This is an optimization exercise on Yosys and OpenROAD, whose aim is small area and a short achievable clock period, not a production implementation.
At most, simulation tests tie the RTL to the original design; equivalence was not proved.
Some runs may be left out. An edit can pass the tests and still lose a function that they never use.
Only the layout flow was run in runs 6 to 12; the RTL was not checked for function there.
Power is estimated from default activity; no workload was simulated.

**flow/design.v**
```verilog
`timescale 1ns / 1ps
module Adder #(parameter DATAWIDTH = 2)(a, b, sum
    );
    input [DATAWIDTH:0] a;
    input [DATAWIDTH:0] b;
    output reg [DATAWIDTH:0] sum;
    always @(a, b) begin
    sum <= a + b;
    end
endmodule
`timescale 1ns / 1ps
module Subtractor #(parameter DATAWIDTH = 32)(a, b, diff
    );
    input [DATAWIDTH:0] a;
    input [DATAWIDTH:0] b;
    output reg [DATAWIDTH:0] diff;
    always @(a, b) begin
    diff <= a - b;
    end
endmodule
`timescale 1ns / 1ps
module Comparator #(parameter DATAWIDTH = 32)(a, b, gt, lt, eq);
    input [DATAWIDTH-1:0] a, b;
    output reg gt, lt, eq;
    always @(a, b) begin
        if(a > b) begin
            gt <= 1;
            lt <= 0;
            eq <= 0;
        end
        else if(a == b) begin
            gt <= 0;
            lt <= 0;
            eq <= 1;
        end
        else begin
            gt <= 0;
            lt <= 1;
            eq <= 0;
        end
    end
endmodule
`timescale 1ns / 1ps
module Mux2To1 #(parameter DATAWIDTH = 2)(a, b, sel, d);
    input [DATAWIDTH-1:0] a, b;
    input sel;
    output reg [DATAWIDTH-1:0] d;
    always @(a, b, sel) begin
        if(sel == 1'b0) begin
            d <= a;
        end
        else begin
            d <= b;
        end
    end
endmodule
`timescale 1ns / 1ps
module Register #(parameter DATAWIDTH = 32)(d,clk, Rst, q
    );
    input [DATAWIDTH:0] d;
    input clk;
    input Rst;
    output reg [DATAWIDTH:0] q;
    always @(posedge clk)
       if (Rst)
         begin
           q <= 0;
       end else
         begin
           q <= d;
         end
endmodule
`timescale 1ns / 1ps
module shiftLeft #(parameter DATAWIDTH = 8)(sh_amt, a, d);
    input [DATAWIDTH-1 : 0] sh_amt;
    input [DATAWIDTH-1 : 0] a;
    output reg [DATAWIDTH-1 : 0] d;
    always@(sh_amt, a)begin
        d <= a << sh_amt;
    end
endmodule
`timescale 1ns / 1ps
module shiftRight #(parameter DATAWIDTH = 8)(sh_amt, a, d);
    input [DATAWIDTH-1 : 0] sh_amt;
    input [DATAWIDTH-1 : 0] a;
    output reg [DATAWIDTH-1 : 0] d;
    always@(sh_amt, a)begin
        d <= a >> sh_amt;
    end
endmodule
`timescale 1ns / 1ps
module Circuit4(  Rst, clk, a, b, c, z, x
    );
input clk, Rst;
input [63:0] a, b, c;
output [31:0] z, x;
wire [63:0] d, e, f, g, h;
wire dLTe, dEQe;
wire [63:0] xrin, zrin;
wire [63:0] greg, hreg;
Adder #(.DATAWIDTH(64)) Adder_0(a,b,d);
Adder #(.DATAWIDTH(64)) Adder_1(a, c, e);
Subtractor #(.DATAWIDTH(64)) Subtractor_1(a, b, f);
Comparator #(.DATAWIDTH(64)) Comparator_1(.a(d), .b(e), .lt(dLTe), .eq(dEQe));
Mux2To1 #(.DATAWIDTH(64)) Mux2To1_1(e, d, dLTe,g);
Mux2To1 #(.DATAWIDTH(64)) Mux2To1_2(f, g, dEQe,h);
Register #(.DATAWIDTH(64)) Register_1(g, clk, Rst, greg);
Register #(.DATAWIDTH(64)) Register_2(h, clk, Rst, hreg);
shiftLeft #(.DATAWIDTH(64)) shiftLeft_1({63'b0, dLTe}, hreg, xrin);
shiftRight #(.DATAWIDTH(64)) shiftRight_1({63'b0, dEQe}, greg, zrin);
Register #(.DATAWIDTH(64)) Register_3(xrin,clk, Rst, x);
Register #(.DATAWIDTH(64)) Register_4(zrin,clk, Rst, z);
endmodule
```
**flow/run.sh**
```bash
#!/bin/bash
# synth_recipe.tcl (not shown) runs the flow's synth.tcl, then flattens the netlist and writes it again
# the make line also repeats each setting of config.mk as NAME=value (left out here)
make -C /OpenROAD-flow-scripts/flow DESIGN_CONFIG=/design/flow/config.mk WORK_HOME=/design/flow/orfs CLKGATE_MAP_FILE= SYNTH_SCRIPT=/design/flow/synth_recipe.tcl finish
```
**flow/config.mk**
```make
export PLATFORM = sky130hd
export DESIGN_NAME = Circuit4
export DESIGN_NICKNAME = Circuit4
export VERILOG_FILES = /design/flow/design.v
export SDC_FILE = /design/flow/constraint.sdc
export NUM_CORES = 4
export LEC_CHECK = 0
export CAP_MARGIN = 20
export CORE_MARGIN = 2
export CORE_UTILIZATION = 40
export SLEW_MARGIN = 20
```
**flow/constraint.sdc**
```tcl
create_clock -name core_clock -period 7.0 [get_ports {clk}]
set_input_delay 1.4000 -clock core_clock [delete_from_list [all_inputs] [get_ports {clk}]]
set_output_delay 1.4000 -clock core_clock [all_outputs]
set_load 0.01 [all_outputs]
```
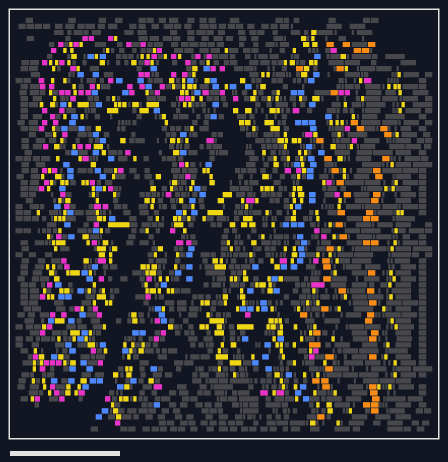
Run 1: selected gate families
The bar under the picture is 50 um long.
[XOR/XNOR gates] blue | cells: 143 | most used: xnor2_1
[inverting AOI/OAI gates] yellow | cells: 458 | most used: a21oi_1 | where: widely spread
[multiplexers] orange | cells: 59 | most used: mux2i_1 | where: a vertical strip on the right
[AND-OR and OR-AND gates] magenta | cells: 133 | most used: a21o_1 | where: widely spread
most common cell after layout, fill and taps aside: buf_4
multi-input combinational area share: 54.86%
final non-filler cell total: 2893

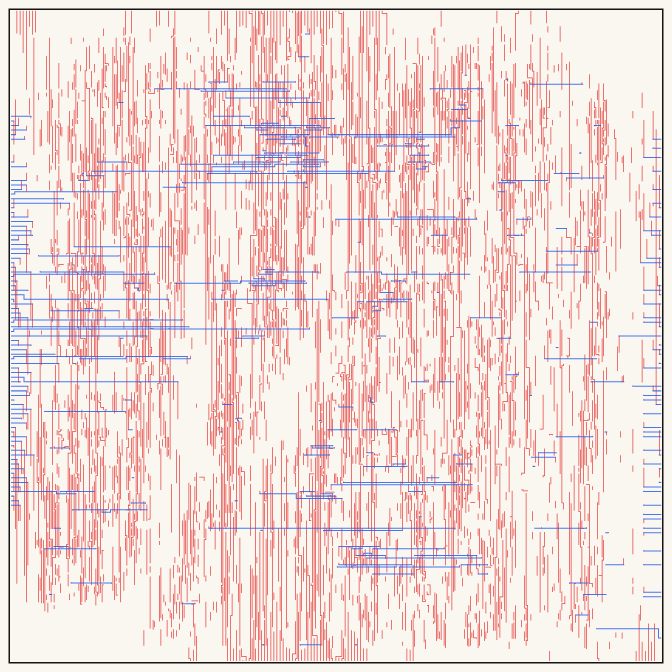
Run 1: routed metal, one colour a layer
Only two layers are drawn.
[met2] red | wire length: 23.4 mm
[met3] blue | wire length: 2950 um
detailed-route via count: 15440
Routed Wire Length: 51160 um

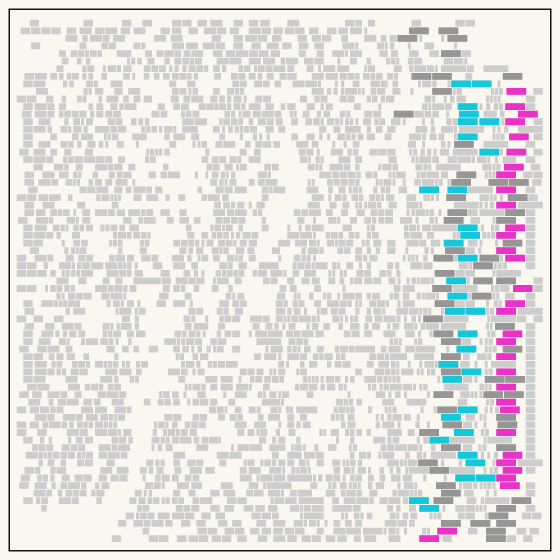
Run 1: where the registers sit
Other sequential cells in the stronger grey, the rest of the logic in the fainter grey.
[Register_4.q] magenta | flops: 32 | where: a vertical strip on the right
[Register_1.q] cyan | flops: 33 | where: a vertical strip on the right
not coloured: 64
Layout Utilization: 58.05%
register area: 2582 um2

## run 1: sequential cells by signal, indices dropped and copies added (netlist names)
register and cells:
Register_1.q 33, Register_2.q 32, Register_3.q 32, Register_4.q 32
## run 1: cell usage after synthesis (all sizes together), types with 16 or more instances
| library cell | instances | share of area (%) |
|---|---|---|
| a21oi | 231 | 8.1 |
| ha | 221 | 19 |
| nand2 | 186 | 4.8 |
| nor2 | 162 | 4.2 |
| dfxtp | 129 | 18 |
| inv | 116 | 3.0 |
| a21o | 99 | 5.2 |
| xnor2 | 96 | 5.8 |
| o21ai | 91 | 3.2 |
| clkbuf | 68 | 1.8 |
| mux2i | 57 | 4.0 |
| xor2 | 47 | 2.9 |
| nand4 | 40 | 1.7 |
| nand3 | 35 | 1.2 |
| nor3 | 35 | 1.3 |
| o21bai | 27 | 1.4 |
| o31ai | 25 | 1.4 |
| nor2b | 24 | 1.0 |
| nand2b | 22 | 0.96 |
| a211oi | 20 | 1.1 |
| buf | 17 | 0.59 |
| o21a | 16 | 0.83 |
## run 1: layer usage
metal	share of wire, %	wire length, um	up-vias
met3	5.8	2949	73
met4	2.2	1132	6
met2	46	23360	492
li1	-	-	7837
met5	0.065	33	-
met1	46	23690	7030
## run 1: logic make-up after synthesis
group / count (synthesis) / share of synthesized area, %
adders and majority gates: 224 / 19.61
AOI/OAI and AO/OA: 591 / 26.01
xor gates and xnor gates: 143 / 8.694
muxes: 59 / 4.117
DFF: 129 / 17.93
buffers and inverters: 201 / 5.385
and+or+nand+nor: 567 / 18.26
## run 1: path summary, 6_finish.rpt
kind               startpoint               end  depth (start not counted)
min reg2reg   Register_1.q[0]   Register_4.q[0]                          2
min           Register_1.q[0]   Register_4.q[0]                          2
max                     a[16]   Register_2.q[7]                         24
max reg2reg  Register_1.q[24]  Register_4.q[23]                          2
## run 1: worst min-delay path: stages, from the launching register on
cell and delay [ns]:
dfxtp_1 0.30, nand2_1 0.05, a21oi_1 0.05
## run 1: metrics by stage
step | TNS (ns) | util (%) | area [um2] | worst slack (ns)
global route | 0 | 58.02 | 20590 | 0.03930
detailed placement | -64.40 | 55.26 | 19610 | -0.6817
CTS | 0 | 57.45 | 20380 | 0.005363
finish | 0 | 58.05 | 20600 | 0.2310
floorplan | 0 | - | 14410 | 0.2938
global placement | -45.28 | 55.26 | 19610 | -0.5144
==> reports/qor.txt, run 1 <==
Worst Hold Margin: 0.4358 ns
asr flop ratio synth: 0%
final hold vios: 0
Yosys Warn Count: 24
Seq/Total Area, Yosys: 17.93%
WP buf/inv: 2
combinational share of power: 54.3%
status: timing/DRC/antenna clean
post-CTS setup buffers: 1
WS Path Type: in -> reg
Clock group: 0.000987 W
clock-cell share of area: 3.372%
nets: 2842
CTS buffer count: 25
ANT nets after route: 0
count of multi-input gates: 1584
total congestion overflow: 0
f_max: 147.7 MHz
Chip Width: 193.8 um
CTS Buffer Depth: 3
busiest grt layer: met2
Pins Over Slew Limit: 0
pin count of the biggest net entering global routing: 72
syn avg cell area: 7.527 um2
Die ar.: 37550 um2
sw frac: 36.52%
core region area: 35480 um2
minimum clock period after layout: 6.769 ns
Post-DP HPWL: 44200 um
Slowest-stage cell, CP: clkdlybuf4s50_1
Avg Vias per Cell: 5.336
sequential cell count: 129
Net Sw Power: 0.001534 W
Slew HR: 44.43%
initial core utilization: 40.60%
Area growth syn-to-layout: 42.97%
initial antenna violation count: 6
Cell Pwr Density: 203.9 nW/um2
area of the multi-input gates: 11300 um2
Period Utilization, post-route: 96.70%
Worst setup SP type: input port
share of cells above drive strength 1: 16.92%
Signal buf overhead: 24.28%
CTS tree: yes
Repair and plain buffers: 568
commonest non-fill, non-tap cells in the layout: 306 x buf_4, 248 x clkdlybuf4s50_1, 225 x a21oi_1
Clock Latency Late Sink: 0.45 ns
FILL cells: 3331
WP data required: 7.38 ns
Clock Power Share: 23.5%
# Max-Cap Violations: 0
Largest stage delay, worst path: 0.58 ns
Worst Tran Pin Value: 0.8259 ns
routing usage on met3: 3.044%
RSZ-0062 raised after global routing: no
tap cells: 461
CP endpoint kind: flip-flop
Overall Power: 0.004200 W
routed len/inst: 17.68 um
met1 GRT Util: 35.15%
fraction of area in registers: 12.54%
clock slew at reported path FFs: 0.05 ns
CTS Sinks: 129
Syn Nets: 2332
Run 1, layout detail:
Region (82, 121) to (112, 151) um. Cells in grey, sequential cells in the stronger grey; small squares are vias.
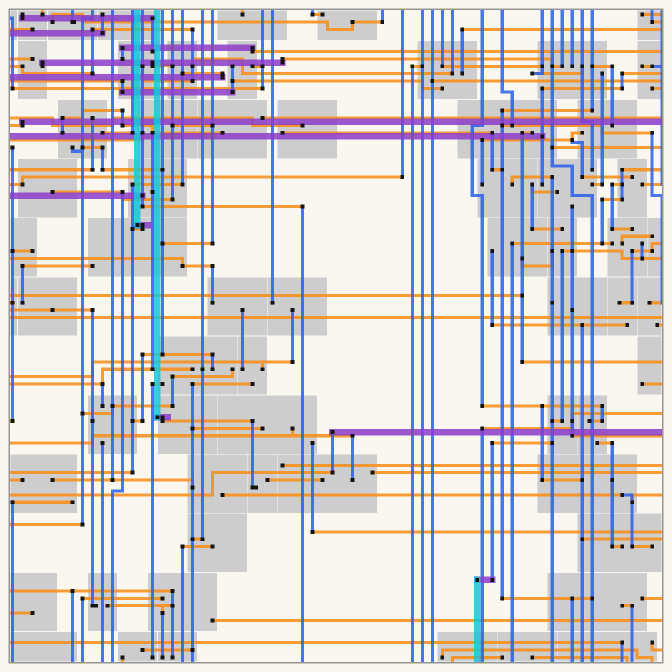

--- run 2 (diff from run 1) ---
==> flow/design.v (replaced) <==
`timescale 1ns / 1ps
`timescale 1ns / 1ps
`timescale 1ns / 1ps
`timescale 1ns / 1ps
`timescale 1ns / 1ps
`timescale 1ns / 1ps
`timescale 1ns / 1ps
`timescale 1ns / 1ps
module Circuit4(Rst, clk, a, b, c, z, x);
  input clk, Rst;
  input [63:0] a, b, c;
  output reg [31:0] z, x;
  wire [64:0] sb = {1'b0, a} + {1'b0, b};
  wire [64:0] sc = {1'b0, a} + {1'b0, c};
  wire [31:0] f  = a[31:0] - b[31:0];
  wire bltc = b < c;
  wire dEQe = (b == c);
  wire dLTe = (sb[64] ^ sc[64]) ? sb[64] : bltc;
  wire [32:0] g = dLTe ? sb[32:0] : sc[32:0];
  wire [31:0] h = dEQe ? sb[31:0] : f;
  reg [32:0] greg;
  reg [31:0] hreg;
  reg rstd;
  always @(posedge clk) begin
    greg <= g;
    hreg <= h;
    rstd <= Rst;
    if (Rst | rstd) begin
      x <= 32'd0;
      z <= 32'd0;
    end else begin
      x <= dLTe ? {hreg[30:0], 1'b0} : hreg;
      z <= dEQe ? greg[32:1] : greg[31:0];
    end
  end
endmodule
==> flow/flow/run.sh (new file) <==
#!/bin/bash
# Standard ORFS layout (standard.sh, unchanged synthesis), with:
#  - port buffers of sky130_fd_sc_hd__buf_1 instead of the default choice
#    (every input and output port still gets its own buffer);
#  - clock tree synthesis without dummy loads.
# Each tool's full output is in orfs/logs/...; make's own output in make.log.
set -euo pipefail
export BUFFER_PORTS_ARGS="-buffer_cell sky130_fd_sc_hd__buf_1"
export CTS_ARGS="-sink_clustering_enable -repair_clock_nets -dont_use_dummy_load"
bash standard.sh finish > make.log 2>&1
==> flow/standard.sh (new file) <==
#!/bin/bash
# synth_recipe.tcl (not shown) runs the flow's synth.tcl, then flattens the netlist and writes it again
# the make line also repeats each setting of config.mk as NAME=value (left out here)
make -C /OpenROAD-flow-scripts/flow DESIGN_CONFIG=/design/flow/config.mk WORK_HOME=/design/flow/orfs CLKGATE_MAP_FILE= SYNTH_SCRIPT=/design/flow/synth_recipe.tcl "${@:-finish}"
removed: flow/run.sh
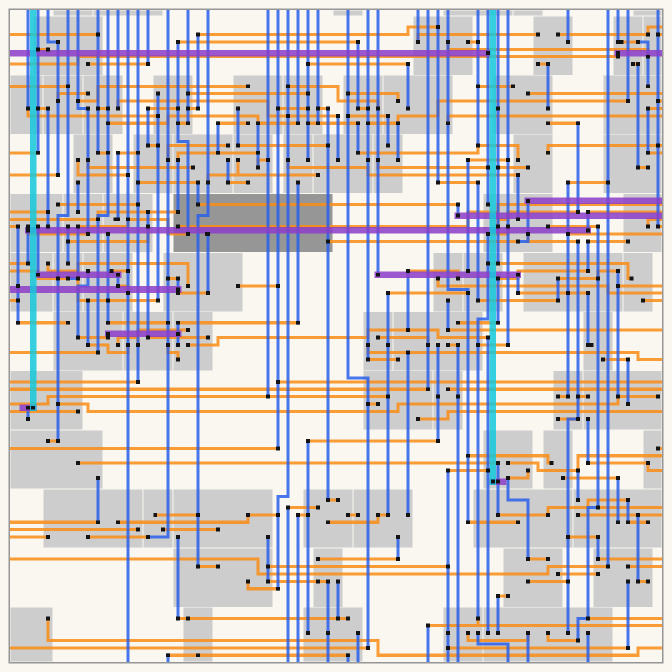
Run 2: layout detail
Region (73, 109) to (103, 139) um. Cells in grey, sequential cells in the stronger grey; small squares are vias.
[met4] cyan
[met2] blue
[met3] purple
[met1] orange
sequential cells in the window: 1
cells with their middle in the window: 68
most frequent: ha_1 (11), a21oi_1 (9)
netlist names of flops here include: greg (1)

==> run 2 against run 1 <==
Effect of this change: clock skew is 0.0011 ns lower; routed wire length is 27% lower; sequential cell count is 1 higher; synthesized area is 17% lower; synthesized cell count is 24% lower; combinational power is 57% lower; via count is 28% lower; non-clock buffer count is 306 lower; largest power group unchanged.
==> reports/qor.txt, run 2 <==
CP Cell Sequence: buf_1 -> inv_1 -> ha_1 -> nor4_1 -> o211ai_1 -> nand4b_1 -> a311o_2 -> a41oi_2 -> o21a_2 -> o31ai_2 -> a31o_1 -> maj3_2 -> buf_12 -> mux2i_1
Top reg by flops: greg
most frequent cell after synthesis: ha_1
detailed-route via count: 11180 (-28%)
Worst setup SP type: input port
GPL Wtd Cong: 0.9369
Synth area leader: ha_1
clk_skew: 0.01375 ns
Post-DP HPWL: 31430 um (-29%)
Die ar.: 31180 um2 (-17%)
FP Rows: 63
CTS Buffer Depth: 2 (-1)
DRC viols: 0
final hold vios: 0 (unchanged)
Post-synth top cells: 223 x ha_1, 166 x a21oi_1, 146 x nand2_1
hold_buf cts: 0
final worst slack: 1.749 ns (+1.518 ns)
RSZ-0062 raised after global routing: no
FILL cells: 3119 (-6.4%)
nets: 2106 (-26%)
Synth cell types: 71
top sig layer: met5
final setup violation count: 0
clock slew at reported path FFs: 0.06 ns (about the same)
most common cell after layout, fill and taps aside: buf_1
Cell Pwr Density: 192.6 nW/um2 (-5.5%)
metal2 WL: 16530 um (-29%)
Yosys Warn Count: 1 (-96%)
final non-filler cell total: 2076 (-28%)
WS Path Type: in -> reg
status: timing/DRC/antenna clean
Largest stage delay, worst path: 0.76 ns (+0.18 ns)
Setup TNS Final: 0 ns (unchanged)
total congestion overflow: 0 (unchanged)
CTS root buf: clkbuf_16
commonest non-fill, non-tap cells in the layout: 257 x buf_1, 223 x ha_1, 166 x a21oi_1
1st-pass router iterations: 5
WP buf/inv: 3 (+1)
Post-CTS Resized: 0
gate count after technology mapping: 1454
CTS tree: yes
CP endpoint kind: flip-flop
CTS Sinks: 130 (+0.78%)
max reg flops: 33 (unchanged)
initial antenna violation count: 3 (-3)
syn avg cell area: 8.192 um2 (+8.8%)
Placement Cell Area: 13180 um2 (-33%)
minimum clock period after layout: 5.251 ns (-1.518 ns)
Post-synth EDFFs: 0
Clock Latency Late Sink: 0.41 ns (-0.04 ns)
ANT nets after route: 0 (unchanged)
DP Worst Slack: 1.412 ns (+2.093 ns)
share of cells above drive strength 1: 2.613% (-14 points)
pin count of the biggest net entering global routing: 51 (-29%)
Worst Tran Pin Value: 0.8654 ns (+0.03952 ns)
routed len/inst: 17.88 um (+1.1%)
number of global-route vias before repair: 10870
cell family with most CP delay: compound AO/OA/AOI/OAI gates
Yosys top cell area share: 23.42% (+4.2 points)
Syn Nets: 1874 (-20%)
asr flop ratio synth: 0% (unchanged)
Chip Width: 176.6 um (-8.9%)
Pins Over Slew Limit: 0 (unchanged)
synth top area cells: ha_1 23%, dfxtp_1 22%, a21oi_1 7.0%
Routed Wire Length: 37110 um (-27%)
Slew HR: 42.30% (-2.1 points)
Avg Vias per Cell: 5.384 (+0.89%)
Period Utilization, post-route: 75.02% (-22 points)
core region area: 29480 um2 (-17%)
Slowest-stage cell, CP: maj3_2
WP data required: 7.33 ns (-0.05 ns)
crit path DAT: 5.58 ns
area of the multi-input gates: 8557 um2 (-24%)
Synth Flop Type: dfxtp_1
Area growth syn-to-layout: 14.30%
Seq/Total Area, Yosys: 21.85% (+3.9 points)
f_max: 190.4 MHz (+29%)
H-tree depth: 4
maximum VDD drop: 0.1793 mV
# Max-Cap Violations: 0 (unchanged)
CTS buffer count: 17 (-32%)
post-CTS setup buffers: 0 (-1)
initial core utilization: 40.40% (-0.20 points)
length of routed wiring on met1: 17120 um (-28%)
Final Cell Area: 13610 um2 (-34%)
routed wl met3: 2607 um (-12%)
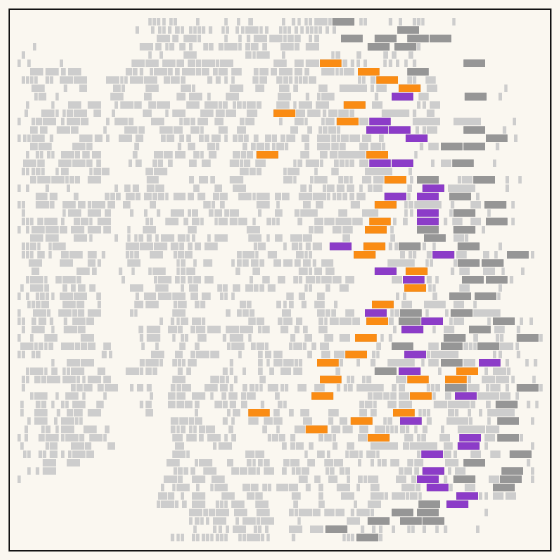
Run 2: where the registers sit
Other sequential cells in the stronger grey, the rest of the logic in the fainter grey.
[greg] orange | flops: 33
[hreg] purple | flops: 32 | where: a vertical strip on the right
not coloured: 65
Layout Utilization: 46.18%
register area: 2603 um2
power in sequential cells: 0.000944 W
fraction of area in registers: 19.12%

[run 2: layer usage]
layer / track usage (%) / up-vias
met2: 38.02 / 383
met1: 31.06 / 5108
met4: 6.784 / 2
li1: - / 5636
met5: 0 / -
met3: 4.823 / 48
[run 2: path summary, 6_finish.rpt]
check             slack, ns    end  cells past startpoint    start
setup / recovery       1.75  x[11]                     14     b[7]
hold / removal         0.45   x[0]                      2  hreg[0]
setup reg to reg       5.61  x[11]                      3     rstd
hold reg to reg        0.45   x[0]                      2  hreg[0]
[run 2: final cells by class]
class / count / area share [%]
Antenna cell: 2 / 0.03676
Clock buffer: 17 / 3.125
Inverter: 139 / 3.832
Multi-Input combinational cell: 1136 / 62.85
Sequential cell: 130 / 19.12
Tap cell: 390 / 3.584
Timing Repair Buffer: 262 / 7.453
[run 2: logic make-up after synthesis]
group / synth area share, %
compound gates: 21.70
simple gates: 13.26
fa+ha+maj: 24.12
buf+inv: 6.439
flops: 21.85
xor+xnor: 6.544
mux: 6.092
[run 2: report_power, final]
group          leakage [nW]  total (W)  switching [W]  internal (W)
clock                 0.210   0.000696       0.000277      0.000419
combinational          5.16   0.000983       0.000579      0.000404
sequential             1.08   0.000944      0.0000554      0.000888
[run 2: tightest hold or removal path, cell delays in order, from the launching register on]
cell and delay, ns:
dfxtp_1 0.30, nand2_1 0.07, nor2_1 0.04
[run 2: per-stage QoR]
stage,total power [W],hold slack (ns),util (%)
global placement,0.001919,0.4316,44.70
finish,0.002622,0.4464,46.18
CTS,0.002632,0.4484,46.16
detailed placement,0.001930,0.4308,44.72
global route,0.002788,0.4643,46.18
floorplan,0.001621,0.4174,-
Run 2, selected gate families:
The bar under the picture is 50 um long.
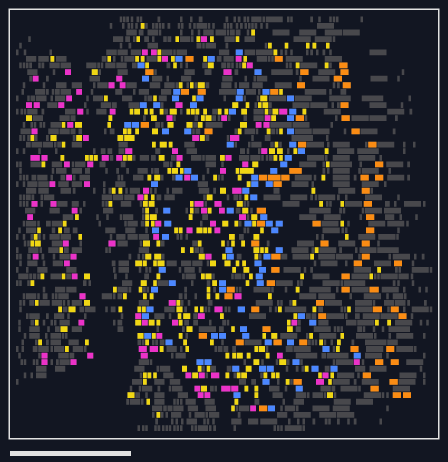

--- run 3 (diff from run 2) ---
--- a/flow/config.mk
+++ b/flow/config.mk
@@ -8,4 +8,5 @@
 export CAP_MARGIN = 20
 export CORE_MARGIN = 2
 export CORE_UTILIZATION = 40
+export SETUP_SLACK_MARGIN = 3.0
 export SLEW_MARGIN = 20
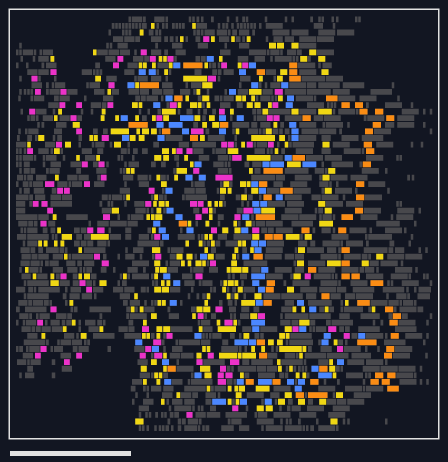
Run 3: selected gate families
The bar under the picture is 50 um long.
[inverting AOI/OAI gates] yellow | cells: 305 | most used: a21oi_1
[AND-OR and OR-AND gates] magenta | cells: 103 | most used: a21o_1
[XOR/XNOR gates] blue | cells: 89 | most used: xnor2_1
[multiplexers] orange | cells: 71 | most used: mux2i_1
final non-filler cell total: 2168
most common cell after layout, fill and taps aside: buf_1
multi-input combinational area share: 60.59%

==> run 3 against run 2 <==
Effect of this change: die area did not move; synthesized cell count did not move; register-to-register slack got worse by 0.02 ns; worst hold slack improved by 0.0056 ns; clock power barely moved; via count rose by 5.0%; sequential power rose by 3.6%; first-iteration DRC count fell by 16%; count of clock-buffer cells in the layout did not move; sequential share of layout area fell by 3.2 points; non-clock buffer count rose by 85.
==> reports/qor.txt, run 3 <==
FP Rows: 63 (unchanged)
WS Path Type: in -> reg
hold_buf cts: 0 (unchanged)
Synth cell types: 71 (unchanged)
die extent in y: 176.6 um
crit path DAT: 4.75 ns (-0.83 ns)
Chip Width: 176.6 um (unchanged)
clock slew at reported path FFs: 0.05 ns (about the same)
Tot GR Track Use: 25.21%
DRT iter0 DRCs: 507
Area growth syn-to-layout: 37.36%
total congestion overflow: 0 (unchanged)
Cell Pwr Density: 178.3 nW/um2 (-7.4%)
WP buf/inv: 5 (+2)
RSZ-0062 raised after global routing: yes
met1 GRT Util: 32.10% (+1.0 points)
most frequent cell after synthesis: ha_1
Worst R2R Path Depth: 2 (-1)
status: timing/DRC/antenna clean
worst hold stages: 2 (unchanged)
commonest non-fill, non-tap cells in the layout: 211 x buf_1, 193 x ha_1, 130 x dfxtp_1
Synth Flop Type: dfxtp_1
DRC viols: 0 (unchanged)
gate count after technology mapping: 1454 (unchanged)
Post-synth EDFFs: 0 (unchanged)
Syn Nets: 1874 (unchanged)
Hold Path Sink: x[22]
Pins Over Slew Limit: 0 (unchanged)
CTS tree: yes
share of cells above drive strength 1: 20.87% (+18 points)
f_max: 223.9 MHz (+18%)
FILL cells: 2721 (-13%)
CTS buffer count: 17 (unchanged)
Avg Vias per Cell: 5.415 (+0.57%)
Largest stage delay, worst path: 0.44 ns (-0.32 ns)
busiest grt layer: met2
r2r endpoint: z[17]
setup slack, reg-to-reg: 5.59 ns (-0.02 ns)
GPL Wtd Cong: 0.9493 (+1.3%)
Overall Power: 0.002918 W (+11%)
final hold vios: 0 (unchanged)
CP Cell Sequence: buf_1 -> inv_1 -> ha_4 -> inv_1 -> a21oi_1 -> o211a_1 -> nand4b_1 -> a311o_2 -> a41oi_4 -> o21a_4 -> o31ai_4 -> a31o_1 -> maj3_4 -> buf_6 -> buf_12 -> mux2i_2
met2 GRT Util: 43.07% (+5.0 points)
synth top area cells: ha_1 23%, dfxtp_1 22%, a21oi_1 7.0%
Post-DP HPWL: 30450 um (-3.1%)
nets: 2195 (+4.2%)
# Max-Cap Violations: 0 (unchanged)
Top reg by flops: greg
CP endpoint kind: flip-flop
Die ar.: 31180 um2 (unchanged)
maximum VDD drop: 0.1716 mV (-4.3%)
Routed Wire Length: 40890 um (+10%)
Worst Tran Pin Value: 1.057 ns (+0.1917 ns)
clk_skew: 0.01822 ns (+0.004472 ns)
asr flop ratio synth: 0% (unchanged)
Slew HR: 29.53% (-13 points)
Slowest-stage cell, CP: a311o_2
core region area: 29480 um2 (unchanged)
H-tree depth: 4 (unchanged)
CTS Sinks: 130 (unchanged)
HP Start: hreg[22]
ANT nets after route: 0 (unchanged)
max reg flops: 33 (unchanged)
count of state elements after synthesis: 130
number of global-route vias before repair: 11650 (+7.1%)
WP data required: 7.28 ns (-0.05 ns)
register area: 2603 um2 (unchanged)
reg2reg start: rstd
Seq/Total Area, Yosys: 21.85% (unchanged)
final setup violation count: 0 (unchanged)
Clock Latency Late Sink: 0.41 ns (about the same)
Synth area leader: ha_1
1st-pass router iterations: 5 (unchanged)
CTS root buf: clkbuf_16
HP Class: reg -> reg
routing usage on met3: 4.565% (-0.26 points)
pin count of the biggest net entering global routing: 51 (unchanged)
Yosys top cell area share: 23.42% (unchanged)
Setup TNS Final: 0 ns (unchanged)
syn avg cell area: 8.192 um2 (unchanged)
Post-synth top cells: 223 x ha_1, 166 x a21oi_1, 146 x nand2_1
cell family with most CP delay: compound AO/OA/AOI/OAI gates
CTS Buffer Depth: 2 (unchanged)
initial antenna violation count: 5 (+2)
initial core utilization: 40.40% (unchanged)
Yosys Warn Count: 1 (unchanged)
area of the multi-input gates: 9913 um2 (+16%)
minimum clock period after layout: 4.467 ns (-0.7843 ns)
Period Utilization, post-route: 63.81% (-11 points)
Worst setup SP type: input port
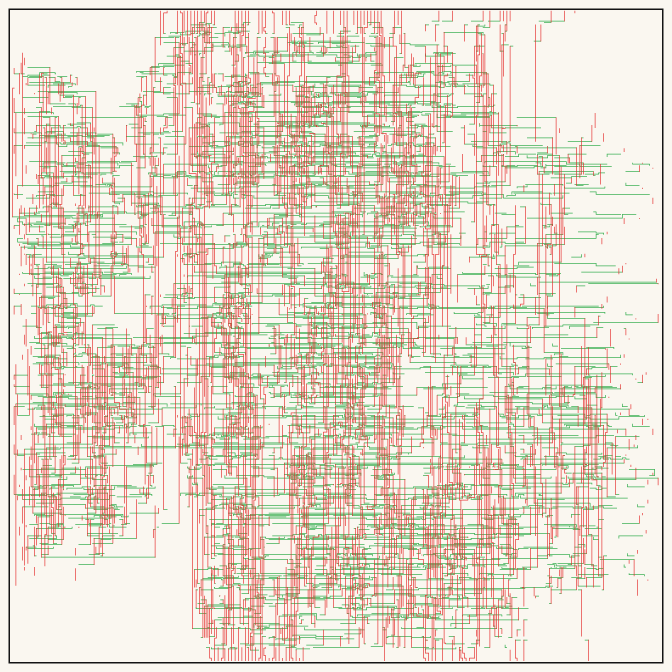
Run 3: routed metal, one colour a layer
Only two layers are drawn.
[met1] green | wire length: 17800 um
[met2] red | wire length: 19400 um
detailed-route via count: 11740
routed len/inst: 18.86 um

==> run 3: cell counts after synthesis <==
Identical to the previous run, type by type.
==> run 3: power breakdown <==
part,switching [W],internal (W)
Combinational,0.000686,0.000560
Clock,0.000276,0.000419
Sequential,0.0000892,0.000889
Total,0.00105,0.00187
==> run 3: final cells by class <==
class                   instances  area share [%]
multi-input cells            1140           60.59
flip-flops and latches        130           15.91
repair buffers                347           14.52
inverters                     139           3.326
well taps                     390           2.982
clock buffers                  17           2.600
diodes                          5         0.07647
==> run 3: through the flow <==
stage	hold slack [ns]	instance area, um2	cells	util (%)	setup WS [ns]
floorplan	0.4174	12010	1454	-	2.562
global placement	0.4301	13250	2057	44.94	1.509
detailed placement	0.4370	13250	2057	44.94	1.430
CTS	0.4528	15480	2151	52.53	2.616
global route	0.4863	16360	2167	55.49	2.478
finish	0.4519	16360	2168	55.50	2.533
==> run 3: cell families (layout without fill, tap and decap cells) <==
| logic type | Yosys count | after routing | synth area share [%] |
|---|---|---|---|
| AOI/OAI and AO/OA | 408 | 408 | 21.70 |
| xor gates and xnor gates | 89 | 89 | 6.544 |
| adders and majority gates | 228 | 231 | 24.12 |
| buffers and inverters | 188 | 503 | 6.439 |
| DFF | 130 | 130 | 21.85 |
| muxes | 71 | 71 | 6.092 |
| other | 0 | 5 | 0 |
| and+or+nand+nor | 340 | 341 | 13.26 |
==> run 3: how the worst max path moves through the flow <==
stage                from  endpoint  slack [ns]  cells after the start
global route         a[0]      x[4]        2.48                     16
floorplan            a[0]  greg[19]        2.56                     15
CTS                  a[0]      x[1]        2.62                     16
detailed placement   a[0]      x[4]        1.43                     15
global placement     a[0]      x[6]        1.51                     15
finish              b[11]      x[4]        2.53                     16
==> run 3: worst reg2reg max path, delay by kind of cell, from the launching register on <==
kind             cells  cell delay (ns)
AO/OA/AOI/OAI        1             0.09
flip-flops           1             0.34
AND/OR/NAND/NOR      1             0.82
==> run 3: what timing repair did <==
item / in CTS / in global routing
gates resized for setup: 220 / 200
endpoints found under the setup margin: 123 / 123
pin swaps: 96 / 78
setup buffers: 64 / 11
endpoints found under the hold margin: 0 / 0
gates cloned: 13 / 1
==> run 3: per-layer routing <==
layer	vias to the layer above	routed length, um
li1	5814	-
met1	5458	17840
met2	405	19410
met3	62	2693
met4	0	950
met5	-	0
--- run 4 (diff from run 3) ---
--- a/flow/config.mk
+++ b/flow/config.mk
@@ -5,8 +5,8 @@
 export SDC_FILE = /design/flow/constraint.sdc
 export NUM_CORES = 4
 export LEC_CHECK = 0
+export ABC_AREA = 1
 export CAP_MARGIN = 20
 export CORE_MARGIN = 2
 export CORE_UTILIZATION = 40
-export SETUP_SLACK_MARGIN = 3.0
 export SLEW_MARGIN = 20
==> run 4 against run 3 <==
Effect of this change: sequential share of layout area grew 0.97 points; still clean on timing, DRC and antenna; die area grew 13%; first-iteration DRC count rose by 72%; clock power up 32%; sequential power down 3.3%; synthesized area grew 14%; global-route usage rose by 1.1 points; clock skew shrank 0.0043 ns; register-to-register slack worse by 0.26 ns.
==> reports/qor.txt, run 4 <==
Setup TNS Final: 0 ns (unchanged)
Placement Cell Area: 14790 um2 (+12%)
pin count of the biggest net entering global routing: 64 (+25%)
number of global-route vias before repair: 13940 (+20%)
1st-pass router iterations: 5 (unchanged)
minimum clock period after layout: 4.467 ns (+0.0004200 ns)
f_max: 223.8 MHz (about the same)
worst hold stages: 2 (unchanged)
DRT iter0 DRCs: 872 (+72%)
core region area: 33450 um2 (+13%)
Clock Latency Late Sink: 0.45 ns (+0.04 ns)
Post-synth EDFFs: 0 (unchanged)
Pins Over Slew Limit: 0 (unchanged)
Slew HR: 38.16% (+8.6 points)
Final Cell Area: 15420 um2 (-5.7%)
Worst setup SP type: input port
HP Class: reg -> reg
Area growth syn-to-layout: 13.92%
CTS tree: yes
CTS buffer count: 25 (+8)
CTS Sinks: 130 (unchanged)
Pint: 0.001887 W (+1.0%)
crit path DAT: 4.80 ns (+0.05 ns)
CTS root buf: clkbuf_16
sequential share of power: 31.3% (-2.2 points)
final worst slack: 2.533 ns (-0.0004200 ns)
Yosys top cell area share: 20.61% (-2.8 points)
Top reg by flops: greg
Chip Width: 188.0 um (+6.5%)
Worst R2R Path Depth: 4 (+2)
Post-synth top cells: 568 x nand2_1, 285 x inv_1, 232 x a21oi_1
ANT nets after route: 0 (unchanged)
sw frac: 37.60% (+1.6 points)
Clock Power Share: 30.3% (+6.5 points)
Post-DP HPWL: 41430 um (+36%)
initial antenna violation count: 2 (-3)
Synth cell types: 51 (-28%)
final setup violation count: 0 (unchanged)
DRC viols: 0 (unchanged)
Cell Pwr Density: 196.0 nW/um2 (+9.9%)
routing usage on met3: 2.733% (-1.8 points)
RSZ-0062 raised after global routing: no
CTS Buffer Depth: 3 (+1)
asr flop ratio synth: 0% (unchanged)
most frequent cell after synthesis: nand2_1
clock slew at reported path FFs: 0.05 ns (about the same)
met1 GRT Util: 34.80% (+2.7 points)
post-CTS setup buffers: 0 (-100%)
max reg flops: 33 (unchanged)
Yosys Warn Count: 1 (unchanged)
# Max-Cap Violations: 0 (unchanged)
H-tree depth: 4 (unchanged)
count of state elements after synthesis: 130 (unchanged)
share of cells above drive strength 1: 2.722% (-18 points)
Layout Utilization: 46.12% (-9.4 points)
status: timing/DRC/antenna clean
met2 GRT Util: 44.98% (+1.9 points)
die extent in y: 188.0 um (+6.5%)
CP endpoint kind: flip-flop
Die ar.: 35340 um2 (+13%)
DP Worst Slack: 2.175 ns (+0.7449 ns)
WS Path Type: in -> reg
run 4: cell types whose count changed in the layout (fill, tap and decap cells not counted), sizes merged, moves of 66 or more:
cell	previous run	this run
buf	337	261
a21oi	166	232
nand3	17	111
nor2	66	197
nand2	146	580
inv	137	292
run 4: cells by family (layout without fill, tap and decap cells):
group	after synthesis	after routing	share of synthesized area, %
other	0	2	0
DFF	130	130	19.22
adders and majority gates	226	226	21.05
xor gates and xnor gates	68	68	4.398
AOI/OAI and AO/OA	388	388	15.49
buffers and inverters	348	579	10.40
and+or+nand+nor	960	960	29.44
run 4: area by class of cell:
cell class              count  area [um2]
flip-flops and latches    130        2603
fillers                  3621       18020
multi-input cells        1642        9534
well taps                 448       560.5
clock buffers              25       625.6
inverters                 293        1102
diodes                      2       5.005
repair buffers            261       994.7
run 4: worst paths after layout:
path	to	slack, ns	startpoint
max	greg[25]	2.53	a[23]
min	z[0]	0.45	greg[0]
max reg2reg	z[26]	5.33	rstd
min reg2reg	z[0]	0.45	greg[0]
run 4: worst max-delay path: stages:
cell and delay, ns:
buf_1 0.13, ha_1 0.42, nand2_2 0.18, inv_1 0.05, a21oi_1 0.28, nand2_1 0.19
a21oi_1 0.33, nand2_2 0.13, nand2_2 0.11, nand3_4 0.51, nand2_4 0.69, inv_4 0.17
nand2_1 0.12, nand2_1 0.05
run 4: routing by layer:
metal,wire [um],share of wire (%),vias up
li1,-,-,7338
met1,21340,45,6426
met2,21540,46,461
met3,2864,6.1,72
met4,1270,2.7,0
met5,0,0,-
run 4: power groups by stage:
stage | clock, W | combinational [W] | sequential (W)
floorplan | 0 | 0.000766 | 0.000961
global placement | 0 | 0.00114 | 0.000960
detailed placement | 0 | 0.00114 | 0.000962
CTS | 0.000936 | 0.00115 | 0.000948
global route | 0.000972 | 0.00131 | 0.000960
finish | 0.000915 | 0.00116 | 0.000946
run 4: through the flow:
step                      power [W]  hold slack (ns)  cells
final                      0.003023           0.4533   2801
after global routing       0.003238           0.4768   2801
after global placement     0.002098           0.4420   2774
after floorplan            0.001727           0.4230   2120
after detailed placement   0.002105           0.4552   2774
after CTS                  0.003033           0.4585   2799
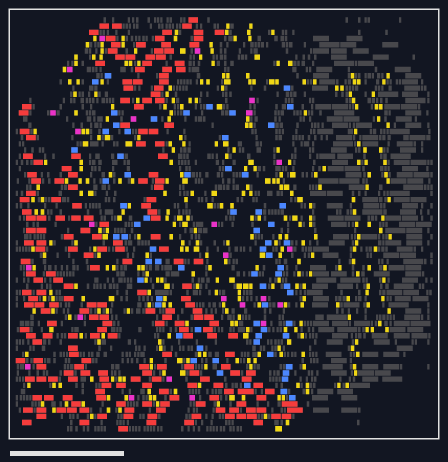
Run 4: selected gate families
The bar under the picture is 50 um long.
[adder and majority cells] red | cells: 226 | most used: ha_1
[inverting AOI/OAI gates] yellow | cells: 364 | most used: a21oi_1 | where: widely spread
[AND-OR and OR-AND gates] magenta | cells: 24 | most used: o21a_1
[XOR/XNOR gates] blue | cells: 68 | most used: xor2_1
multi-input combinational area share: 61.81%
final non-filler cell total: 2801
most common cell after layout, fill and taps aside: nand2_1

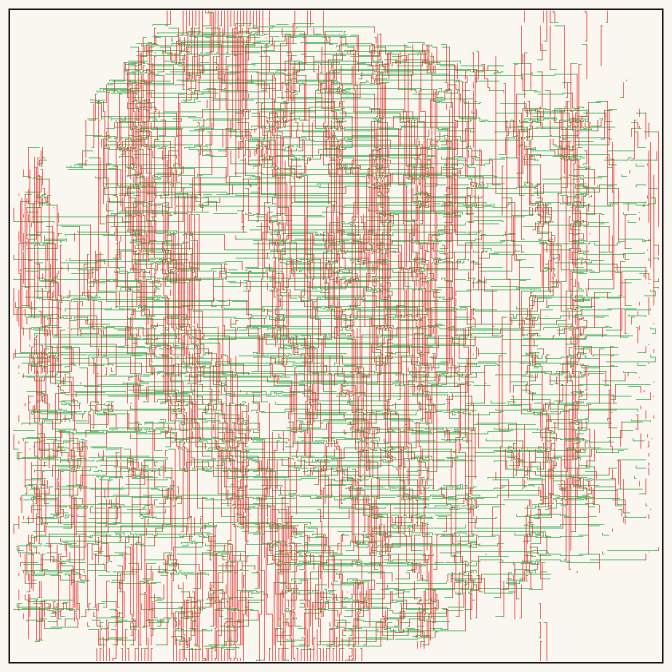
Run 4: routed metal, one colour a layer
Only two layers are drawn.
[met2] red | wire length: 21.5 mm
[met1] green | wire length: 21.3 mm
routed len/inst: 16.78 um
Tot GR Track Use: 26.36%
Routed Wire Length: 47010 um
detailed-route via count: 14300

Run 4, where the registers sit:
Other sequential cells in the stronger grey, the rest of the logic in the fainter grey.
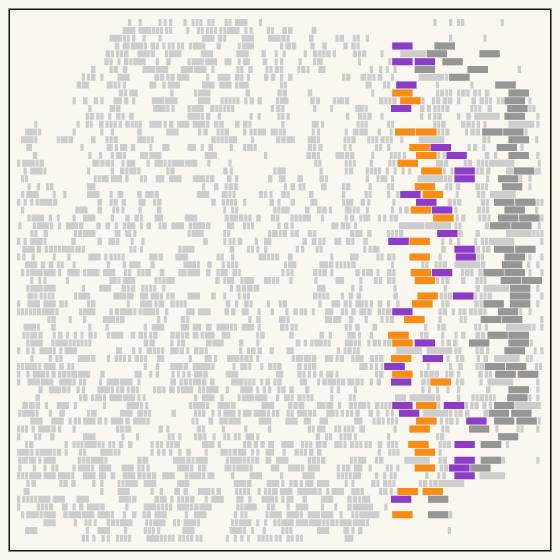

--- run 5 (diff from run 4) ---
==> flow/run.sh (new file) <==
#!/bin/bash
# synth_recipe.tcl (not shown) runs the flow's synth.tcl, then flattens the netlist and writes it again
# the make line also repeats each setting of config.mk as NAME=value (left out here)
make -C /OpenROAD-flow-scripts/flow DESIGN_CONFIG=/design/flow/config.mk WORK_HOME=/design/flow/orfs CLKGATE_MAP_FILE= SYNTH_SCRIPT=/design/flow/synth_recipe.tcl finish
--- a/flow/config.mk
+++ b/flow/config.mk
@@ -5,7 +5,6 @@
 export SDC_FILE = /design/flow/constraint.sdc
 export NUM_CORES = 4
 export LEC_CHECK = 0
-export ABC_AREA = 1
 export CAP_MARGIN = 20
 export CORE_MARGIN = 2
 export CORE_UTILIZATION = 40
removed: flow/flow/run.sh
removed: flow/standard.sh
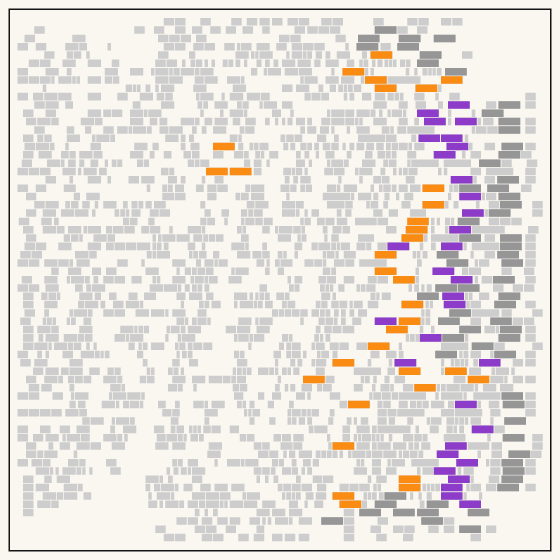
Run 5: where the registers sit
Other sequential cells in the stronger grey, the rest of the logic in the fainter grey.
[greg] orange | flops: 33
[hreg] purple | flops: 32 | where: a vertical strip on the right
not coloured: 65
power in sequential cells: 0.000942 W
fraction of area in registers: 16.92%
Layout Utilization: 52.16%

==> run 5 against run 4 <==
Effect of this change: critical path depth is the same; global-route usage shrank 2.4 points; final cell count shrank 25%; non-clock buffer count grew 2; count of clock-buffer cells in the layout shrank 3; design area shrank 0.30%; synthesized area shrank 12%; combinational power shrank 5%; routed wire length shrank 21%; synthesized cell count shrank 31%.
==> reports/qor.txt, run 5 <==
status: timing/DRC/antenna clean
CP Cell Sequence: clkdlybuf4s50_1 -> inv_1 -> ha_1 -> nor4_1 -> o211ai_1 -> nand4b_1 -> a311o_2 -> a41oi_2 -> o21a_2 -> o31ai_2 -> a31o_1 -> maj3_2 -> buf_4 -> mux2_2
H-tree depth: 4 (unchanged)
Post-synth top cells: 223 x ha_1, 166 x a21oi_1, 146 x nand2_1
sw frac: 32.36% (-5.2 points)
Post-synth EDFFs: 0 (unchanged)
Worst R2R Path Depth: 3 (-1)
count of state elements after synthesis: 130 (unchanged)
CTS Sinks: 130 (unchanged)
number of global-route vias before repair: 10940 (-22%)
Setup TNS Final: 0 ns (unchanged)
HP Class: reg -> reg
asr flop ratio synth: 0% (unchanged)
Cell Pwr Density: 189.5 nW/um2 (-3.3%)
post-CTS setup buffers: 0 (unchanged)
minimum clock period after layout: 5.500 ns (+1.033 ns)
# Max-Cap Violations: 0 (unchanged)
CTS root buf: clkbuf_16
Slew HR: 48.68% (+11 points)
clock slew at reported path FFs: 0.05 ns (about the same)
Pins Over Slew Limit: 0 (unchanged)
Die ar.: 31180 um2 (-12%)
most common cell after layout, fill and taps aside: clkdlybuf4s50_1
Chip Width: 176.6 um (-6.1%)
final worst slack: 1.500 ns (-1.033 ns)
Clock Latency Late Sink: 0.42 ns (-0.03 ns)
core region area: 29480 um2 (-12%)
r2r endpoint: x[12]
DP Worst Slack: 1.145 ns (-1.030 ns)
share of cells above drive strength 1: 3.178% (+0.46 points)
register area: 2603 um2 (unchanged)
FILL cells: 2816 (-22%)
area of the multi-input gates: 8557 um2 (-10%)
Overall Power: 0.002915 W (-3.6%)
Top reg by flops: greg
f_max: 181.8 MHz (-19%)
CTS Buffer Depth: 2 (-1)
CTS buffer count: 17 (-32%)
routed len/inst: 17.83 um (+6.2%)
CTS tree: yes
WP buf/inv: 3 (unchanged)
reg2reg start: rstd
setup slack, reg-to-reg: 5.68 ns (+0.35 ns)
max reg flops: 33 (unchanged)
Hold Path Sink: x[0]
worst hold stages: 2 (unchanged)
Largest stage delay, worst path: 0.64 ns (-0.05 ns)
CP Depth: 14 (unchanged)
ANT nets after route: 0 (unchanged)
Worst setup SP type: input port
Pint: 0.001972 W (+4.5%)
Slowest-stage cell, CP: nor4_1
Clock Power Share: 30.0% (-0.3 points)
Final Cell Area: 15380 um2 (-0.30%)
RSZ-0062 raised after global routing: no
DRC viols: 0 (unchanged)
CP endpoint kind: flip-flop
die extent in y: 176.6 um (-6.1%)
pin count of the biggest net entering global routing: 51 (-20%)
1st-pass router iterations: 5 (unchanged)
Synth cell types: 71 (+39%)
Placement Cell Area: 14790 um2 (unchanged)
commonest non-fill, non-tap cells in the layout: 257 x clkdlybuf4s50_1, 223 x ha_1, 166 x a21oi_1
Post-DP HPWL: 32090 um (-23%)
crit path DAT: 5.80 ns (+1.00 ns)
first-pass GRT wire length: 58970 um
HP Start: hreg[0]
Area growth syn-to-layout: 29.11%
Yosys top cell area share: 23.42% (+2.8 points)
sequential share of power: 32.3% (+1.0 points)
syn avg cell area: 8.192 um2
initial antenna violation count: 2 (unchanged)
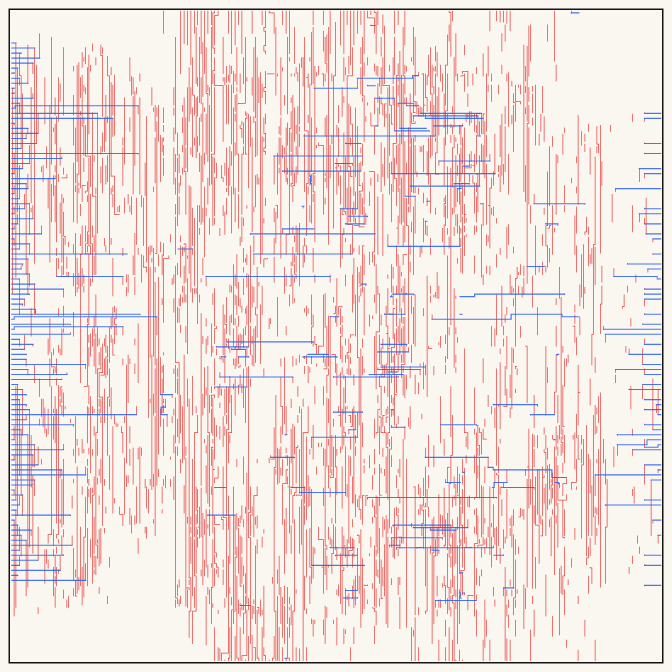
Run 5: routed metal, one colour a layer
Only two layers are drawn.
[met3] blue | wire length: 2170 um
[met2] red | wire length: 17100 um
Routed Wire Length: 37260 um
detailed-route via count: 11090
Tot GR Track Use: 24.01%

## run 5: changes by cell type after synthesis, sizes merged, moves of 62 or more
cell   before  now
a21o       11   73
a21oi     232  166
inv       292  137
mux2i       0   65
nand2     580  146
nand3     111   17
nor2      197   65
## run 5: kinds of logic (layout without fill, tap and decap cells)
logic type	after synthesis	in the layout	synth area share (%)
simple gates	340	340	13.26
compound gates	408	408	21.70
buf+inv	188	433	6.439
mux	71	71	6.092
fa+ha+maj	228	228	24.12
xor+xnor	89	89	6.544
other cells	0	1	0
flops	130	130	21.85
## run 5: worst max-delay path by stage
stage               startpoint  endpoint
floorplan                 a[0]  greg[19]
global placement          b[7]  greg[14]
detailed placement        b[7]  greg[14]
CTS                       b[7]  greg[14]
global route              b[7]  greg[14]
finish                    b[7]  greg[14]
## run 5: layout make-up
| cell class | instances | share of cell area, % |
|---|---|---|
| inverter | 139 | 3.393 |
| multi-input combinational | 1136 | 55.64 |
| clock buffer | 22 | 2.888 |
| sequential | 130 | 16.92 |
| antenna | 1 | 0.01627 |
| tap | 390 | 3.173 |
| clock inverter | 9 | 0.8624 |
| timing repair buffer | 263 | 17.10 |
## run 5: worst register-to-register path, delay by kind of cell (launching register included)
family	cells	cell delay (ns)
simple gates	2	0.74
mux	1	0.18
flops	1	0.33
## run 5: power groups by stage
| stage | Combinational, W | Clock (W) | Sequential, W |
|---|---|---|---|
| 6_report | 0.00110 | 0.000874 | 0.000942 |
| 5_1_grt | 0.00122 | 0.000924 | 0.000957 |
| 4_1_cts | 0.00110 | 0.000892 | 0.000942 |
| 2_1_floorplan | 0.000657 | 0 | 0.000964 |
| 3_5_place_dp | 0.00109 | 0 | 0.000956 |
| 3_3_place_gp | 0.00109 | 0 | 0.000957 |
## run 5: per-stage QoR
stage | instances | hold WS, ns
after floorplan | 1454 | 0.4174
after global placement | 2058 | 0.4374
after detailed placement | 2058 | 0.4400
after CTS | 2089 | 0.4478
after global routing | 2090 | 0.4695
final | 2090 | 0.4460
## run 5: per-layer routing
metal | up-vias | share of wire (%) | global-route usage, %
met4 | 2 | 1.6 | 5.131
met1 | 5032 | 47 | 32.53
li1 | 5645 | - | -
met2 | 363 | 46 | 39.89
met5 | - | 0.035 | 0
met3 | 44 | 5.8 | 4.156
==> run 6: a larger rewrite; changed files in full <==
removed: flow/run.sh
==> flow/design.v <==
`timescale 1ns / 1ps
module Prefix #(parameter W = 8, parameter KIND = 0) (P, G, CO);
  input  [W-1:0] P, G;
  output [W-1:0] CO;
  reg [W-1:0] g, p;
  integer i, l;
  always @* begin
    g = G;
    p = P;
    if (KIND == 0) begin
      for (l = 0; (1 << l) < W; l = l + 1)
        for (i = (2 << l) - 1; i < W; i = i + (2 << l)) begin
          g[i] = g[i] | (p[i] & g[i - (1 << l)]);
          p[i] = p[i] & p[i - (1 << l)];
        end
      for (l = $clog2(W) - 2; l >= 0; l = l - 1)
        for (i = 3 * (1 << l) - 1; i < W; i = i + (2 << l)) begin
          g[i] = g[i] | (p[i] & g[i - (1 << l)]);
          p[i] = p[i] & p[i - (1 << l)];
        end
    end else if (KIND == 1) begin
      for (l = 0; (1 << l) < W; l = l + 1)
        for (i = W - 1; i >= (1 << l); i = i - 1) begin
          g[i] = g[i] | (p[i] & g[i - (1 << l)]);
          p[i] = p[i] & p[i - (1 << l)];
        end
    end else if (KIND == 2) begin
      for (l = 0; (1 << l) < W; l = l + 1)
        for (i = 0; i < W; i = i + 1)
          if ((i >> l) & 1) begin
            g[i] = g[i] | (p[i] & g[((i >> l) << l) - 1]);
            p[i] = p[i] & p[((i >> l) << l) - 1];
          end
    end else begin
      for (i = 1; i < W; i = i + 1) begin
        g[i] = g[i] | (p[i] & g[i - 1]);
        p[i] = p[i] & p[i - 1];
      end
    end
  end
  assign CO = g;
endmodule
`timescale 1ns / 1ps
`timescale 1ns / 1ps
`timescale 1ns / 1ps
`timescale 1ns / 1ps
`timescale 1ns / 1ps
`timescale 1ns / 1ps
`timescale 1ns / 1ps
module Circuit4(Rst, clk, a, b, c, z, x);
  parameter KLT = 0;    
  parameter KSUM = 0;   
  input clk, Rst;
  input [63:0] a, b, c;
  output reg [31:0] z, x;
  wire [63:0] gab = a & b, pab = a ^ b;
  wire [63:0] gac = a & c, pac = a ^ c;
  wire [63:0] gbc = ~b & c, pbc = ~(b ^ c);    
  wire [31:0] gf = a[31:0] & ~b[31:0];         
  wire [31:0] pf = ~pab[31:0];
  wire [63:0] cab, cac, cbc;
  wire [32:0] sab, sac;
  wire [31:0] cf;
  Prefix #(.W(64), .KIND(KLT)) u_ab (.P(pab), .G(gab), .CO(cab));
  Prefix #(.W(64), .KIND(KLT)) u_ac (.P(pac), .G(gac), .CO(cac));
  Prefix #(.W(64), .KIND(KLT)) u_bc (.P(pbc), .G(gbc), .CO(cbc));
  Prefix #(.W(32), .KIND(KSUM)) u_f (.P(pf), .G({gf[31:1], gf[0] | pf[0]}), .CO(cf));
  wire [32:0] d = pab[32:0] ^ {cab[31:0], 1'b0};
  wire [32:0] e = pac[32:0] ^ {cac[31:0], 1'b0};
  wire [31:0] f = pf ^ {cf[30:0], 1'b1};
  wire dEQe = &pbc;
  wire dLTe = cab[63] ^ cac[63] ^ cbc[63];
  wire [32:0] g = dLTe ? d : e;
  wire [31:0] h = dEQe ? d[31:0] : f;
  reg [32:0] greg;
  reg [31:0] hreg;
  reg rstd;
  wire run = ~(Rst | rstd);
  wire xsh = run & dLTe, xkeep = run & ~dLTe;
  wire zsh = run & dEQe, zkeep = run & ~dEQe;
  always @(posedge clk) begin
    greg <= g;
    hreg <= h;
    rstd <= Rst;
    x <= ({32{xsh}} & {hreg[30:0], 1'b0}) | ({32{xkeep}} & hreg);
    z <= ({32{zsh}} & greg[32:1]) | ({32{zkeep}} & greg[31:0]);
  end
endmodule
==> flow/flow/run.sh <==
#!/bin/bash
# The standard ORFS layout (standard.sh), with:
#  - synthesis by flow/synth.tcl: the standard script with abc run on
#    flow/abc.script and no full/half-adder extraction;
#  - port buffers of sky130_fd_sc_hd__buf_1 (every input and output port
#    still gets its own buffer);
#  - clock tree synthesis without dummy loads.
# Each tool's full output is in orfs/logs/...; make's own output in make.log.
set -euo pipefail
here=$(pwd)
export MY_ABC_SCRIPT=$here/flow/abc.script
export MY_ABC_D=3000
export BUFFER_PORTS_ARGS="-buffer_cell sky130_fd_sc_hd__buf_1"
export CTS_ARGS="-sink_clustering_enable -repair_clock_nets -dont_use_dummy_load"
bash standard.sh SYNTH_SCRIPT=$here/flow/synth.tcl finish > make.log 2>&1
==> flow/flow/abc.script <==
strash
dch -f
map
topo
buffer -c
stime -c
upsize -c
dnsize -c
==> flow/flow/synth.tcl <==
# The standard synthesis script (synth_recipe.tcl), with two changes made
# by overriding Yosys commands before ORFS's synth.tcl runs:
#  - abc uses the mapping script flow/abc.script (the ORFS call and its
#    liberty, dont_use and constraint arguments are otherwise unchanged);
#  - extract_fa is skipped, so adders stay as plain gates for abc to map.
# Registers, their names and cell types are the same as the standard flow's.
proc synth {args} { yosys synth -nofsm -noshare {*}$args }
proc abc {args} {
  set i [lsearch -exact $args -script]
  lset args [expr {$i + 1}] $::env(MY_ABC_SCRIPT)
  set j [lsearch -exact $args -D]
  if { $j >= 0 } {
    lset args [expr {$j + 1}] $::env(MY_ABC_D)
  } else {
    lappend args -D $::env(MY_ABC_D)
  }
  yosys abc {*}$args
}
proc extract_fa {args} { puts "extract_fa skipped" }
source $::env(SCRIPTS_DIR)/synth.tcl
# left out here: clear keep_hierarchy, flatten, clean up, hide names made inside functions, write 1_2_yosys.v
==> flow/standard.sh <==
#!/bin/bash
# synth_recipe.tcl (not shown) runs the flow's synth.tcl, then flattens the netlist and writes it again
# the make line also repeats each setting of config.mk as NAME=value (left out here)
make -C /OpenROAD-flow-scripts/flow DESIGN_CONFIG=/design/flow/config.mk WORK_HOME=/design/flow/orfs CLKGATE_MAP_FILE= SYNTH_SCRIPT=/design/flow/synth_recipe.tcl "${@:-finish}"
==> run 6 against run 5 <==
Effect of this change: design area is 19% lower; sequential power is 3.8% lower; sequential cell count is the same; highest routed layer unchanged; critical path depth up 1; critical path type unchanged; first-iteration DRC count up 50%; synthesized area decreased by 9.2%; clock power down 23%; die area is 9.0% lower; worst setup slack better by 0.70 ns; global-route usage barely moved; sequential share of layout area grew 3.9 points; synthesized cell count increased by 28%; still clean on timing, DRC and antenna; critical endpoint is now z[30].
==> reports/qor.txt, run 6 <==
CTS tree: yes
largest family of logic cells by synthesized area: simple AND/OR/NAND/NOR gates
crit path DAT: 5.01 ns (-0.79 ns)
Post-CTS Resized: 0
clock slew at reported path FFs: 0.06 ns (about the same)
Cell Pwr Density: 191.1 nW/um2 (+0.80%)
count of state elements after synthesis: 130 (unchanged)
pin count of the biggest net entering global routing: 67 (+31%)
Post-synth EDFFs: 0 (unchanged)
syn avg cell area: 5.817 um2 (-29%)
most common cell after layout, fill and taps aside: nand2_1
maximum VDD drop: 0.1389 mV
Yosys top cell area share: 24.07% (+0.64 points)
CTS buffer count: 17 (unchanged)
CTS Buffer Depth: 2 (unchanged)
sw frac: 35.15% (+2.8 points)
ANT nets after route: 0 (unchanged)
gate count after technology mapping: 1859
Clock Power Share: 28.1% (-1.9 points)
# Max-Cap Violations: 0 (unchanged)
max reg flops: 33 (unchanged)
final non-filler cell total: 2446 (+17%)
Post-synth top cells: 417 x nand2_1, 303 x nor2_1, 263 x inv_1
f_max: 208.3 MHz (+15%)
Synth cell types: 57 (-20%)
final hold vios: 0
first-pass GRT wire length: 55410 um (-6.0%)
minimum clock period after layout: 4.800 ns (-0.7005 ns)
Syn Nets: 2053
Period Utilization, post-route: 68.57%
Setup TNS Final: 0 ns (unchanged)
dpl cells: 2425 (+18%)
nets: 2297
clk_skew: 0.02502 ns
Post-DP HPWL: 29160 um (-9.1%)
1st-pass router iterations: 6 (+1)
initial core utilization: 40.46%
DRC viols: 0 (unchanged)
Worst Tran Pin Value: 1.024 ns
DRT iter0 DRCs: 891
Pint: 0.001548 W (-21%)
PortBufs: 257
die extent in y: 168.4 um (-4.6%)
adder-cell share of the synthesized area: 0.1851% (-24 points)
Overall Power: 0.002388 W (-18%)
Pins Over Slew Limit: 0 (unchanged)
Die ar.: 28370 um2 (-9.0%)
CP endpoint kind: flip-flop
total congestion overflow: 0
Worst setup SP type: input port
Post-Synth Simple-Gate Area: 36.82% (+24 points)
CTS Sinks: 130 (unchanged)
H-tree depth: 4 (unchanged)
synth top area cells: dfxtp_1 24%, nand2_1 14%, nor2_1 11%
status: timing/DRC/antenna clean
compound-cell area share of the yosys netlist: 21.44% (-0.26 points)
WP data required: 7.21 ns
number of global-route vias before repair: 11330 (+3.6%)
post-synthesis mux area share: 0.4628% (-5.6 points)
Clock Latency Late Sink: 0.40 ns (-0.02 ns)
Avg Vias per Cell: 5.076
Chip Width: 168.4 um (-4.6%)
sequential share of power: 37.9% (+5.6 points)
GPL Wtd Cong: 0.9634
most frequent cell after synthesis: nand2_1
share of cells above drive strength 1: 2.999% (-0.18 points)
HP Class: reg -> reg
commonest non-fill, non-tap cells in the layout: 417 x nand2_1, 302 x nor2_1, 263 x inv_1
Slew HR: 31.71% (-17 points)
Seq/Total Area, Yosys: 24.07%
Top reg by flops: greg
initial antenna violation count: 5 (+3)
post-synthesis xor/xnor area fraction: 5.739% (-0.81 points)
CTS root buf: clkbuf_16
Area growth syn-to-layout: 15.56%
hold_buf cts: 0
post-CTS setup buffers: 0 (unchanged)
IO Pins: 258
asr flop ratio synth: 0% (unchanged)
core region area: 26730 um2 (-9.3%)
WS Path Type: in -> reg
RSZ-0062 raised after global routing: no
FP Rows: 60
==> run 6: cell count changes after synthesis, sizes merged, moves of 60 or more <==
cell   delta
a21oi    -74
nor2    +240
nand2   +271
o21ai    +95
mux2i    -60
nand3   +110
a21o     -70
ha      -223
inv     +138
==> run 6: stage by stage <==
step | hold WS, ns | worst slack [ns] | instance area, um2 | util, %
3_3_place_gp | 0.4506 | 1.904 | 12060 | 45.13
5_1_grt | 0.4720 | 1.833 | 12500 | 46.76
3_5_place_dp | 0.4521 | 1.808 | 12060 | 45.13
6_report | 0.4549 | 2.200 | 12500 | 46.76
4_1_cts | 0.4542 | 2.229 | 12490 | 46.72
2_1_floorplan | 0.4236 | 3.677 | 10810 | -
==> run 6: power groups by stage <==
stage                     clock (W)  combinational, W  sequential (W)
final                      0.000670          0.000811        0.000906
after global routing       0.000718          0.000920        0.000917
after CTS                  0.000683          0.000806        0.000906
after detailed placement          0          0.000802        0.000921
after global placement            0          0.000794        0.000921
after floorplan                   0          0.000530        0.000929
==> run 6: worst max-delay path: stages <==
cell and delay [ns]:
buf_1 0.13, inv_1 0.07, nand2_1 0.08, nand2_1 0.05, nor3_1 0.19, nand3_1 0.14, nor3_1 0.29, nand3_1 0.18
nor4_2 0.30, inv_1 0.13, nor2_2 0.09, buf_4 0.36, inv_1 0.50, nand2_1 0.93, o22ai_1 0.15
==> run 6: final cells by class <==
cell class,instances,area [um2]
fillers,2962,14230
multi-input cells,1418,7005
flip-flops and latches,130,2603
inverters,275,1032
repair buffers,261,994.7
well taps,341,426.7
clock buffers,17,425.4
diodes,4,10.01
==> run 6: metal layers <==
layer  vias up  GRT usage (%)  part of all wire, %  routed length (um)
met2       382          38.68                   44               15160
met3        44          4.043                  6.6                2295
li1       6552              -                    -                   -
met5         -              0                0.038                  13
met1      5435          32.49                   47               16280
met4         2          8.096                  2.3                 795
==> run 6: worst paths after layout <==
check               start    end  slack, ns  cells after the start
setup / recovery    b[63]  z[30]       2.20                     15
hold / removal    hreg[6]   x[7]       0.45                      2
setup reg to reg     rstd  z[12]       4.81                      4
hold reg to reg   hreg[6]   x[7]       0.45                      2
==> run 6: cells by family (layout without fill, tap and decap cells) <==
logic type	Yosys count	in the layout
mux	5	5
other cells	0	4
flops	130	130
compound gates	388	388
buf+inv	311	553
fa+ha+maj	2	2
simple gates	953	953
xor+xnor	70	70
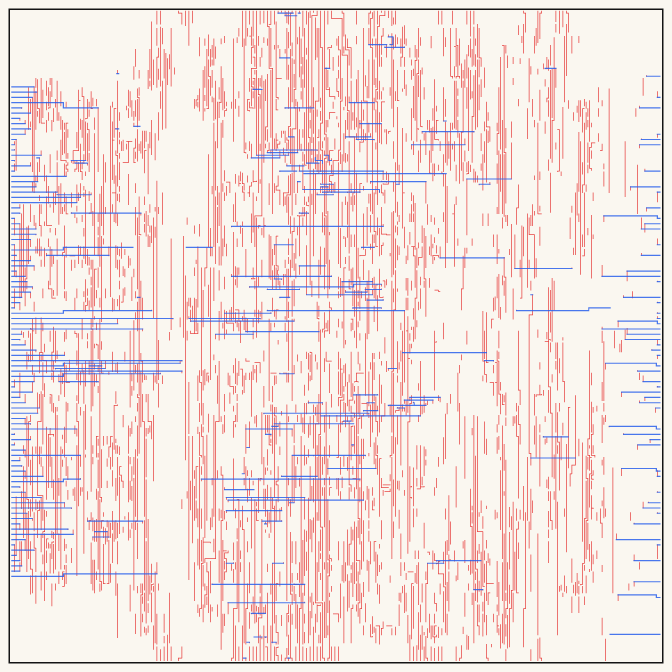
Run 6: routed metal, one colour a layer
Only two layers are drawn.
[met2] red | wire length: 15200 um
[met3] blue | wire length: 2300 um
Tot GR Track Use: 23.99%
routed len/inst: 14.12 um
Routed Wire Length: 34540 um
detailed-route via count: 12420

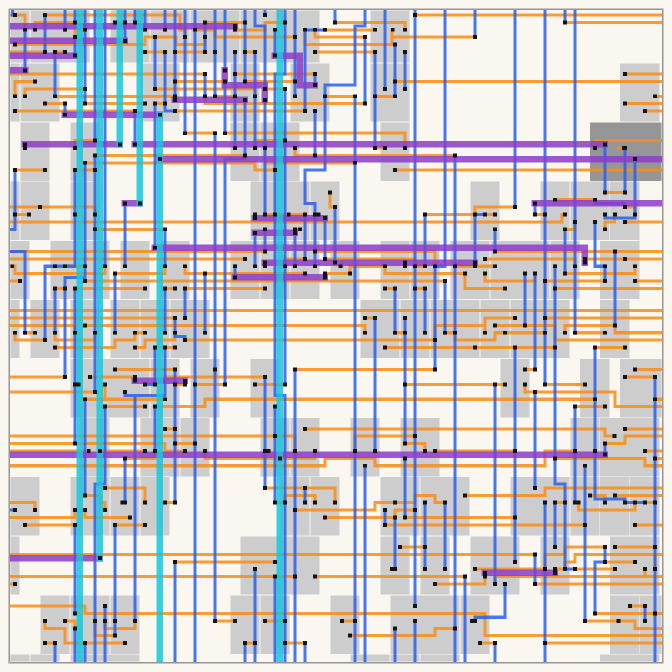
Run 6: layout detail
Region (69, 103) to (99, 133) um. Cells in grey, sequential cells in the stronger grey; small squares are vias.
[met2] blue
[met4] cyan
[met1] orange
[met3] purple
most frequent: nand2_1 (23), nor2_1 (16), inv_1 (14)
sequential cells in the window: 0
cells with their middle in the window: 99

--- run 7 (diff from run 6) ---
--- a/flow/config.mk
+++ b/flow/config.mk
@@ -8,4 +8,5 @@
 export CAP_MARGIN = 20
 export CORE_MARGIN = 2
 export CORE_UTILIZATION = 40
+export SETUP_SLACK_MARGIN = 2.5
 export SLEW_MARGIN = 20
==> run 7 against run 6 <==
Effect of this change: still clean; register-to-register slack better by 0.34 ns; clock power hardly changed; global-route usage stayed put; worst hold slack hardly changed; power is 0.74% higher; die area stayed put; critical path type unchanged; critical endpoint is now greg[16]; largest cell class unchanged; highest routed layer unchanged.
==> reports/qor.txt, run 7 <==
status: timing/DRC/antenna clean
commonest non-fill, non-tap cells in the layout: 415 x nand2_1, 302 x nor2_1, 262 x inv_1
routed len/inst: 14.41 um (+2.0%)
sequential share of power: 37.7% (-0.2 points)
initial antenna violation count: 5 (unchanged)
detailed-route via count: 12520 (+0.85%)
Die ar.: 28370 um2 (unchanged)
maximum VDD drop: 0.1500 mV (+8.0%)
routing usage on met3: 4.043% (unchanged)
1st-pass router iterations: 5 (-1)
hold_buf cts: 0 (unchanged)
register area: 2603 um2 (unchanged)
CTS tree: yes
number of global-route vias before repair: 11330 (unchanged)
HP Class: reg -> reg
Slew HR: 37.28% (+5.6 points)
CTS buffer count: 17 (unchanged)
Yosys top cell area share: 24.07% (unchanged)
Setup TNS Final: 0 ns (unchanged)
Top reg by flops: greg
Chip Width: 168.4 um (unchanged)
Overall Power: 0.002405 W (+0.74%)
total congestion overflow: 0 (unchanged)
FILL cells: 2959 (-0.10%)
CP endpoint kind: flip-flop
dpl cells: 2425 (unchanged)
WP data required: 7.23 ns (+0.02 ns)
PortBufs: 257 (unchanged)
Syn Nets: 2053 (unchanged)
Worst Hold Margin: 0.4549 ns (+0.00002800 ns)
most common cell after layout, fill and taps aside: nand2_1
area of the multi-input gates: 7037 um2 (+0.45%)
sw frac: 35.40% (+0.25 points)
worst hold stages: 2 (unchanged)
worst setup path endpoint: greg[16]
Post-synth top cells: 417 x nand2_1, 303 x nor2_1, 263 x inv_1
Worst R2R Path Depth: 4 (unchanged)
IO Pins: 258 (unchanged)
Pint: 0.001554 W (+0.35%)
clk_skew: 0.02555 ns (+0.0005269 ns)
max reg flops: 33 (unchanged)
[run 7: cell types whose count changed in the layout (fill, tap and decap cells not counted), sizes merged]
| cell | before | now |
|---|---|---|
| a31oi | 20 | 21 |
| buf | 261 | 263 |
| clkinvlp | 0 | 2 |
| inv | 275 | 274 |
| o21ai | 150 | 151 |
[run 7: worst min path at each step]
stage | slack, ns | endpoint
after global routing | 0.47 | x[4]
final | 0.45 | x[7]
after global placement | 0.45 | z[31]
after CTS | 0.45 | x[7]
after detailed placement | 0.45 | z[31]
after floorplan | 0.42 | x[0]
[run 7: through the flow]
step           setup slack, ns  cell area, um2
2_1_floorplan            3.677           10810
3_3_place_gp             1.904           12060
3_5_place_dp             1.808           12060
4_1_cts                  2.515           12490
5_1_grt                  2.528           12560
6_report                 2.841           12560
[run 7: power groups by stage]
stage,clock network (W),registers [W],logic (W)
after floorplan,0,0.000929,0.000530
after global placement,0,0.000921,0.000794
after detailed placement,0,0.000921,0.000802
after CTS,0.000683,0.000906,0.000806
after global routing,0.000718,0.000917,0.000936
final,0.000670,0.000906,0.000829
[run 7: area by class of cell]
type | count | area share (%)
Multi-Input combinational cell | 1420 | 56.03
Sequential cell | 130 | 20.72
Inverter | 275 | 8.249
Timing Repair Buffer | 263 | 8.099
Tap cell | 341 | 3.397
Clock buffer | 17 | 3.387
Antenna cell | 4 | 0.07970
Timing Repair inverter | 1 | 0.03985
[run 7: cells by family after synthesis]
kind of cell | share of synthesized area, %
and+or+nand+nor | 36.82
DFF | 24.07
xor gates and xnor gates | 5.739
buffers and inverters | 11.29
muxes | 0.4628
adders and majority gates | 0.1851
AOI/OAI and AO/OA | 21.44
[run 7: per-layer routing]
layer  vias to the layer above  share of wire [%]
met5                         -              0.037
met4                         2                2.2
met3                        40                7.2
met2                       397                 44
met1                      5506                 47
li1                       6576                  -
[run 7: worst max-delay path, stage by stage]
cell and delay (ns):
buf_1 0.13, and2_1 0.21, nor2_1 0.31, nand4_1 0.20, o21bai_1 0.23, a21oi_1 0.20
o21bai_1 0.15, nand3_1 0.14, nand3b_1 0.15, nand2_1 0.11, nand2_1 0.16, a31oi_2 0.82
o21ai_1 0.18
[run 7: what timing repair did]
action / CTS / global route
cloned: 0 / 3
gates resized for setup: 1 / 6
endpoints found under the setup margin: 31 / 81
buffers inserted: 0 / 2
pin swaps: 0 / 2
endpoints found under the hold margin: 0 / 0
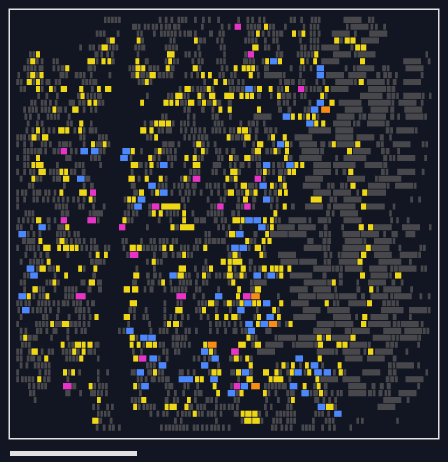
Run 7: selected gate families
The bar under the picture is 50 um long.
[inverting AOI/OAI gates] yellow | cells: 369 | most used: o21ai_0 | where: widely spread
[XOR/XNOR gates] blue | cells: 70 | most used: xor2_1
[AND-OR and OR-AND gates] magenta | cells: 21 | most used: o21a_1
[multiplexers] orange | cells: 5 | most used: mux2i_1
final non-filler cell total: 2451
multi-input combinational area share: 56.03%

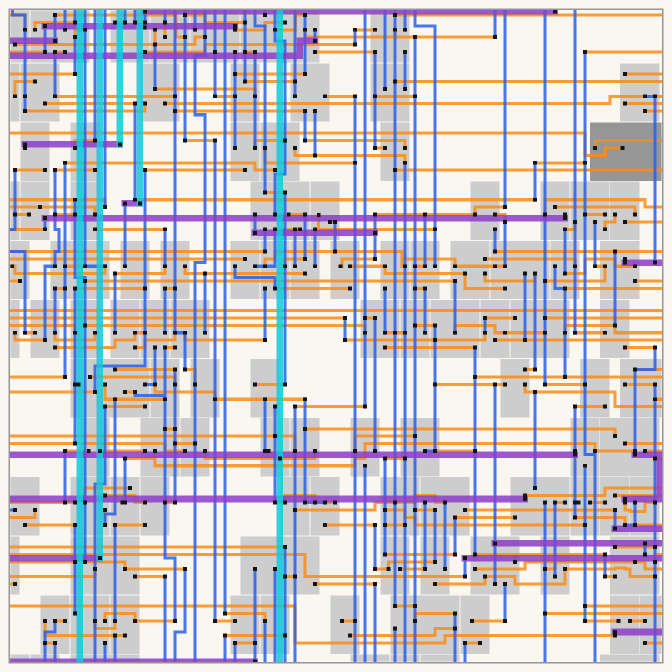
Run 7: layout detail
Region (69, 103) to (99, 133) um. Cells in grey, sequential cells in the stronger grey; small squares are vias.
[met4] cyan
[met1] orange
[met2] blue
[met3] purple
sequential cells in the window: 0
most frequent: nand2_1 (23), nor2_1 (16), inv_1 (14)
cells with their middle in the window: 100

--- run 8 (diff from run 7) ---
--- a/flow/config.mk
+++ b/flow/config.mk
@@ -8,5 +8,5 @@
 export CAP_MARGIN = 20
 export CORE_MARGIN = 2
 export CORE_UTILIZATION = 40
-export SETUP_SLACK_MARGIN = 2.5
+export SETUP_SLACK_MARGIN = 3.2
 export SLEW_MARGIN = 20
==> run 8 against run 7 <==
Effect of this change: count of clock-buffer cells in the layout stayed put; die area stayed put; non-clock buffer count is 12 higher; worst setup slack better by 0.47 ns; power is 2.5% higher; fmax is 13% higher; largest power group unchanged; synthesized area stayed put; sequential share of layout area is 0.68 points lower; critical path type unchanged; worst hold slack worse by 0.0022 ns; design area is 3.4% higher; clock skew is 0.00075 ns lower; first-iteration DRC count is 4.7% lower.
==> reports/qor.txt, run 8 <==
HP Class: reg -> reg
HP Start: hreg[6]
CP endpoint kind: flip-flop
CTS buffer count: 17 (unchanged)
final worst slack: 3.309 ns (+0.4676 ns)
largest family of logic cells by synthesized area: simple AND/OR/NAND/NOR gates
sw frac: 35.55% (+0.15 points)
synth top area cells: dfxtp_1 24%, nand2_1 14%, nor2_1 11%
minimum clock period after layout: 3.691 ns
Die ar.: 28370 um2 (unchanged)
Post-synth EDFFs: 0
initial antenna violation count: 5 (unchanged)
Cell Pwr Density: 189.8 nW/um2
source of the critical timing path: b[27]
hold_buf cts: 0 (unchanged)
dpl cells: 2425 (unchanged)
Placement Cell Area: 12060 um2 (unchanged)
Post-synth top cells: 417 x nand2_1, 303 x nor2_1, 263 x inv_1
Syn Nets: 2053 (unchanged)
clk_skew: 0.02480 ns (-0.0007467 ns)
sequential share of power: 36.8% (-0.9 points)
Slew HR: 39.32% (+2.0 points)
status: timing/DRC/antenna clean
max reg flops: 33 (unchanged)
WP data required: 7.23 ns (about the same)
Chip Width: 168.4 um (unchanged)
adder-cell share of the synthesized area: 0.1851% (unchanged)
Pint: 0.001589 W (+2.2%)
Top reg by flops: greg
commonest non-fill, non-tap cells in the layout: 412 x nand2_1, 289 x nor2_1, 262 x inv_1
PortBufs: 257 (unchanged)
1st-pass router iterations: 5 (unchanged)
DP Worst Slack: 1.808 ns (unchanged)
Post-DP HPWL: 29160 um
maximum VDD drop: 0.1436 mV (-4.3%)
number of global-route vias before repair: 11430 (+0.93%)
first-pass GRT wire length: 56610 um
post-synthesis xor/xnor area fraction: 5.739% (unchanged)
Synth area leader: dfxtp_1
combinational share of power: 36.1%
Post-CTS Resized: 20 (+19)
Clock Power Share: 27.2%
CTS root buf: clkbuf_16
most common cell after layout, fill and taps aside: nand2_1
Yosys top cell area share: 24.07% (unchanged)
pin count of the biggest net entering global routing: 67
CTS tree: yes
total congestion overflow: 0 (unchanged)
post-CTS setup buffers: 9 (+9)
Avg Vias per Cell: 5.152
Setup TNS Final: 0 ns (unchanged)
compound-cell area share of the yosys netlist: 21.44% (unchanged)
final hold vios: 0
post-synthesis mux area share: 0.4628% (unchanged)
share of cells above drive strength 1: 6.138%
Area growth syn-to-layout: 20.07%
Post-Synth Simple-Gate Area: 36.82% (unchanged)
Seq/Total Area, Yosys: 24.07%
IO Pins: 258 (unchanged)
Final Cell Area: 12990 um2 (+3.4%)
H-tree depth: 4
[run 8: cell count changes in the layout (fill, tap and decap cells not counted), sizes merged]
cell and change:
clkbuf +14, buf -2
[run 8: layout make-up]
class	count	area, um2
multi-input combinational	1420	7257
sequential	130	2603
clock buffer	17	425.4
tap	341	426.7
timing repair buffer	275	1220
fill	2939	13740
antenna	4	10.01
timing repair inverter	1	7.507
inverter	275	1036
[run 8: cells by family after synthesis]
| kind of cell | after synthesis |
|---|---|
| muxes | 5 |
| AOI/OAI and AO/OA | 388 |
| DFF | 130 |
| and+or+nand+nor | 953 |
| adders and majority gates | 2 |
| buffers and inverters | 311 |
| xor gates and xnor gates | 70 |
[run 8: path summary, 6_finish.rpt]
path / end / slack [ns] / depth (start not counted)
hold reg to reg: x[7] / 0.45 / 2
setup reg to reg: z[30] / 5.35 / 4
setup / recovery: greg[15] / 3.31 / 15
hold / removal: x[7] / 0.45 / 2
[run 8: critical path: stages]
cell and delay, ns:
buf_1 0.12, inv_2 0.06, nor2_1 0.12, a21oi_1 0.05, nand3_1 0.09, nor2_1 0.06
o21a_1 0.18, nor4_1 0.69, nand2_1 0.12, a21oi_1 0.20, o21ai_2 0.13, o21ai_4 0.22
buf_12 0.14, buf_12 0.19, o21ai_0 0.15
[run 8: routing by layer]
layer,GRT usage (%),wire length [um],vias to the layer above
met4,7.946,906,2
met2,39.72,16000,416
met1,33.29,16890,5620
met3,4.490,2392,50
met5,0,13,-
li1,-,-,6601
[run 8: stage by stage]
| step | power, W | hold slack (ns) | utilization [%] |
|---|---|---|---|
| floorplan | 0.001458 | 0.4236 | - |
| global placement | 0.001715 | 0.4506 | 45.13 |
| detailed placement | 0.001723 | 0.4521 | 45.13 |
| CTS | 0.002427 | 0.4532 | 47.41 |
| global route | 0.002629 | 0.4704 | 48.59 |
| finish | 0.002465 | 0.4528 | 48.59 |
[run 8: power by group through the flow]
| stage | registers, W | clock network, W | logic, W |
|---|---|---|---|
| 2_1_floorplan | 0.000929 | 0 | 0.000530 |
| 3_3_place_gp | 0.000921 | 0 | 0.000794 |
| 3_5_place_dp | 0.000921 | 0 | 0.000802 |
| 4_1_cts | 0.000906 | 0.000683 | 0.000837 |
| 5_1_grt | 0.000917 | 0.000719 | 0.000994 |
| 6_report | 0.000906 | 0.000670 | 0.000889 |
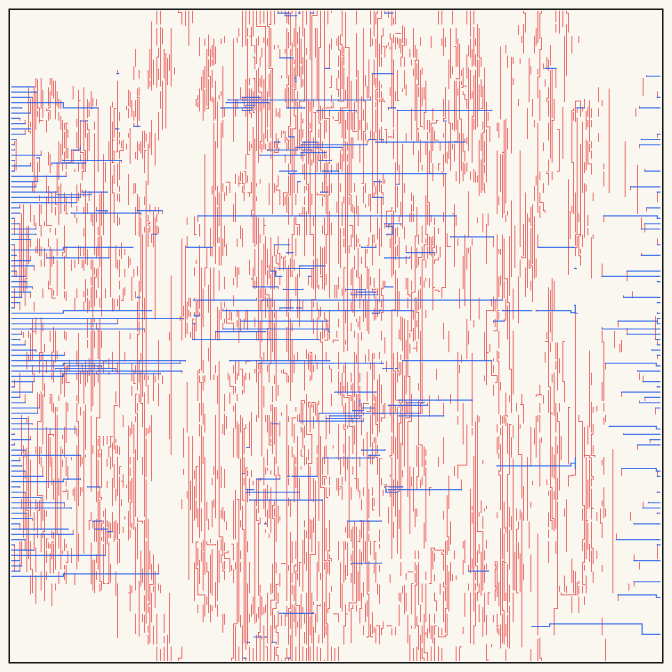
Run 8: routed metal, one colour a layer
Only two layers are drawn.
[met3] blue | wire length: 2390 um
[met2] red | wire length: 16000 um
detailed-route via count: 12690
Routed Wire Length: 36210 um
Tot GR Track Use: 24.63%
routed len/inst: 14.70 um

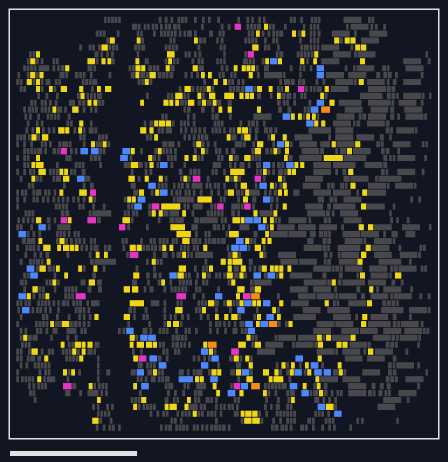
Run 8: selected gate families
The bar under the picture is 50 um long.
[multiplexers] orange | cells: 5 | most used: mux2i_1
[inverting AOI/OAI gates] yellow | cells: 369 | most used: o21ai_0 | where: widely spread
[XOR/XNOR gates] blue | cells: 70 | most used: xor2_1
[AND-OR and OR-AND gates] magenta | cells: 21 | most used: o21a_1
final non-filler cell total: 2463
multi-input combinational area share: 55.89%

--- run 9 (diff from run 8) ---
--- a/flow/config.mk
+++ b/flow/config.mk
@@ -8,5 +8,5 @@
 export CAP_MARGIN = 20
 export CORE_MARGIN = 2
 export CORE_UTILIZATION = 40
-export SETUP_SLACK_MARGIN = 3.2
+export SETUP_SLACK_MARGIN = 3.6
 export SLEW_MARGIN = 20
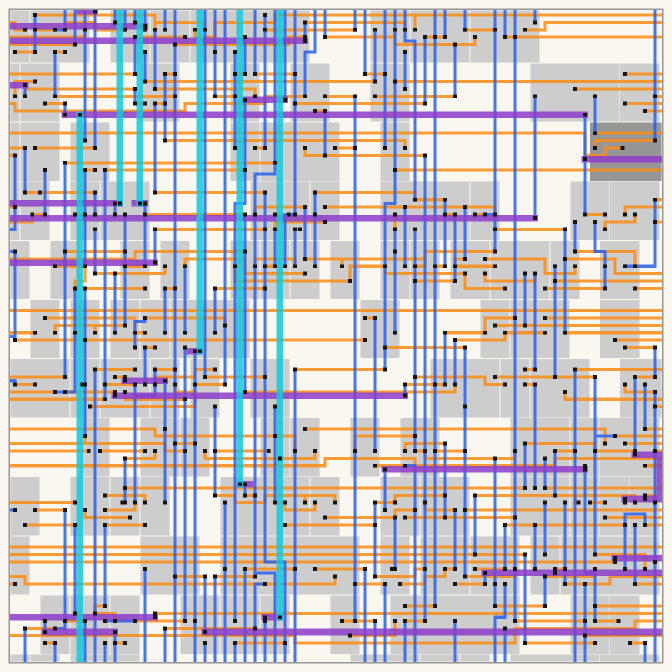
Run 9: layout detail
Region (69, 103) to (99, 133) um. Cells in grey, sequential cells in the stronger grey; small squares are vias.
[met3] purple
[met4] cyan
[met2] blue
[met1] orange
cells with their middle in the window: 106
sequential cells in the window: 0
most frequent: nand2_1 (21), nor2_1 (12), inv_1 (11)

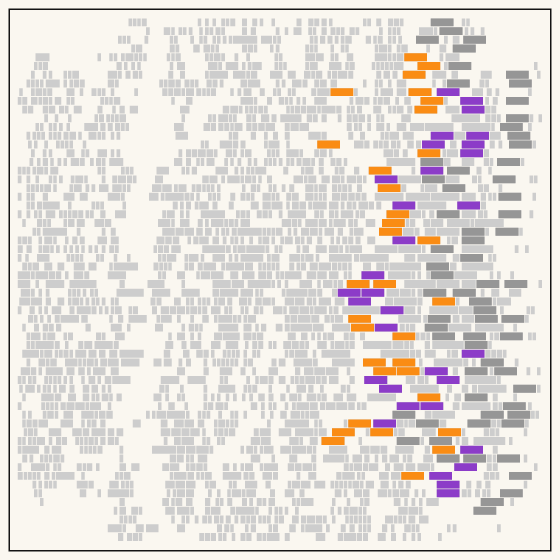
Run 9: where the registers sit
Other sequential cells in the stronger grey, the rest of the logic in the fainter grey.
[greg] orange | flops: 33 | where: a vertical strip on the right
[hreg] purple | flops: 32 | where: a vertical strip on the right
not coloured: 65
Layout Utilization: 57.81%
fraction of area in registers: 16.84%

==> run 9 against run 8 <==
Effect of this change: register-to-register slack lost 0.04 ns; synthesized cell count unchanged; routed wire length is 12% higher; fmax rose by 8.2%; critical path depth up 2; worst setup slack gained 0.28 ns; via count up 5.7%; highest routed layer unchanged; combinational power increased by 34%; non-clock buffer count is 78 higher.
==> reports/qor.txt, run 9 <==
status: timing/DRC/antenna clean
HP Class: reg -> reg
minimum clock period after layout: 3.412 ns (-0.2793 ns)
pin count of the biggest net entering global routing: 67 (unchanged)
Seq/Total Area, Yosys: 24.07% (unchanged)
Synth Flop Type: dfxtp_1
Syn Nets: 2053 (unchanged)
dpl cells: 2425 (unchanged)
Crit Path Max Fanout: 6
clk_skew: 0.02482 ns (+0.00001500 ns)
Slew HR: 37.91% (-1.4 points)
worst hold stages: 2 (unchanged)
CP endpoint kind: flip-flop
asr flop ratio synth: 0%
IO Pins: 258 (unchanged)
setup slack, reg-to-reg: 5.31 ns (-0.04 ns)
syn avg cell area: 5.817 um2
final hold vios: 0 (unchanged)
ANT nets after route: 0
f_max: 293.1 MHz
Chip Width: 168.4 um (unchanged)
Post-synth EDFFs: 0 (unchanged)
Post-DP HPWL: 29160 um (unchanged)
initial antenna violation count: 7 (+2)
H-tree depth: 4 (unchanged)
synth top area cells: dfxtp_1 24%, nand2_1 14%, nor2_1 11%
number of global-route vias before repair: 11930 (+4.4%)
Yosys top cell area share: 24.07% (unchanged)
most common cell after layout, fill and taps aside: nand2_1
PortBufs: 257 (unchanged)
die extent in y: 168.4 um
most frequent cell after synthesis: nand2_1
HP Start: hreg[6]
Placement Cell Area: 12060 um2 (unchanged)
Synth area leader: dfxtp_1
CTS Sinks: 130
leakage power: 7.325 nW
1st-pass router iterations: 5 (unchanged)
Hold Path Sink: x[7]
Die ar.: 28370 um2 (unchanged)
Yosys Warn Count: 3
maximum VDD drop: 0.1520 mV (+5.8%)
r2r endpoint: z[13]
Top reg by flops: greg
routed len/inst: 15.95 um (+8.5%)
hold_buf cts: 0 (unchanged)
WS Path Type: in -> reg
Routed Wire Length: 40610 um (+12%)
Tot GR Track Use: 26.14% (+1.5 points)
final non-filler cell total: 2546 (+3.4%)
Post-synth top cells: 417 x nand2_1, 303 x nor2_1, 263 x inv_1
WP data required: 7.33 ns (+0.10 ns)
Worst R2R Path Depth: 4 (unchanged)
detailed-route via count: 13410 (+5.7%)
Final Cell Area: 15450 um2 (+19%)
count of state elements after synthesis: 130
final setup violation count: 0
core region area: 26730 um2
CTS root buf: clkbuf_16
CTS tree: yes
Cell Pwr Density: 180.2 nW/um2 (-5.1%)
Worst Hold Margin: 0.4512 ns (-0.001550 ns)
Area growth syn-to-layout: 42.88%
share of cells above drive strength 1: 25.59% (+19 points)
commonest non-fill, non-tap cells in the layout: 367 x nand2_1, 229 x nor2_1, 224 x inv_1
first-pass GRT wire length: 59810 um (+5.7%)
Avg Vias per Cell: 5.267 (+2.2%)
Setup TNS Final: 0 ns (unchanged)
clock slew at reported path FFs: 0.07 ns
RSZ-0062 raised after global routing: yes
CTS buffer count: 17 (unchanged)
GPL Wtd Cong: 0.9634
initial core utilization: 40.46%
max reg flops: 33 (unchanged)
total congestion overflow: 0 (unchanged)
reg2reg start: rstd
==> run 9: kinds of logic (layout without fill, tap and decap cells) <==
logic type                 Yosys count  in the layout  share of synthesized area [%]
and+or+nand+nor                    953            956                          36.82
AOI/OAI and AO/OA                  388            390                          21.44
buffers and inverters              311            647                          11.29
DFF                                130            130                          24.07
xor gates and xnor gates            70             70                          5.739
muxes                                5              5                         0.4628
adders and majority gates            2              2                         0.1851
other                                0              5                              0
==> run 9: how the worst max path moves through the flow <==
stage               end   from
3_3_place_gp      z[31]  b[59]
5_1_grt           x[19]  b[62]
2_1_floorplan     x[22]   c[6]
3_5_place_dp       z[7]  b[59]
6_report          x[15]  a[62]
4_1_cts        greg[15]  a[61]
==> run 9: metal layers <==
layer / GRT usage [%] / vias to the layer above / share of wire (%)
met5: 0 / - / 0.052
met4: 7.909 / 4 / 1.7
met3: 4.231 / 54 / 6.8
met2: 43.82 / 455 / 48
met1: 34.53 / 6115 / 43
li1: - / 6782 / -
==> run 9: what timing repair did <==
action / 4_1_cts / 5_1_grt
resized for setup: 179 / 447
setup buffers: 34 / 46
cloned: 11 / 8
pin swaps: 40 / 129
endpoints found under the setup margin: 119 / 123
==> run 9: area by class of cell <==
class                           instances  area [um2]
Fill cell                            2662       11270
Multi-Input combinational cell       1423        8611
Sequential cell                       130        2603
Timing Repair Buffer                  353        2310
Inverter                              275        1049
Tap cell                              341       426.7
Clock buffer                           17       425.4
Timing Repair inverter                  2       15.01
Antenna cell                            5       12.51
==> run 9: stage by stage <==
step           power [W]  worst slack [ns]
3_5_place_dp    0.001723             1.808
3_3_place_gp    0.001715             1.904
5_1_grt         0.002938             3.469
6_report        0.002784             3.588
4_1_cts         0.002574             3.508
2_1_floorplan   0.001458             3.677
==> run 9: power breakdown <==
| part | leakage (nW) | internal [W] | switching [W] |
|---|---|---|---|
| registers | 1.08 | 0.000865 | 0.0000449 |
| clock network | 0.210 | 0.000418 | 0.000262 |
| logic | 6.03 | 0.000477 | 0.000718 |
==> run 9: worst max-delay path, cell delays in order <==
cell      delay, ns
clkbuf_2       0.11
inv_2          0.08
nor2_2         0.05
nor3_2         0.21
nand3b_1       0.18
nor2_4         0.16
nand3_2        0.09
nand3b_1       0.21
nand3b_1       0.20
buf_6          0.15
nand2_4        0.09
nand2_4        0.07
a31oi_4        0.24
buf_12         0.18
buf_12         0.12
nand3_2        0.06
nand2_1        0.12
--- run 10 (diff from run 9) ---
--- a/flow/config.mk
+++ b/flow/config.mk
@@ -8,5 +8,6 @@
 export CAP_MARGIN = 20
 export CORE_MARGIN = 2
 export CORE_UTILIZATION = 40
-export SETUP_SLACK_MARGIN = 3.6
+export SETUP_SLACK_MARGIN = 3.4
 export SLEW_MARGIN = 20
+export TNS_END_PERCENT = 0
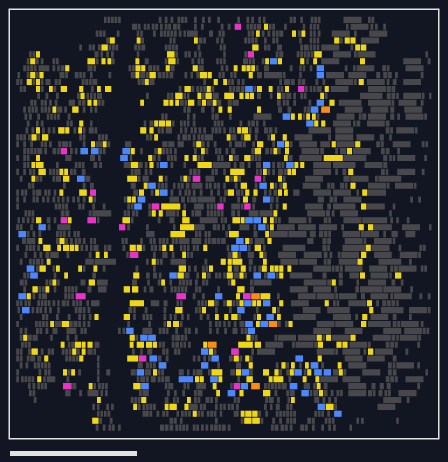
Run 10: selected gate families
The bar under the picture is 50 um long.
[multiplexers] orange | cells: 5 | most used: mux2i_1
[AND-OR and OR-AND gates] magenta | cells: 21 | most used: o21a_1
[inverting AOI/OAI gates] yellow | cells: 369 | most used: o21ai_0 | where: widely spread
[XOR/XNOR gates] blue | cells: 70 | most used: xor2_1
multi-input combinational area share: 55.69%
final non-filler cell total: 2479

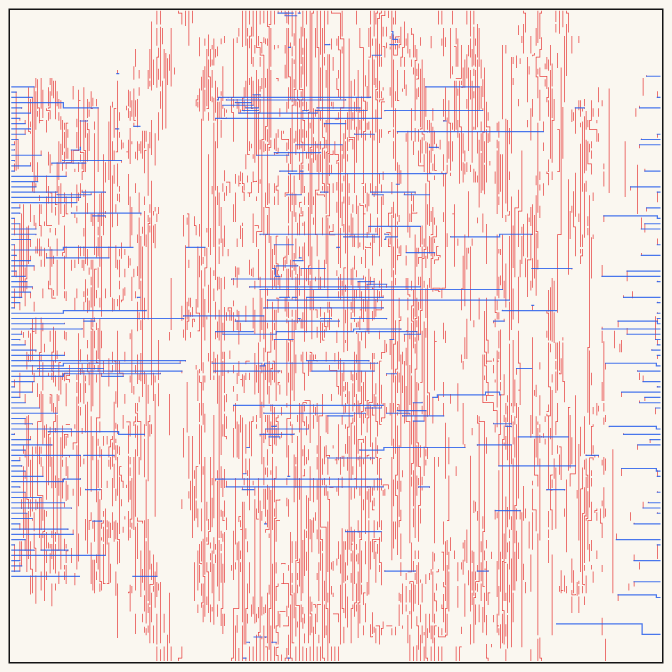
Run 10: routed metal, one colour a layer
Only two layers are drawn.
[met3] blue | wire length: 2710 um
[met2] red | wire length: 16600 um
detailed-route via count: 12850
Routed Wire Length: 37050 um
routed len/inst: 14.94 um
Tot GR Track Use: 25.07%

==> run 10 against run 9 <==
Effect of this change: still clean; sequential share of layout area rose by 2.7 points; worst hold slack improved by 0.0025 ns; clock power is 1% lower; critical endpoint is now z[16]; largest cell class unchanged.
==> reports/qor.txt, run 10 <==
GPL Wtd Cong: 0.9634 (unchanged)
PortBufs: 257 (unchanged)
most frequent cell after synthesis: nand2_1
Synth area leader: dfxtp_1
final hold vios: 0 (unchanged)
Synth Flop Type: dfxtp_1
commonest non-fill, non-tap cells in the layout: 409 x nand2_1, 283 x nor2_1, 262 x inv_1
die extent in y: 168.4 um (unchanged)
count of state elements after synthesis: 130 (unchanged)
maximum VDD drop: 0.1464 mV (-3.6%)
FILL cells: 2910 (+9.3%)
HP Start: hreg[6]
sw frac: 35.77% (-1.0 points)
Clock Power Share: 26.9% (+2.5 points)
Cell Pwr Density: 188.3 nW/um2 (+4.5%)
CP endpoint kind: flip-flop
Worst Hold Margin: 0.4537 ns (+0.002517 ns)
WP data required: 7.27 ns (-0.06 ns)
status: timing/DRC/antenna clean
CTS buffer count: 17 (unchanged)
reg2reg start: rstd
combinational share of power: 36.9% (-6.0 points)
Yosys Warn Count: 3 (unchanged)
Post-DP HPWL: 29160 um (unchanged)
core region area: 26730 um2 (unchanged)
HP Class: reg -> reg
Die ar.: 28370 um2 (unchanged)
Setup TNS Final: 0 ns (unchanged)
Area growth syn-to-layout: 22.92%
number of global-route vias before repair: 11580 (-2.9%)
Net Sw Power: 0.0008951 W (-13%)
f_max: 279.9 MHz (-4.5%)
sequential share of power: 36.2% (+3.5 points)
Chip Width: 168.4 um (unchanged)
Yosys top cell area share: 24.07% (unchanged)
Seq/Total Area, Yosys: 24.07% (unchanged)
clk_skew: 0.02583 ns (+0.001015 ns)
1st-pass router iterations: 5 (unchanged)
asr flop ratio synth: 0% (unchanged)
H-tree depth: 4 (unchanged)
area of the multi-input gates: 7403 um2 (-14%)
max reg flops: 33 (unchanged)
register area: 2603 um2 (unchanged)
synth top area cells: dfxtp_1 24%, nand2_1 14%, nor2_1 11%
CTS root buf: clkbuf_16
Pint: 0.001607 W (-8.7%)
RSZ-0062 raised after global routing: yes
WS Path Type: in -> reg
[run 10: path summary, 6_finish.rpt]
path,end,slack [ns],depth (start not counted)
max,z[16],3.43,13
min,x[7],0.45,2
max reg2reg,z[12],5.32,4
min reg2reg,x[7],0.45,2
[run 10: routing by layer]
metal	share of wire [%]	GRT usage (%)	wire length, um	vias to the layer above
li1	-	-	-	6641
met1	45	33.75	16830	5743
met2	45	40.79	16590	417
met3	7.3	4.513	2707	49
met4	2.4	7.759	890	4
met5	0.073	0	27	-
[run 10: power groups by stage]
stage / combinational [W] / sequential [W] / clock [W]
after floorplan: 0.000530 / 0.000929 / 0
after global placement: 0.000794 / 0.000921 / 0
after detailed placement: 0.000802 / 0.000921 / 0
after CTS: 0.000871 / 0.000906 / 0.000683
after global routing: 0.00103 / 0.000917 / 0.000718
final: 0.000924 / 0.000906 / 0.000673
[run 10: cell families after synthesis]
group                    count (synthesis)  share of synthesized area (%)
XOR/XNOR                                70                          5.739
buffers and inverters                  311                          11.29
AND/OR/NAND/NOR                        953                          36.82
multiplexers                             5                         0.4628
adder cells (fa/ha/maj)                  2                         0.1851
AO/OA/AOI/OAI                          388                          21.44
flip-flops                             130                          24.07
[run 10: timing repair]
item	CTS	global route
gates resized for setup	63	61
endpoints found under the hold margin	0	0
endpoints found under the setup margin	115	116
cloned	4	3
buffers inserted	15	11
pin swaps	12	17
[run 10: cell type report]
| class | count | share of cell area, % |
|---|---|---|
| flip-flops and latches | 130 | 19.58 |
| repair buffers | 290 | 10.39 |
| inverters | 275 | 7.794 |
| well taps | 341 | 3.210 |
| repair inverters | 1 | 0.05648 |
| diodes | 4 | 0.07530 |
| clock buffers | 17 | 3.200 |
| multi-input cells | 1421 | 55.69 |
[run 10: critical path: stages]
cell and delay, ns:
buf_1 0.16, nor2_1 0.08, or2_2 0.29, nor4_1 0.21
nand2_1 0.19, nor4_4 0.34, inv_1 0.15, nor2_4 0.19
buf_12 0.21, clkinvlp_4 0.14, buf_4 0.19, nand2_4 0.17
o22ai_1 0.09
[run 10: metrics by stage]
stage	cells	utilization (%)	setup slack (ns)	cell area (um2)	total power, W
final	2479	49.74	3.428	13290	0.002502
after global routing	2479	49.74	3.281	13290	0.002662
after CTS	2461	48.26	3.370	12900	0.002461
after detailed placement	2425	45.13	1.808	12060	0.001723
after global placement	2425	45.13	1.904	12060	0.001715
after floorplan	1859	-	3.677	10810	0.001458
--- run 11 (diff from run 10) ---
--- a/flow/config.mk
+++ b/flow/config.mk
@@ -8,6 +8,6 @@
 export CAP_MARGIN = 20
 export CORE_MARGIN = 2
 export CORE_UTILIZATION = 40
-export SETUP_SLACK_MARGIN = 3.4
+export SETUP_SLACK_MARGIN = 3.7
 export SLEW_MARGIN = 20
 export TNS_END_PERCENT = 0
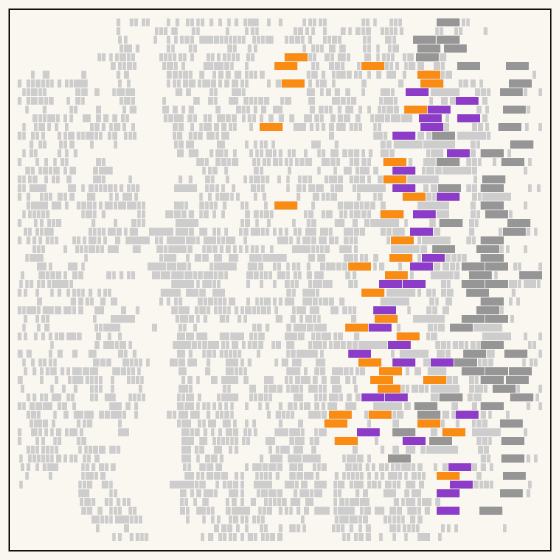
Run 11: where the registers sit
Other sequential cells in the stronger grey, the rest of the logic in the fainter grey.
[hreg] purple | flops: 32 | where: a vertical strip on the right
[greg] orange | flops: 33
not coloured: 65
fraction of area in registers: 19.20%
power in sequential cells: 0.000909 W
Layout Utilization: 50.72%

==> run 11 against run 10 <==
Effect of this change: count of clock-buffer cells in the layout unchanged; worst hold slack got worse by 0.011 ns; sequential power about the same; die area unchanged; sequential cell count unchanged; design area increased by 2.0%; synthesized area unchanged; power increased by 2.2%; critical endpoint is now x[31]; largest power group unchanged.
==> reports/qor.txt, run 11 <==
PortBufs: 257 (unchanged)
H-tree depth: 4 (unchanged)
Yosys Warn Count: 3 (unchanged)
status: timing/DRC/antenna clean
top sig layer: met4
metal2 WL: 16400 um (-1.1%)
1st-pass router iterations: 7 (+2)
Post-Synth Simple-Gate Area: 36.82% (unchanged)
reg2reg start: rstd
post-synthesis mux area share: 0.4628% (unchanged)
Synth Flop Type: dfxtp_1
post-synthesis xor/xnor area fraction: 5.739% (unchanged)
Slowest-stage cell, CP: a21o_1
Post-DP HPWL: 28810 um (-1.2%)
Seq/Total Area, Yosys: 24.07% (unchanged)
CTS buffer count: 17 (unchanged)
clk_skew: 0.01899 ns (-0.006841 ns)
WP buf/inv: 3 (-2)
number of global-route vias before repair: 11730 (+1.2%)
CP Cell Sequence: buf_2 -> nand2_2 -> o21ai_2 -> nand4_1 -> nand2_2 -> nand2_1 -> a21oi_2 -> nor2_2 -> o21ai_2 -> a21o_1 -> a21oi_4 -> o21ai_4 -> buf_12 -> buf_12 -> nand3_1 -> nand2_1
core region area: 26730 um2 (unchanged)
commonest non-fill, non-tap cells in the layout: 405 x nand2_1, 275 x nor2_1, 261 x inv_1
Cell Pwr Density: 188.7 nW/um2 (+0.23%)
GPL Wtd Cong: 0.9657 (+0.24%)
setup slack, reg-to-reg: 5.32 ns (about the same)
cell family with most CP delay: compound AO/OA/AOI/OAI gates
count of state elements after synthesis: 130 (unchanged)
HP Start: hreg[0]
asr flop ratio synth: 0% (unchanged)
synth top area cells: dfxtp_1 24%, nand2_1 14%, nor2_1 11%
WP data required: 7.34 ns (+0.07 ns)
r2r endpoint: z[9]
Die ar.: 28370 um2 (unchanged)
most frequent cell after synthesis: nand2_1
Yosys top cell area share: 24.07% (unchanged)
Synth area leader: dfxtp_1
RSZ-0062 raised after global routing: yes
max reg flops: 33 (unchanged)
compound-cell area share of the yosys netlist: 21.44% (unchanged)
Worst setup SP type: input port
Chip Width: 168.4 um (unchanged)
f_max: 292.6 MHz (+4.5%)
Worst Hold Margin: 0.4427 ns (-0.01104 ns)
Hold Path Sink: x[0]
length of routed wiring on met1: 16770 um (-0.37%)
Largest stage delay, worst path: 0.25 ns (-0.09 ns)
CP endpoint kind: flip-flop
maximum VDD drop: 0.1891 mV (+29%)
adder-cell share of the synthesized area: 0.1851% (unchanged)
Area growth syn-to-layout: 25.34%
worst hold stages: 2 (unchanged)
largest family of logic cells by synthesized area: simple AND/OR/NAND/NOR gates
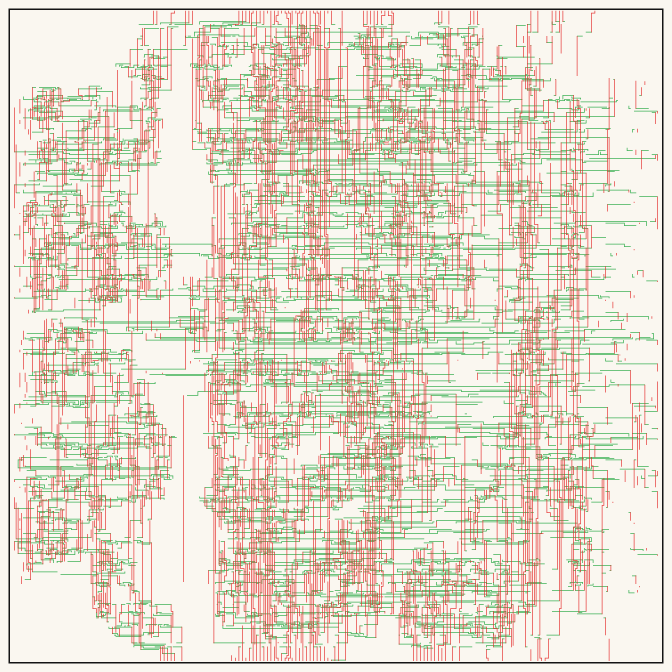
Run 11: routed metal, one colour a layer
Only two layers are drawn.
[met2] red | wire length: 16400 um
[met1] green | wire length: 16800 um
routed len/inst: 14.81 um
Routed Wire Length: 36860 um
detailed-route via count: 12860

-- run 11: per-stage QoR --
stage / setup slack, ns / std cells / area [um2] / total power (W) / utilization [%]
final: 3.583 / 2489 / 13550 / 0.002558 / 50.72
after global routing: 3.442 / 2488 / 13550 / 0.002720 / 50.71
after CTS: 3.595 / 2473 / 13160 / 0.002522 / 49.25
after detailed placement: 2.267 / 2426 / 12090 / 0.001717 / 45.23
after global placement: 2.318 / 2426 / 12090 / 0.001710 / 45.23
after floorplan: 3.719 / 1859 / 10840 / 0.001461 / -
-- run 11: kinds of logic (layout without fill, tap and decap cells) --
group	after synthesis	in the layout
AND/OR/NAND/NOR	953	953
AO/OA/AOI/OAI	388	389
buffers and inverters	311	591
flip-flops	130	130
XOR/XNOR	70	70
multiplexers	5	5
adder cells (fa/ha/maj)	2	2
other	0	8
-- run 11: worst max-delay path by stage --
| stage | cells past startpoint | from | slack (ns) | end |
|---|---|---|---|---|
| 2_1_floorplan | 14 | c[62] | 3.72 | z[10] |
| 3_3_place_gp | 12 | b[7] | 2.32 | z[8] |
| 3_5_place_dp | 13 | b[63] | 2.27 | z[23] |
| 4_1_cts | 16 | b[61] | 3.60 | greg[20] |
| 5_1_grt | 15 | b[27] | 3.44 | hreg[20] |
| 6_report | 16 | c[0] | 3.58 | x[31] |
-- run 11: timing repair --
item	in CTS	in global routing
gates resized for setup	91	87
gates cloned	6	1
pin swaps	17	32
setup endpoints to repair	128	128
setup buffers	24	7
-- run 11: per-layer routing --
metal  up-vias  track usage [%]
li1       6639                -
met1      5716            33.23
met2       443            41.80
met3        60            3.644
met4         0            9.595
met5         -                0
-- run 11: report_power, final --
| group | switching (W) | internal [W] |
|---|---|---|
| logic | 0.000609 | 0.000358 |
| clock network | 0.000264 | 0.000418 |
| registers | 0.0000444 | 0.000865 |
| total | 0.000917 | 0.00164 |
-- run 11: final cells by class --
class                           instances  area, um2
Tap cell                              341      426.7
Fill cell                            2859      13170
Sequential cell                       130       2603
Inverter                              275       1032
Antenna cell                            8      20.02
Clock buffer                           17      425.4
Multi-Input combinational cell       1419       7532
Timing Repair Buffer                  299       1515
-- run 11: worst min-delay path: stages (launching register included) --
cell and delay [ns]:
dfxtp_1 0.30, inv_1 0.06, nor3_1 0.05
--- run 12 (diff from run 11) ---
--- a/flow/flow/run.sh
+++ b/flow/flow/run.sh
@@ -11,5 +11,5 @@
 export MY_ABC_SCRIPT=$here/flow/abc.script
 export MY_ABC_D=3000
 export BUFFER_PORTS_ARGS="-buffer_cell sky130_fd_sc_hd__buf_1"
-export CTS_ARGS="-sink_clustering_enable -repair_clock_nets -dont_use_dummy_load"
+export CTS_ARGS="-sink_clustering_enable -repair_clock_nets -dont_use_dummy_load -sink_clustering_size 30 -sink_clustering_max_diameter 120 -buf_list {sky130_fd_sc_hd__clkbuf_4 sky130_fd_sc_hd__clkbuf_8}"
 bash standard.sh SYNTH_SCRIPT=$here/flow/synth.tcl finish > make.log 2>&1
--- a/flow/config.mk
+++ b/flow/config.mk
@@ -8,6 +8,6 @@
 export CAP_MARGIN = 20
 export CORE_MARGIN = 2
 export CORE_UTILIZATION = 40
-export SETUP_SLACK_MARGIN = 3.7
+export SETUP_SLACK_MARGIN = 3.4
 export SLEW_MARGIN = 20
 export TNS_END_PERCENT = 0
==> run 12 against run 11 <==
Effect of this change: worst setup slack worse by 0.20 ns; utilization decreased by 1.8 points; critical path type unchanged; critical endpoint is now hreg[31]; non-clock buffer count shrank 13; power down 11%; design area is 3.6% lower; first-iteration DRC count shrank 14%; register-to-register slack improved by 0.04 ns; count of clock-buffer cells in the layout unchanged; synthesized cell count unchanged; sequential power down 0.6%.
==> reports/qor.txt, run 12 <==
CP endpoint kind: flip-flop
Slowest-stage cell, CP: a31oi_1
Tot GR Track Use: 24.98%
Yosys top cell area share: 24.07% (unchanged)
source of the critical timing path: a[7]
pin count of the biggest net entering global routing: 67
clock slew at reported path FFs: 0.09 ns
minimum clock period after layout: 3.619 ns
core region area: 26730 um2 (unchanged)
setup slack, reg-to-reg: 5.36 ns (+0.04 ns)
H-tree depth: 4 (unchanged)
r2r endpoint: z[26]
clk_skew: 0.03930 ns (+0.02031 ns)
WP buf/inv: 2 (-1)
Cell Pwr Density: 173.6 nW/um2 (-8.0%)
cell family with most CP delay: compound AO/OA/AOI/OAI gates
detailed-route via count: 12780 (-0.58%)
register area: 2603 um2 (unchanged)
RSZ-0062 raised after global routing: yes
worst setup path endpoint: hreg[31]
1st-pass router iterations: 5 (-2)
Yosys Warn Count: 3 (unchanged)
synth top area cells: dfxtp_1 24%, nand2_1 14%, nor2_1 11%
Chip Width: 168.4 um (unchanged)
Placement Cell Area: 12060 um2 (-0.22%)
GPL Wtd Cong: 0.9634 (-0.24%)
asr flop ratio synth: 0% (unchanged)
Synth area leader: dfxtp_1
CTS buffer count: 17 (unchanged)
Routed Wire Length: 36900 um (+0.12%)
max reg flops: 33 (unchanged)
maximum VDD drop: 0.1066 mV (-44%)
Seq/Total Area, Yosys: 24.07% (unchanged)
Final Cell Area: 13070 um2 (-3.6%)
commonest non-fill, non-tap cells in the layout: 409 x nand2_1, 285 x nor2_1, 262 x inv_1
CP Depth: 13 (-3)
ANT nets after route: 0
Synth Flop Type: dfxtp_1
Worst setup SP type: input port
status: timing/DRC/antenna clean
FILL cells: 2935 (+2.7%)
f_max: 276.3 MHz (-5.6%)
most frequent cell after synthesis: nand2_1
CTS Sinks: 130
count of state elements after synthesis: 130 (unchanged)
Post-DP HPWL: 29160 um (+1.2%)
Largest stage delay, worst path: 0.32 ns (+0.07 ns)
PortBufs: 257 (unchanged)
number of global-route vias before repair: 11570 (-1.4%)
WP data required: 7.28 ns (-0.06 ns)
Area growth syn-to-layout: 20.83%
HP Start: hreg[6]
routed len/inst: 14.92 um (+0.73%)
reg2reg start: rstd
Die ar.: 28370 um2 (unchanged)
==> run 12: cell counts after synthesis <==
Identical to the previous run, type by type.
==> run 12: logic make-up (layout without fill, tap and decap cells) <==
| kind of cell | after synthesis | count (layout) | share of synthesized area (%) |
|---|---|---|---|
| other | 0 | 4 | 0 |
| adders and majority gates | 2 | 2 | 0.1851 |
| buffers and inverters | 311 | 579 | 11.29 |
| and+or+nand+nor | 953 | 953 | 36.82 |
| xor gates and xnor gates | 70 | 70 | 5.739 |
| AOI/OAI and AO/OA | 388 | 390 | 21.44 |
| muxes | 5 | 5 | 0.4628 |
| DFF | 130 | 130 | 24.07 |
==> run 12: where the power goes <==
part	internal (W)	switching [W]
clock	0.000213	0.000226
combinational	0.000325	0.000600
sequential	0.000863	0.0000412
total	0.00140	0.000867
==> run 12: what timing repair did <==
| action | 4_1_cts | 5_1_grt |
|---|---|---|
| setup buffers | 12 | 8 |
| pin swaps | 9 | 14 |
| gates resized for setup | 47 | 73 |
| setup endpoints to repair | 115 | 116 |
| cloned | 4 | 4 |
==> run 12: tightest hold or removal path, cell delays in order (launching register included) <==
cell and delay [ns]:
dfxtp_1 0.31, nand3_1 0.07, nand2_1 0.04
==> run 12: worst min path at each step <==
stage | slack, ns | cells past startpoint | to
floorplan | 0.42 | 2 | x[0]
global placement | 0.45 | 2 | z[31]
detailed placement | 0.45 | 2 | z[31]
CTS | 0.44 | 2 | x[7]
global route | 0.46 | 2 | x[4]
finish | 0.45 | 2 | x[7]
==> run 12: area by class of cell <==
class	instances	area share, %
antenna	4	0.07661
clock buffer	17	1.791
inverter	275	7.929
multi-input combinational	1420	56.51
sequential	130	19.92
tap	341	3.265
timing repair buffer	286	10.46
timing repair inverter	1	0.05745
==> run 12: routing by layer <==
layer	global-route usage [%]	vias up	part of all wire, %	routed length [um]
met5	0	-	0.073	27
met4	9.220	4	3.2	1199
met3	5.360	70	7.6	2815
met2	39.70	426	44	16180
met1	33.30	5660	45	16680
li1	-	6624	-	-
==> run 12: stage by stage <==
step                setup WS, ns  hold slack, ns  std cells  util (%)  total power, W
floorplan                  3.677          0.4236       1859         -        0.001458
global placement           1.904          0.4506       2425     45.13        0.001715
detailed placement         1.808          0.4521       2425     45.13        0.001723
CTS                        3.334          0.4429       2458     47.22        0.002217
global route               3.299          0.4615       2474     48.89        0.002426
finish                     3.381          0.4464       2474     48.89        0.002268
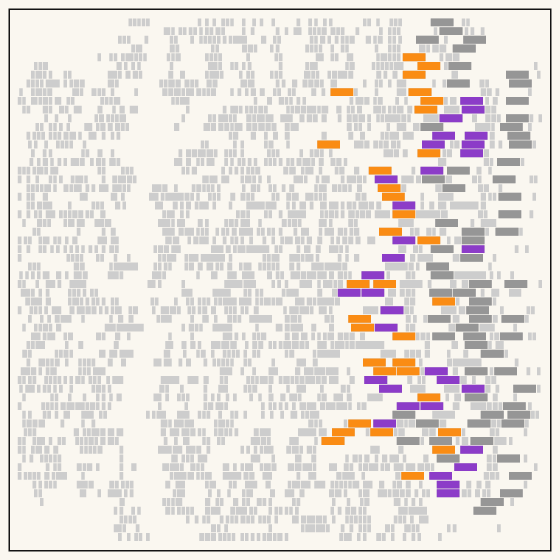
Run 12: where the registers sit
Other sequential cells in the stronger grey, the rest of the logic in the fainter grey.
[greg] orange | flops: 33 | where: a vertical strip on the right
[hreg] purple | flops: 32 | where: a vertical strip on the right
not coloured: 65
fraction of area in registers: 19.92%
power in sequential cells: 0.000904 W
Layout Utilization: 48.89%

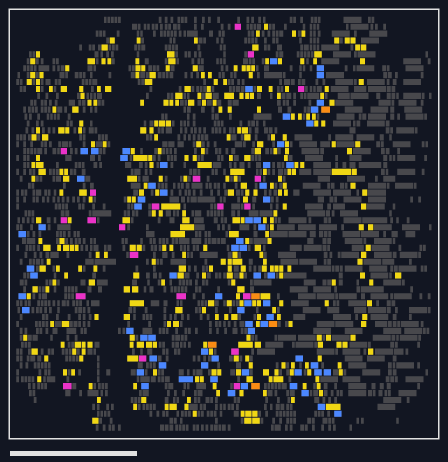
Run 12: selected gate families
The bar under the picture is 50 um long.
[XOR/XNOR gates] blue | cells: 70 | most used: xor2_1
[AND-OR and OR-AND gates] magenta | cells: 21 | most used: o21a_1
[inverting AOI/OAI gates] yellow | cells: 369 | most used: o21ai_0 | where: widely spread
[multiplexers] orange | cells: 5 | most used: mux2i_1
final non-filler cell total: 2474
multi-input combinational area share: 56.51%

--- run 13 (diff from run 12) ---
--- a/flow/design.v
+++ b/flow/design.v
@@ -13,11 +13,12 @@
           g[i] = g[i] | (p[i] & g[i - (1 << l)]);
           p[i] = p[i] & p[i - (1 << l)];
         end
-      for (l = $clog2(W) - 2; l >= 0; l = l - 1)
-        for (i = 3 * (1 << l) - 1; i < W; i = i + (2 << l)) begin
-          g[i] = g[i] | (p[i] & g[i - (1 << l)]);
-          p[i] = p[i] & p[i - (1 << l)];
-        end
+      for (l = 15; l >= 0; l = l - 1)
+        if ((2 << l) < W)
+          for (i = 3 * (1 << l) - 1; i < W; i = i + (2 << l)) begin
+            g[i] = g[i] | (p[i] & g[i - (1 << l)]);
+            p[i] = p[i] & p[i - (1 << l)];
+          end
     end else if (KIND == 1) begin
       for (l = 0; (1 << l) < W; l = l + 1)
         for (i = W - 1; i >= (1 << l); i = i - 1) begin
--- a/flow/flow/run.sh
+++ b/flow/flow/run.sh
@@ -11,5 +11,5 @@
 export MY_ABC_SCRIPT=$here/flow/abc.script
 export MY_ABC_D=3000
 export BUFFER_PORTS_ARGS="-buffer_cell sky130_fd_sc_hd__buf_1"
-export CTS_ARGS="-sink_clustering_enable -repair_clock_nets -dont_use_dummy_load -sink_clustering_size 30 -sink_clustering_max_diameter 120 -buf_list {sky130_fd_sc_hd__clkbuf_4 sky130_fd_sc_hd__clkbuf_8}"
+export CTS_ARGS="-sink_clustering_enable -repair_clock_nets -dont_use_dummy_load"
 bash standard.sh SYNTH_SCRIPT=$here/flow/synth.tcl finish > make.log 2>&1
--- a/flow/config.mk
+++ b/flow/config.mk
@@ -8,6 +8,6 @@
 export CAP_MARGIN = 20
 export CORE_MARGIN = 2
 export CORE_UTILIZATION = 40
-export SETUP_SLACK_MARGIN = 3.4
+export SETUP_SLACK_MARGIN = 4.0
 export SLEW_MARGIN = 20
 export TNS_END_PERCENT = 0
==> run 13 against run 12 <==
Effect of this change: clock skew decreased by 0.023 ns; non-clock buffer count increased by 47; still clean; synthesized cell count unchanged; worst setup slack improved by 0.26 ns; design area increased by 13%; combinational power increased by 19%; first-iteration DRC count increased by 23%.
==> reports/qor.txt, run 13 <==
status: timing/DRC/antenna clean
minimum clock period after layout: 3.361 ns (-0.2583 ns)
final worst slack: 3.639 ns (+0.2583 ns)
Chip Width: 168.4 um (unchanged)
CTS Sinks: 130 (unchanged)
worst hold stages: 2 (unchanged)
DP Worst Slack: 1.992 ns (+0.1841 ns)
RSZ-0062 raised after global routing: yes
pin count of the biggest net entering global routing: 68 (+1.5%)
asr flop ratio synth: 0% (unchanged)
core region area: 26730 um2 (unchanged)
Post-DP HPWL: 29510 um (+1.2%)
register area: 2603 um2 (unchanged)
Die ar.: 28370 um2 (unchanged)
H-tree depth: 4 (unchanged)
Cell Pwr Density: 198.4 nW/um2 (+14%)
routed wl met3: 2567 um (-8.8%)
1st-pass router iterations: 6 (+1)
clk_skew: 0.01668 ns (-0.02262 ns)
DRC viols: 0
max reg flops: 33 (unchanged)
Placement Cell Area: 12090 um2 (+0.26%)
FILL cells: 2709 (-7.7%)
Worst setup SP type: input port
GPL Wtd Cong: 1.003 (+4.1%)
Layout Utilization: 55.25% (+6.4 points)
metal2 WL: 18250 um (+13%)
clock slew at reported path FFs: 0.05 ns (-0.04 ns)
synth top area cells: dfxtp_1 24%, nand2_1 14%, nor2_1 11%
Yosys Warn Count: 3 (unchanged)
maximum VDD drop: 0.1206 mV (+13%)
ANT nets after route: 0 (unchanged)
PortBufs: 257 (unchanged)
Worst Hold Margin: 0.4658 ns (+0.01944 ns)
cell family with most CP delay: compound AO/OA/AOI/OAI gates
Final Cell Area: 14770 um2 (+13%)
length of routed wiring on met1: 17360 um (+4.1%)
cell area after synthesis: 10810 um2
Synth Flop Type: dfxtp_1
Area growth syn-to-layout: 36.54%
run 13: cell counts after synthesis:
No cell type changed its count.
run 13: timing repair:
item / in CTS / in global routing
buffers inserted: 27 / 31
hold buffers: 0 / 0
gates cloned: 6 / 10
pin swaps: 28 / 90
endpoints found under the setup margin: 128 / 128
gates resized for setup: 135 / 257
run 13: cells by family (layout without fill, tap and decap cells):
| family | Yosys count | in the layout | share of synthesized area, % |
|---|---|---|---|
| AOI/OAI and AO/OA | 388 | 390 | 21.44 |
| xor gates and xnor gates | 70 | 70 | 5.739 |
| adders and majority gates | 2 | 2 | 0.1851 |
| buffers and inverters | 311 | 633 | 11.29 |
| DFF | 130 | 130 | 24.07 |
| muxes | 5 | 5 | 0.4628 |
| other | 0 | 8 | 0 |
| and+or+nand+nor | 953 | 954 | 36.82 |
run 13: path summary, 6_finish.rpt:
kind | from | end | slack [ns]
worst max-delay path | a[15] | greg[32] | 3.64
worst min register to register | hreg[4] | x[5] | 0.47
worst min-delay path | hreg[4] | x[5] | 0.47
worst max register to register | rstd | z[0] | 5.23
run 13: metal layers:
layer | global-route usage, % | vias up
met3 | 3.879 | 73
met4 | 8.958 | 0
met2 | 42.62 | 480
met1 | 33.27 | 5963
met5 | 0 | -
li1 | - | 6766
run 13: per-stage QoR:
stage | instances | power (W)
CTS | 2484 | 0.002765
detailed placement | 2426 | 0.001725
floorplan | 1859 | 0.001461
global placement | 2426 | 0.001717
finish | 2533 | 0.002929
global route | 2530 | 0.003082
run 13: cell type report:
class                           count  share of cell area (%)
Tap cell                          341                   2.890
Clock buffer                       25                   4.237
Antenna cell                        8                  0.1356
Multi-Input combinational cell   1421                   54.43
Timing Repair Buffer              333                   13.68
Sequential cell                   130                   17.63
Inverter                          275                   7.008
run 13: worst min-delay path, stage by stage, from the launching register on:
cell     delay [ns]
dfxtp_1        0.30
nand3_1        0.07
nand2_1        0.04
run 13: where the power goes:
part	internal [W]	switching (W)	leakage, nW
Combinational	0.000426	0.000673	5.73
Clock	0.000620	0.000301	0.308
Sequential	0.000865	0.0000437	1.08
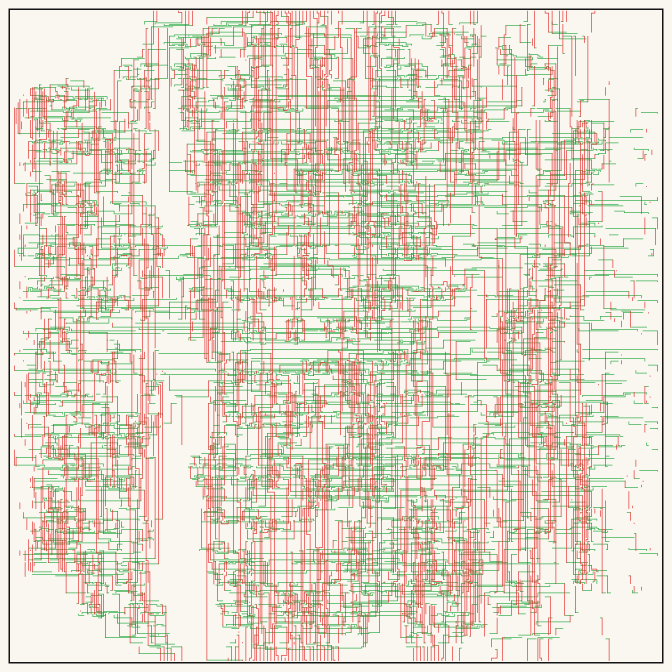
Run 13: routed metal, one colour a layer
Only two layers are drawn.
[met1] green | wire length: 17400 um
[met2] red | wire length: 18300 um
Routed Wire Length: 39450 um
Tot GR Track Use: 25.44%
detailed-route via count: 13280
routed len/inst: 15.58 um

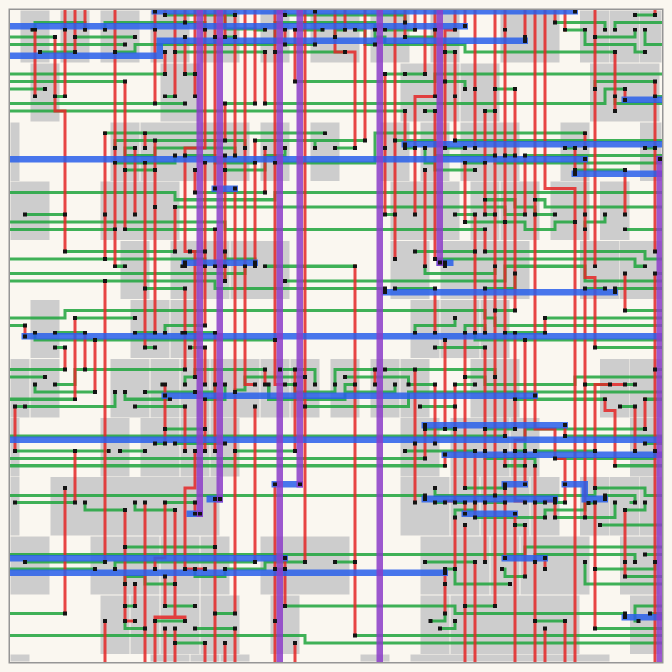
Run 13: layout detail
Region (69, 103) to (99, 133) um. Cells in grey, sequential cells in the stronger grey; small squares are vias.
[met1] green
[met2] red
[met3] blue
[met4] purple
most frequent: nand2_1 (23), nor2_1 (12), inv_1 (12)
cells with their middle in the window: 93
sequential cells in the window: 0


==> notes/layouts.md <==
Pictures saved along the way, in no particular order.

Selected gate families.
The bar under the picture is 50 um long.
(a)
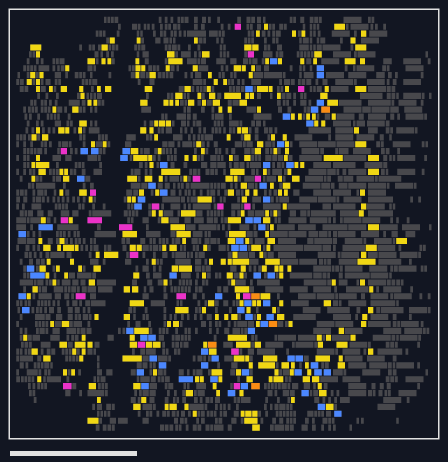
(b)
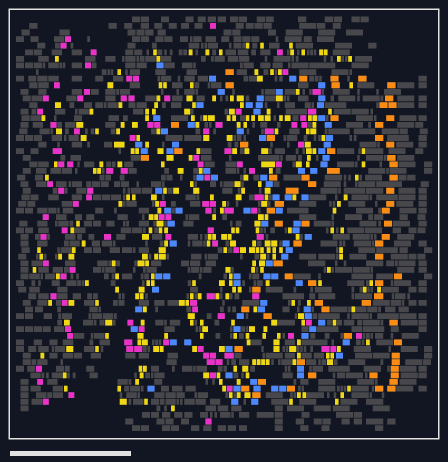
(a) is run 9.
(b) is run 5.

Key to (a):
[XOR/XNOR gates] blue | cells: 70 | most used: xor2_1
[AND-OR and OR-AND gates] magenta | cells: 21 | most used: o21a_1
[inverting AOI/OAI gates] yellow | cells: 369 | most used: o21ai_0 | where: widely spread
[multiplexers] orange | cells: 5 | most used: mux2i_1

[separate check: timing with driven ports]
How much do the figures lean on ideal ports? The routed layouts below were timed once more, with nothing changed but the port constraints.
Step 1, drivers: a clkbuf_16 drives clk and a buf_2 each remaining input, both assumed.
Step 2, shift: input delay + t, output delay - t, t = (earliest + latest rising clock arrival at the registers) / 2. This alone moves slack from input paths to output paths.
Slacks: ideal / step 1 / step 2; pairs: ideal / step 1.
run	shift t [ns]	setup slack, ns	worst hold slack (ns)	clock arrival spread, ns
run 1	0.485	0.231 / 0.250 / -0.235	0.436 / 0.436 / 0.436	0.015 / 0.015
run 2	0.442	1.749 / 1.767 / 1.325	0.446 / 0.446 / 0.446	0.014 / 0.014
run 3	0.446	2.533 / 2.550 / 2.104	0.452 / 0.452 / 0.452	0.018 / 0.019
run 4	0.480	2.533 / 2.551 / 2.071	0.453 / 0.453 / 0.453	0.016 / 0.016
run 5	0.453	1.500 / 1.519 / 1.066	0.446 / 0.446 / 0.446	0.012 / 0.012
run 6	0.429	2.200 / 2.208 / 1.779	0.455 / 0.455 / 0.455	0.029 / 0.028
run 7	0.429	2.841 / 2.849 / 2.420	0.455 / 0.455 / 0.455	0.029 / 0.029
run 8	0.429	3.309 / 3.328 / 2.898	0.453 / 0.453 / 0.453	0.029 / 0.029
run 9	0.435	3.588 / 3.575 / 3.140	0.451 / 0.451 / 0.451	0.030 / 0.029
run 10	0.436	3.428 / 3.428 / 2.992	0.454 / 0.454 / 0.454	0.030 / 0.030
run 11	0.444	3.583 / 3.602 / 3.158	0.443 / 0.443 / 0.443	0.020 / 0.020
run 12	0.447	3.381 / 3.384 / 2.937	0.446 / 0.446 / 0.446	0.043 / 0.044
run 13	0.493	3.639 / 3.627 / 3.133	0.466 / 0.466 / 0.466	0.021 / 0.021
With both steps, setup timing fails in run 1, where it was met with ideal ports. For run 13, which loses most, drivers alone change the setup slack by -0.012 ns; drivers and shift together by -0.506 ns.
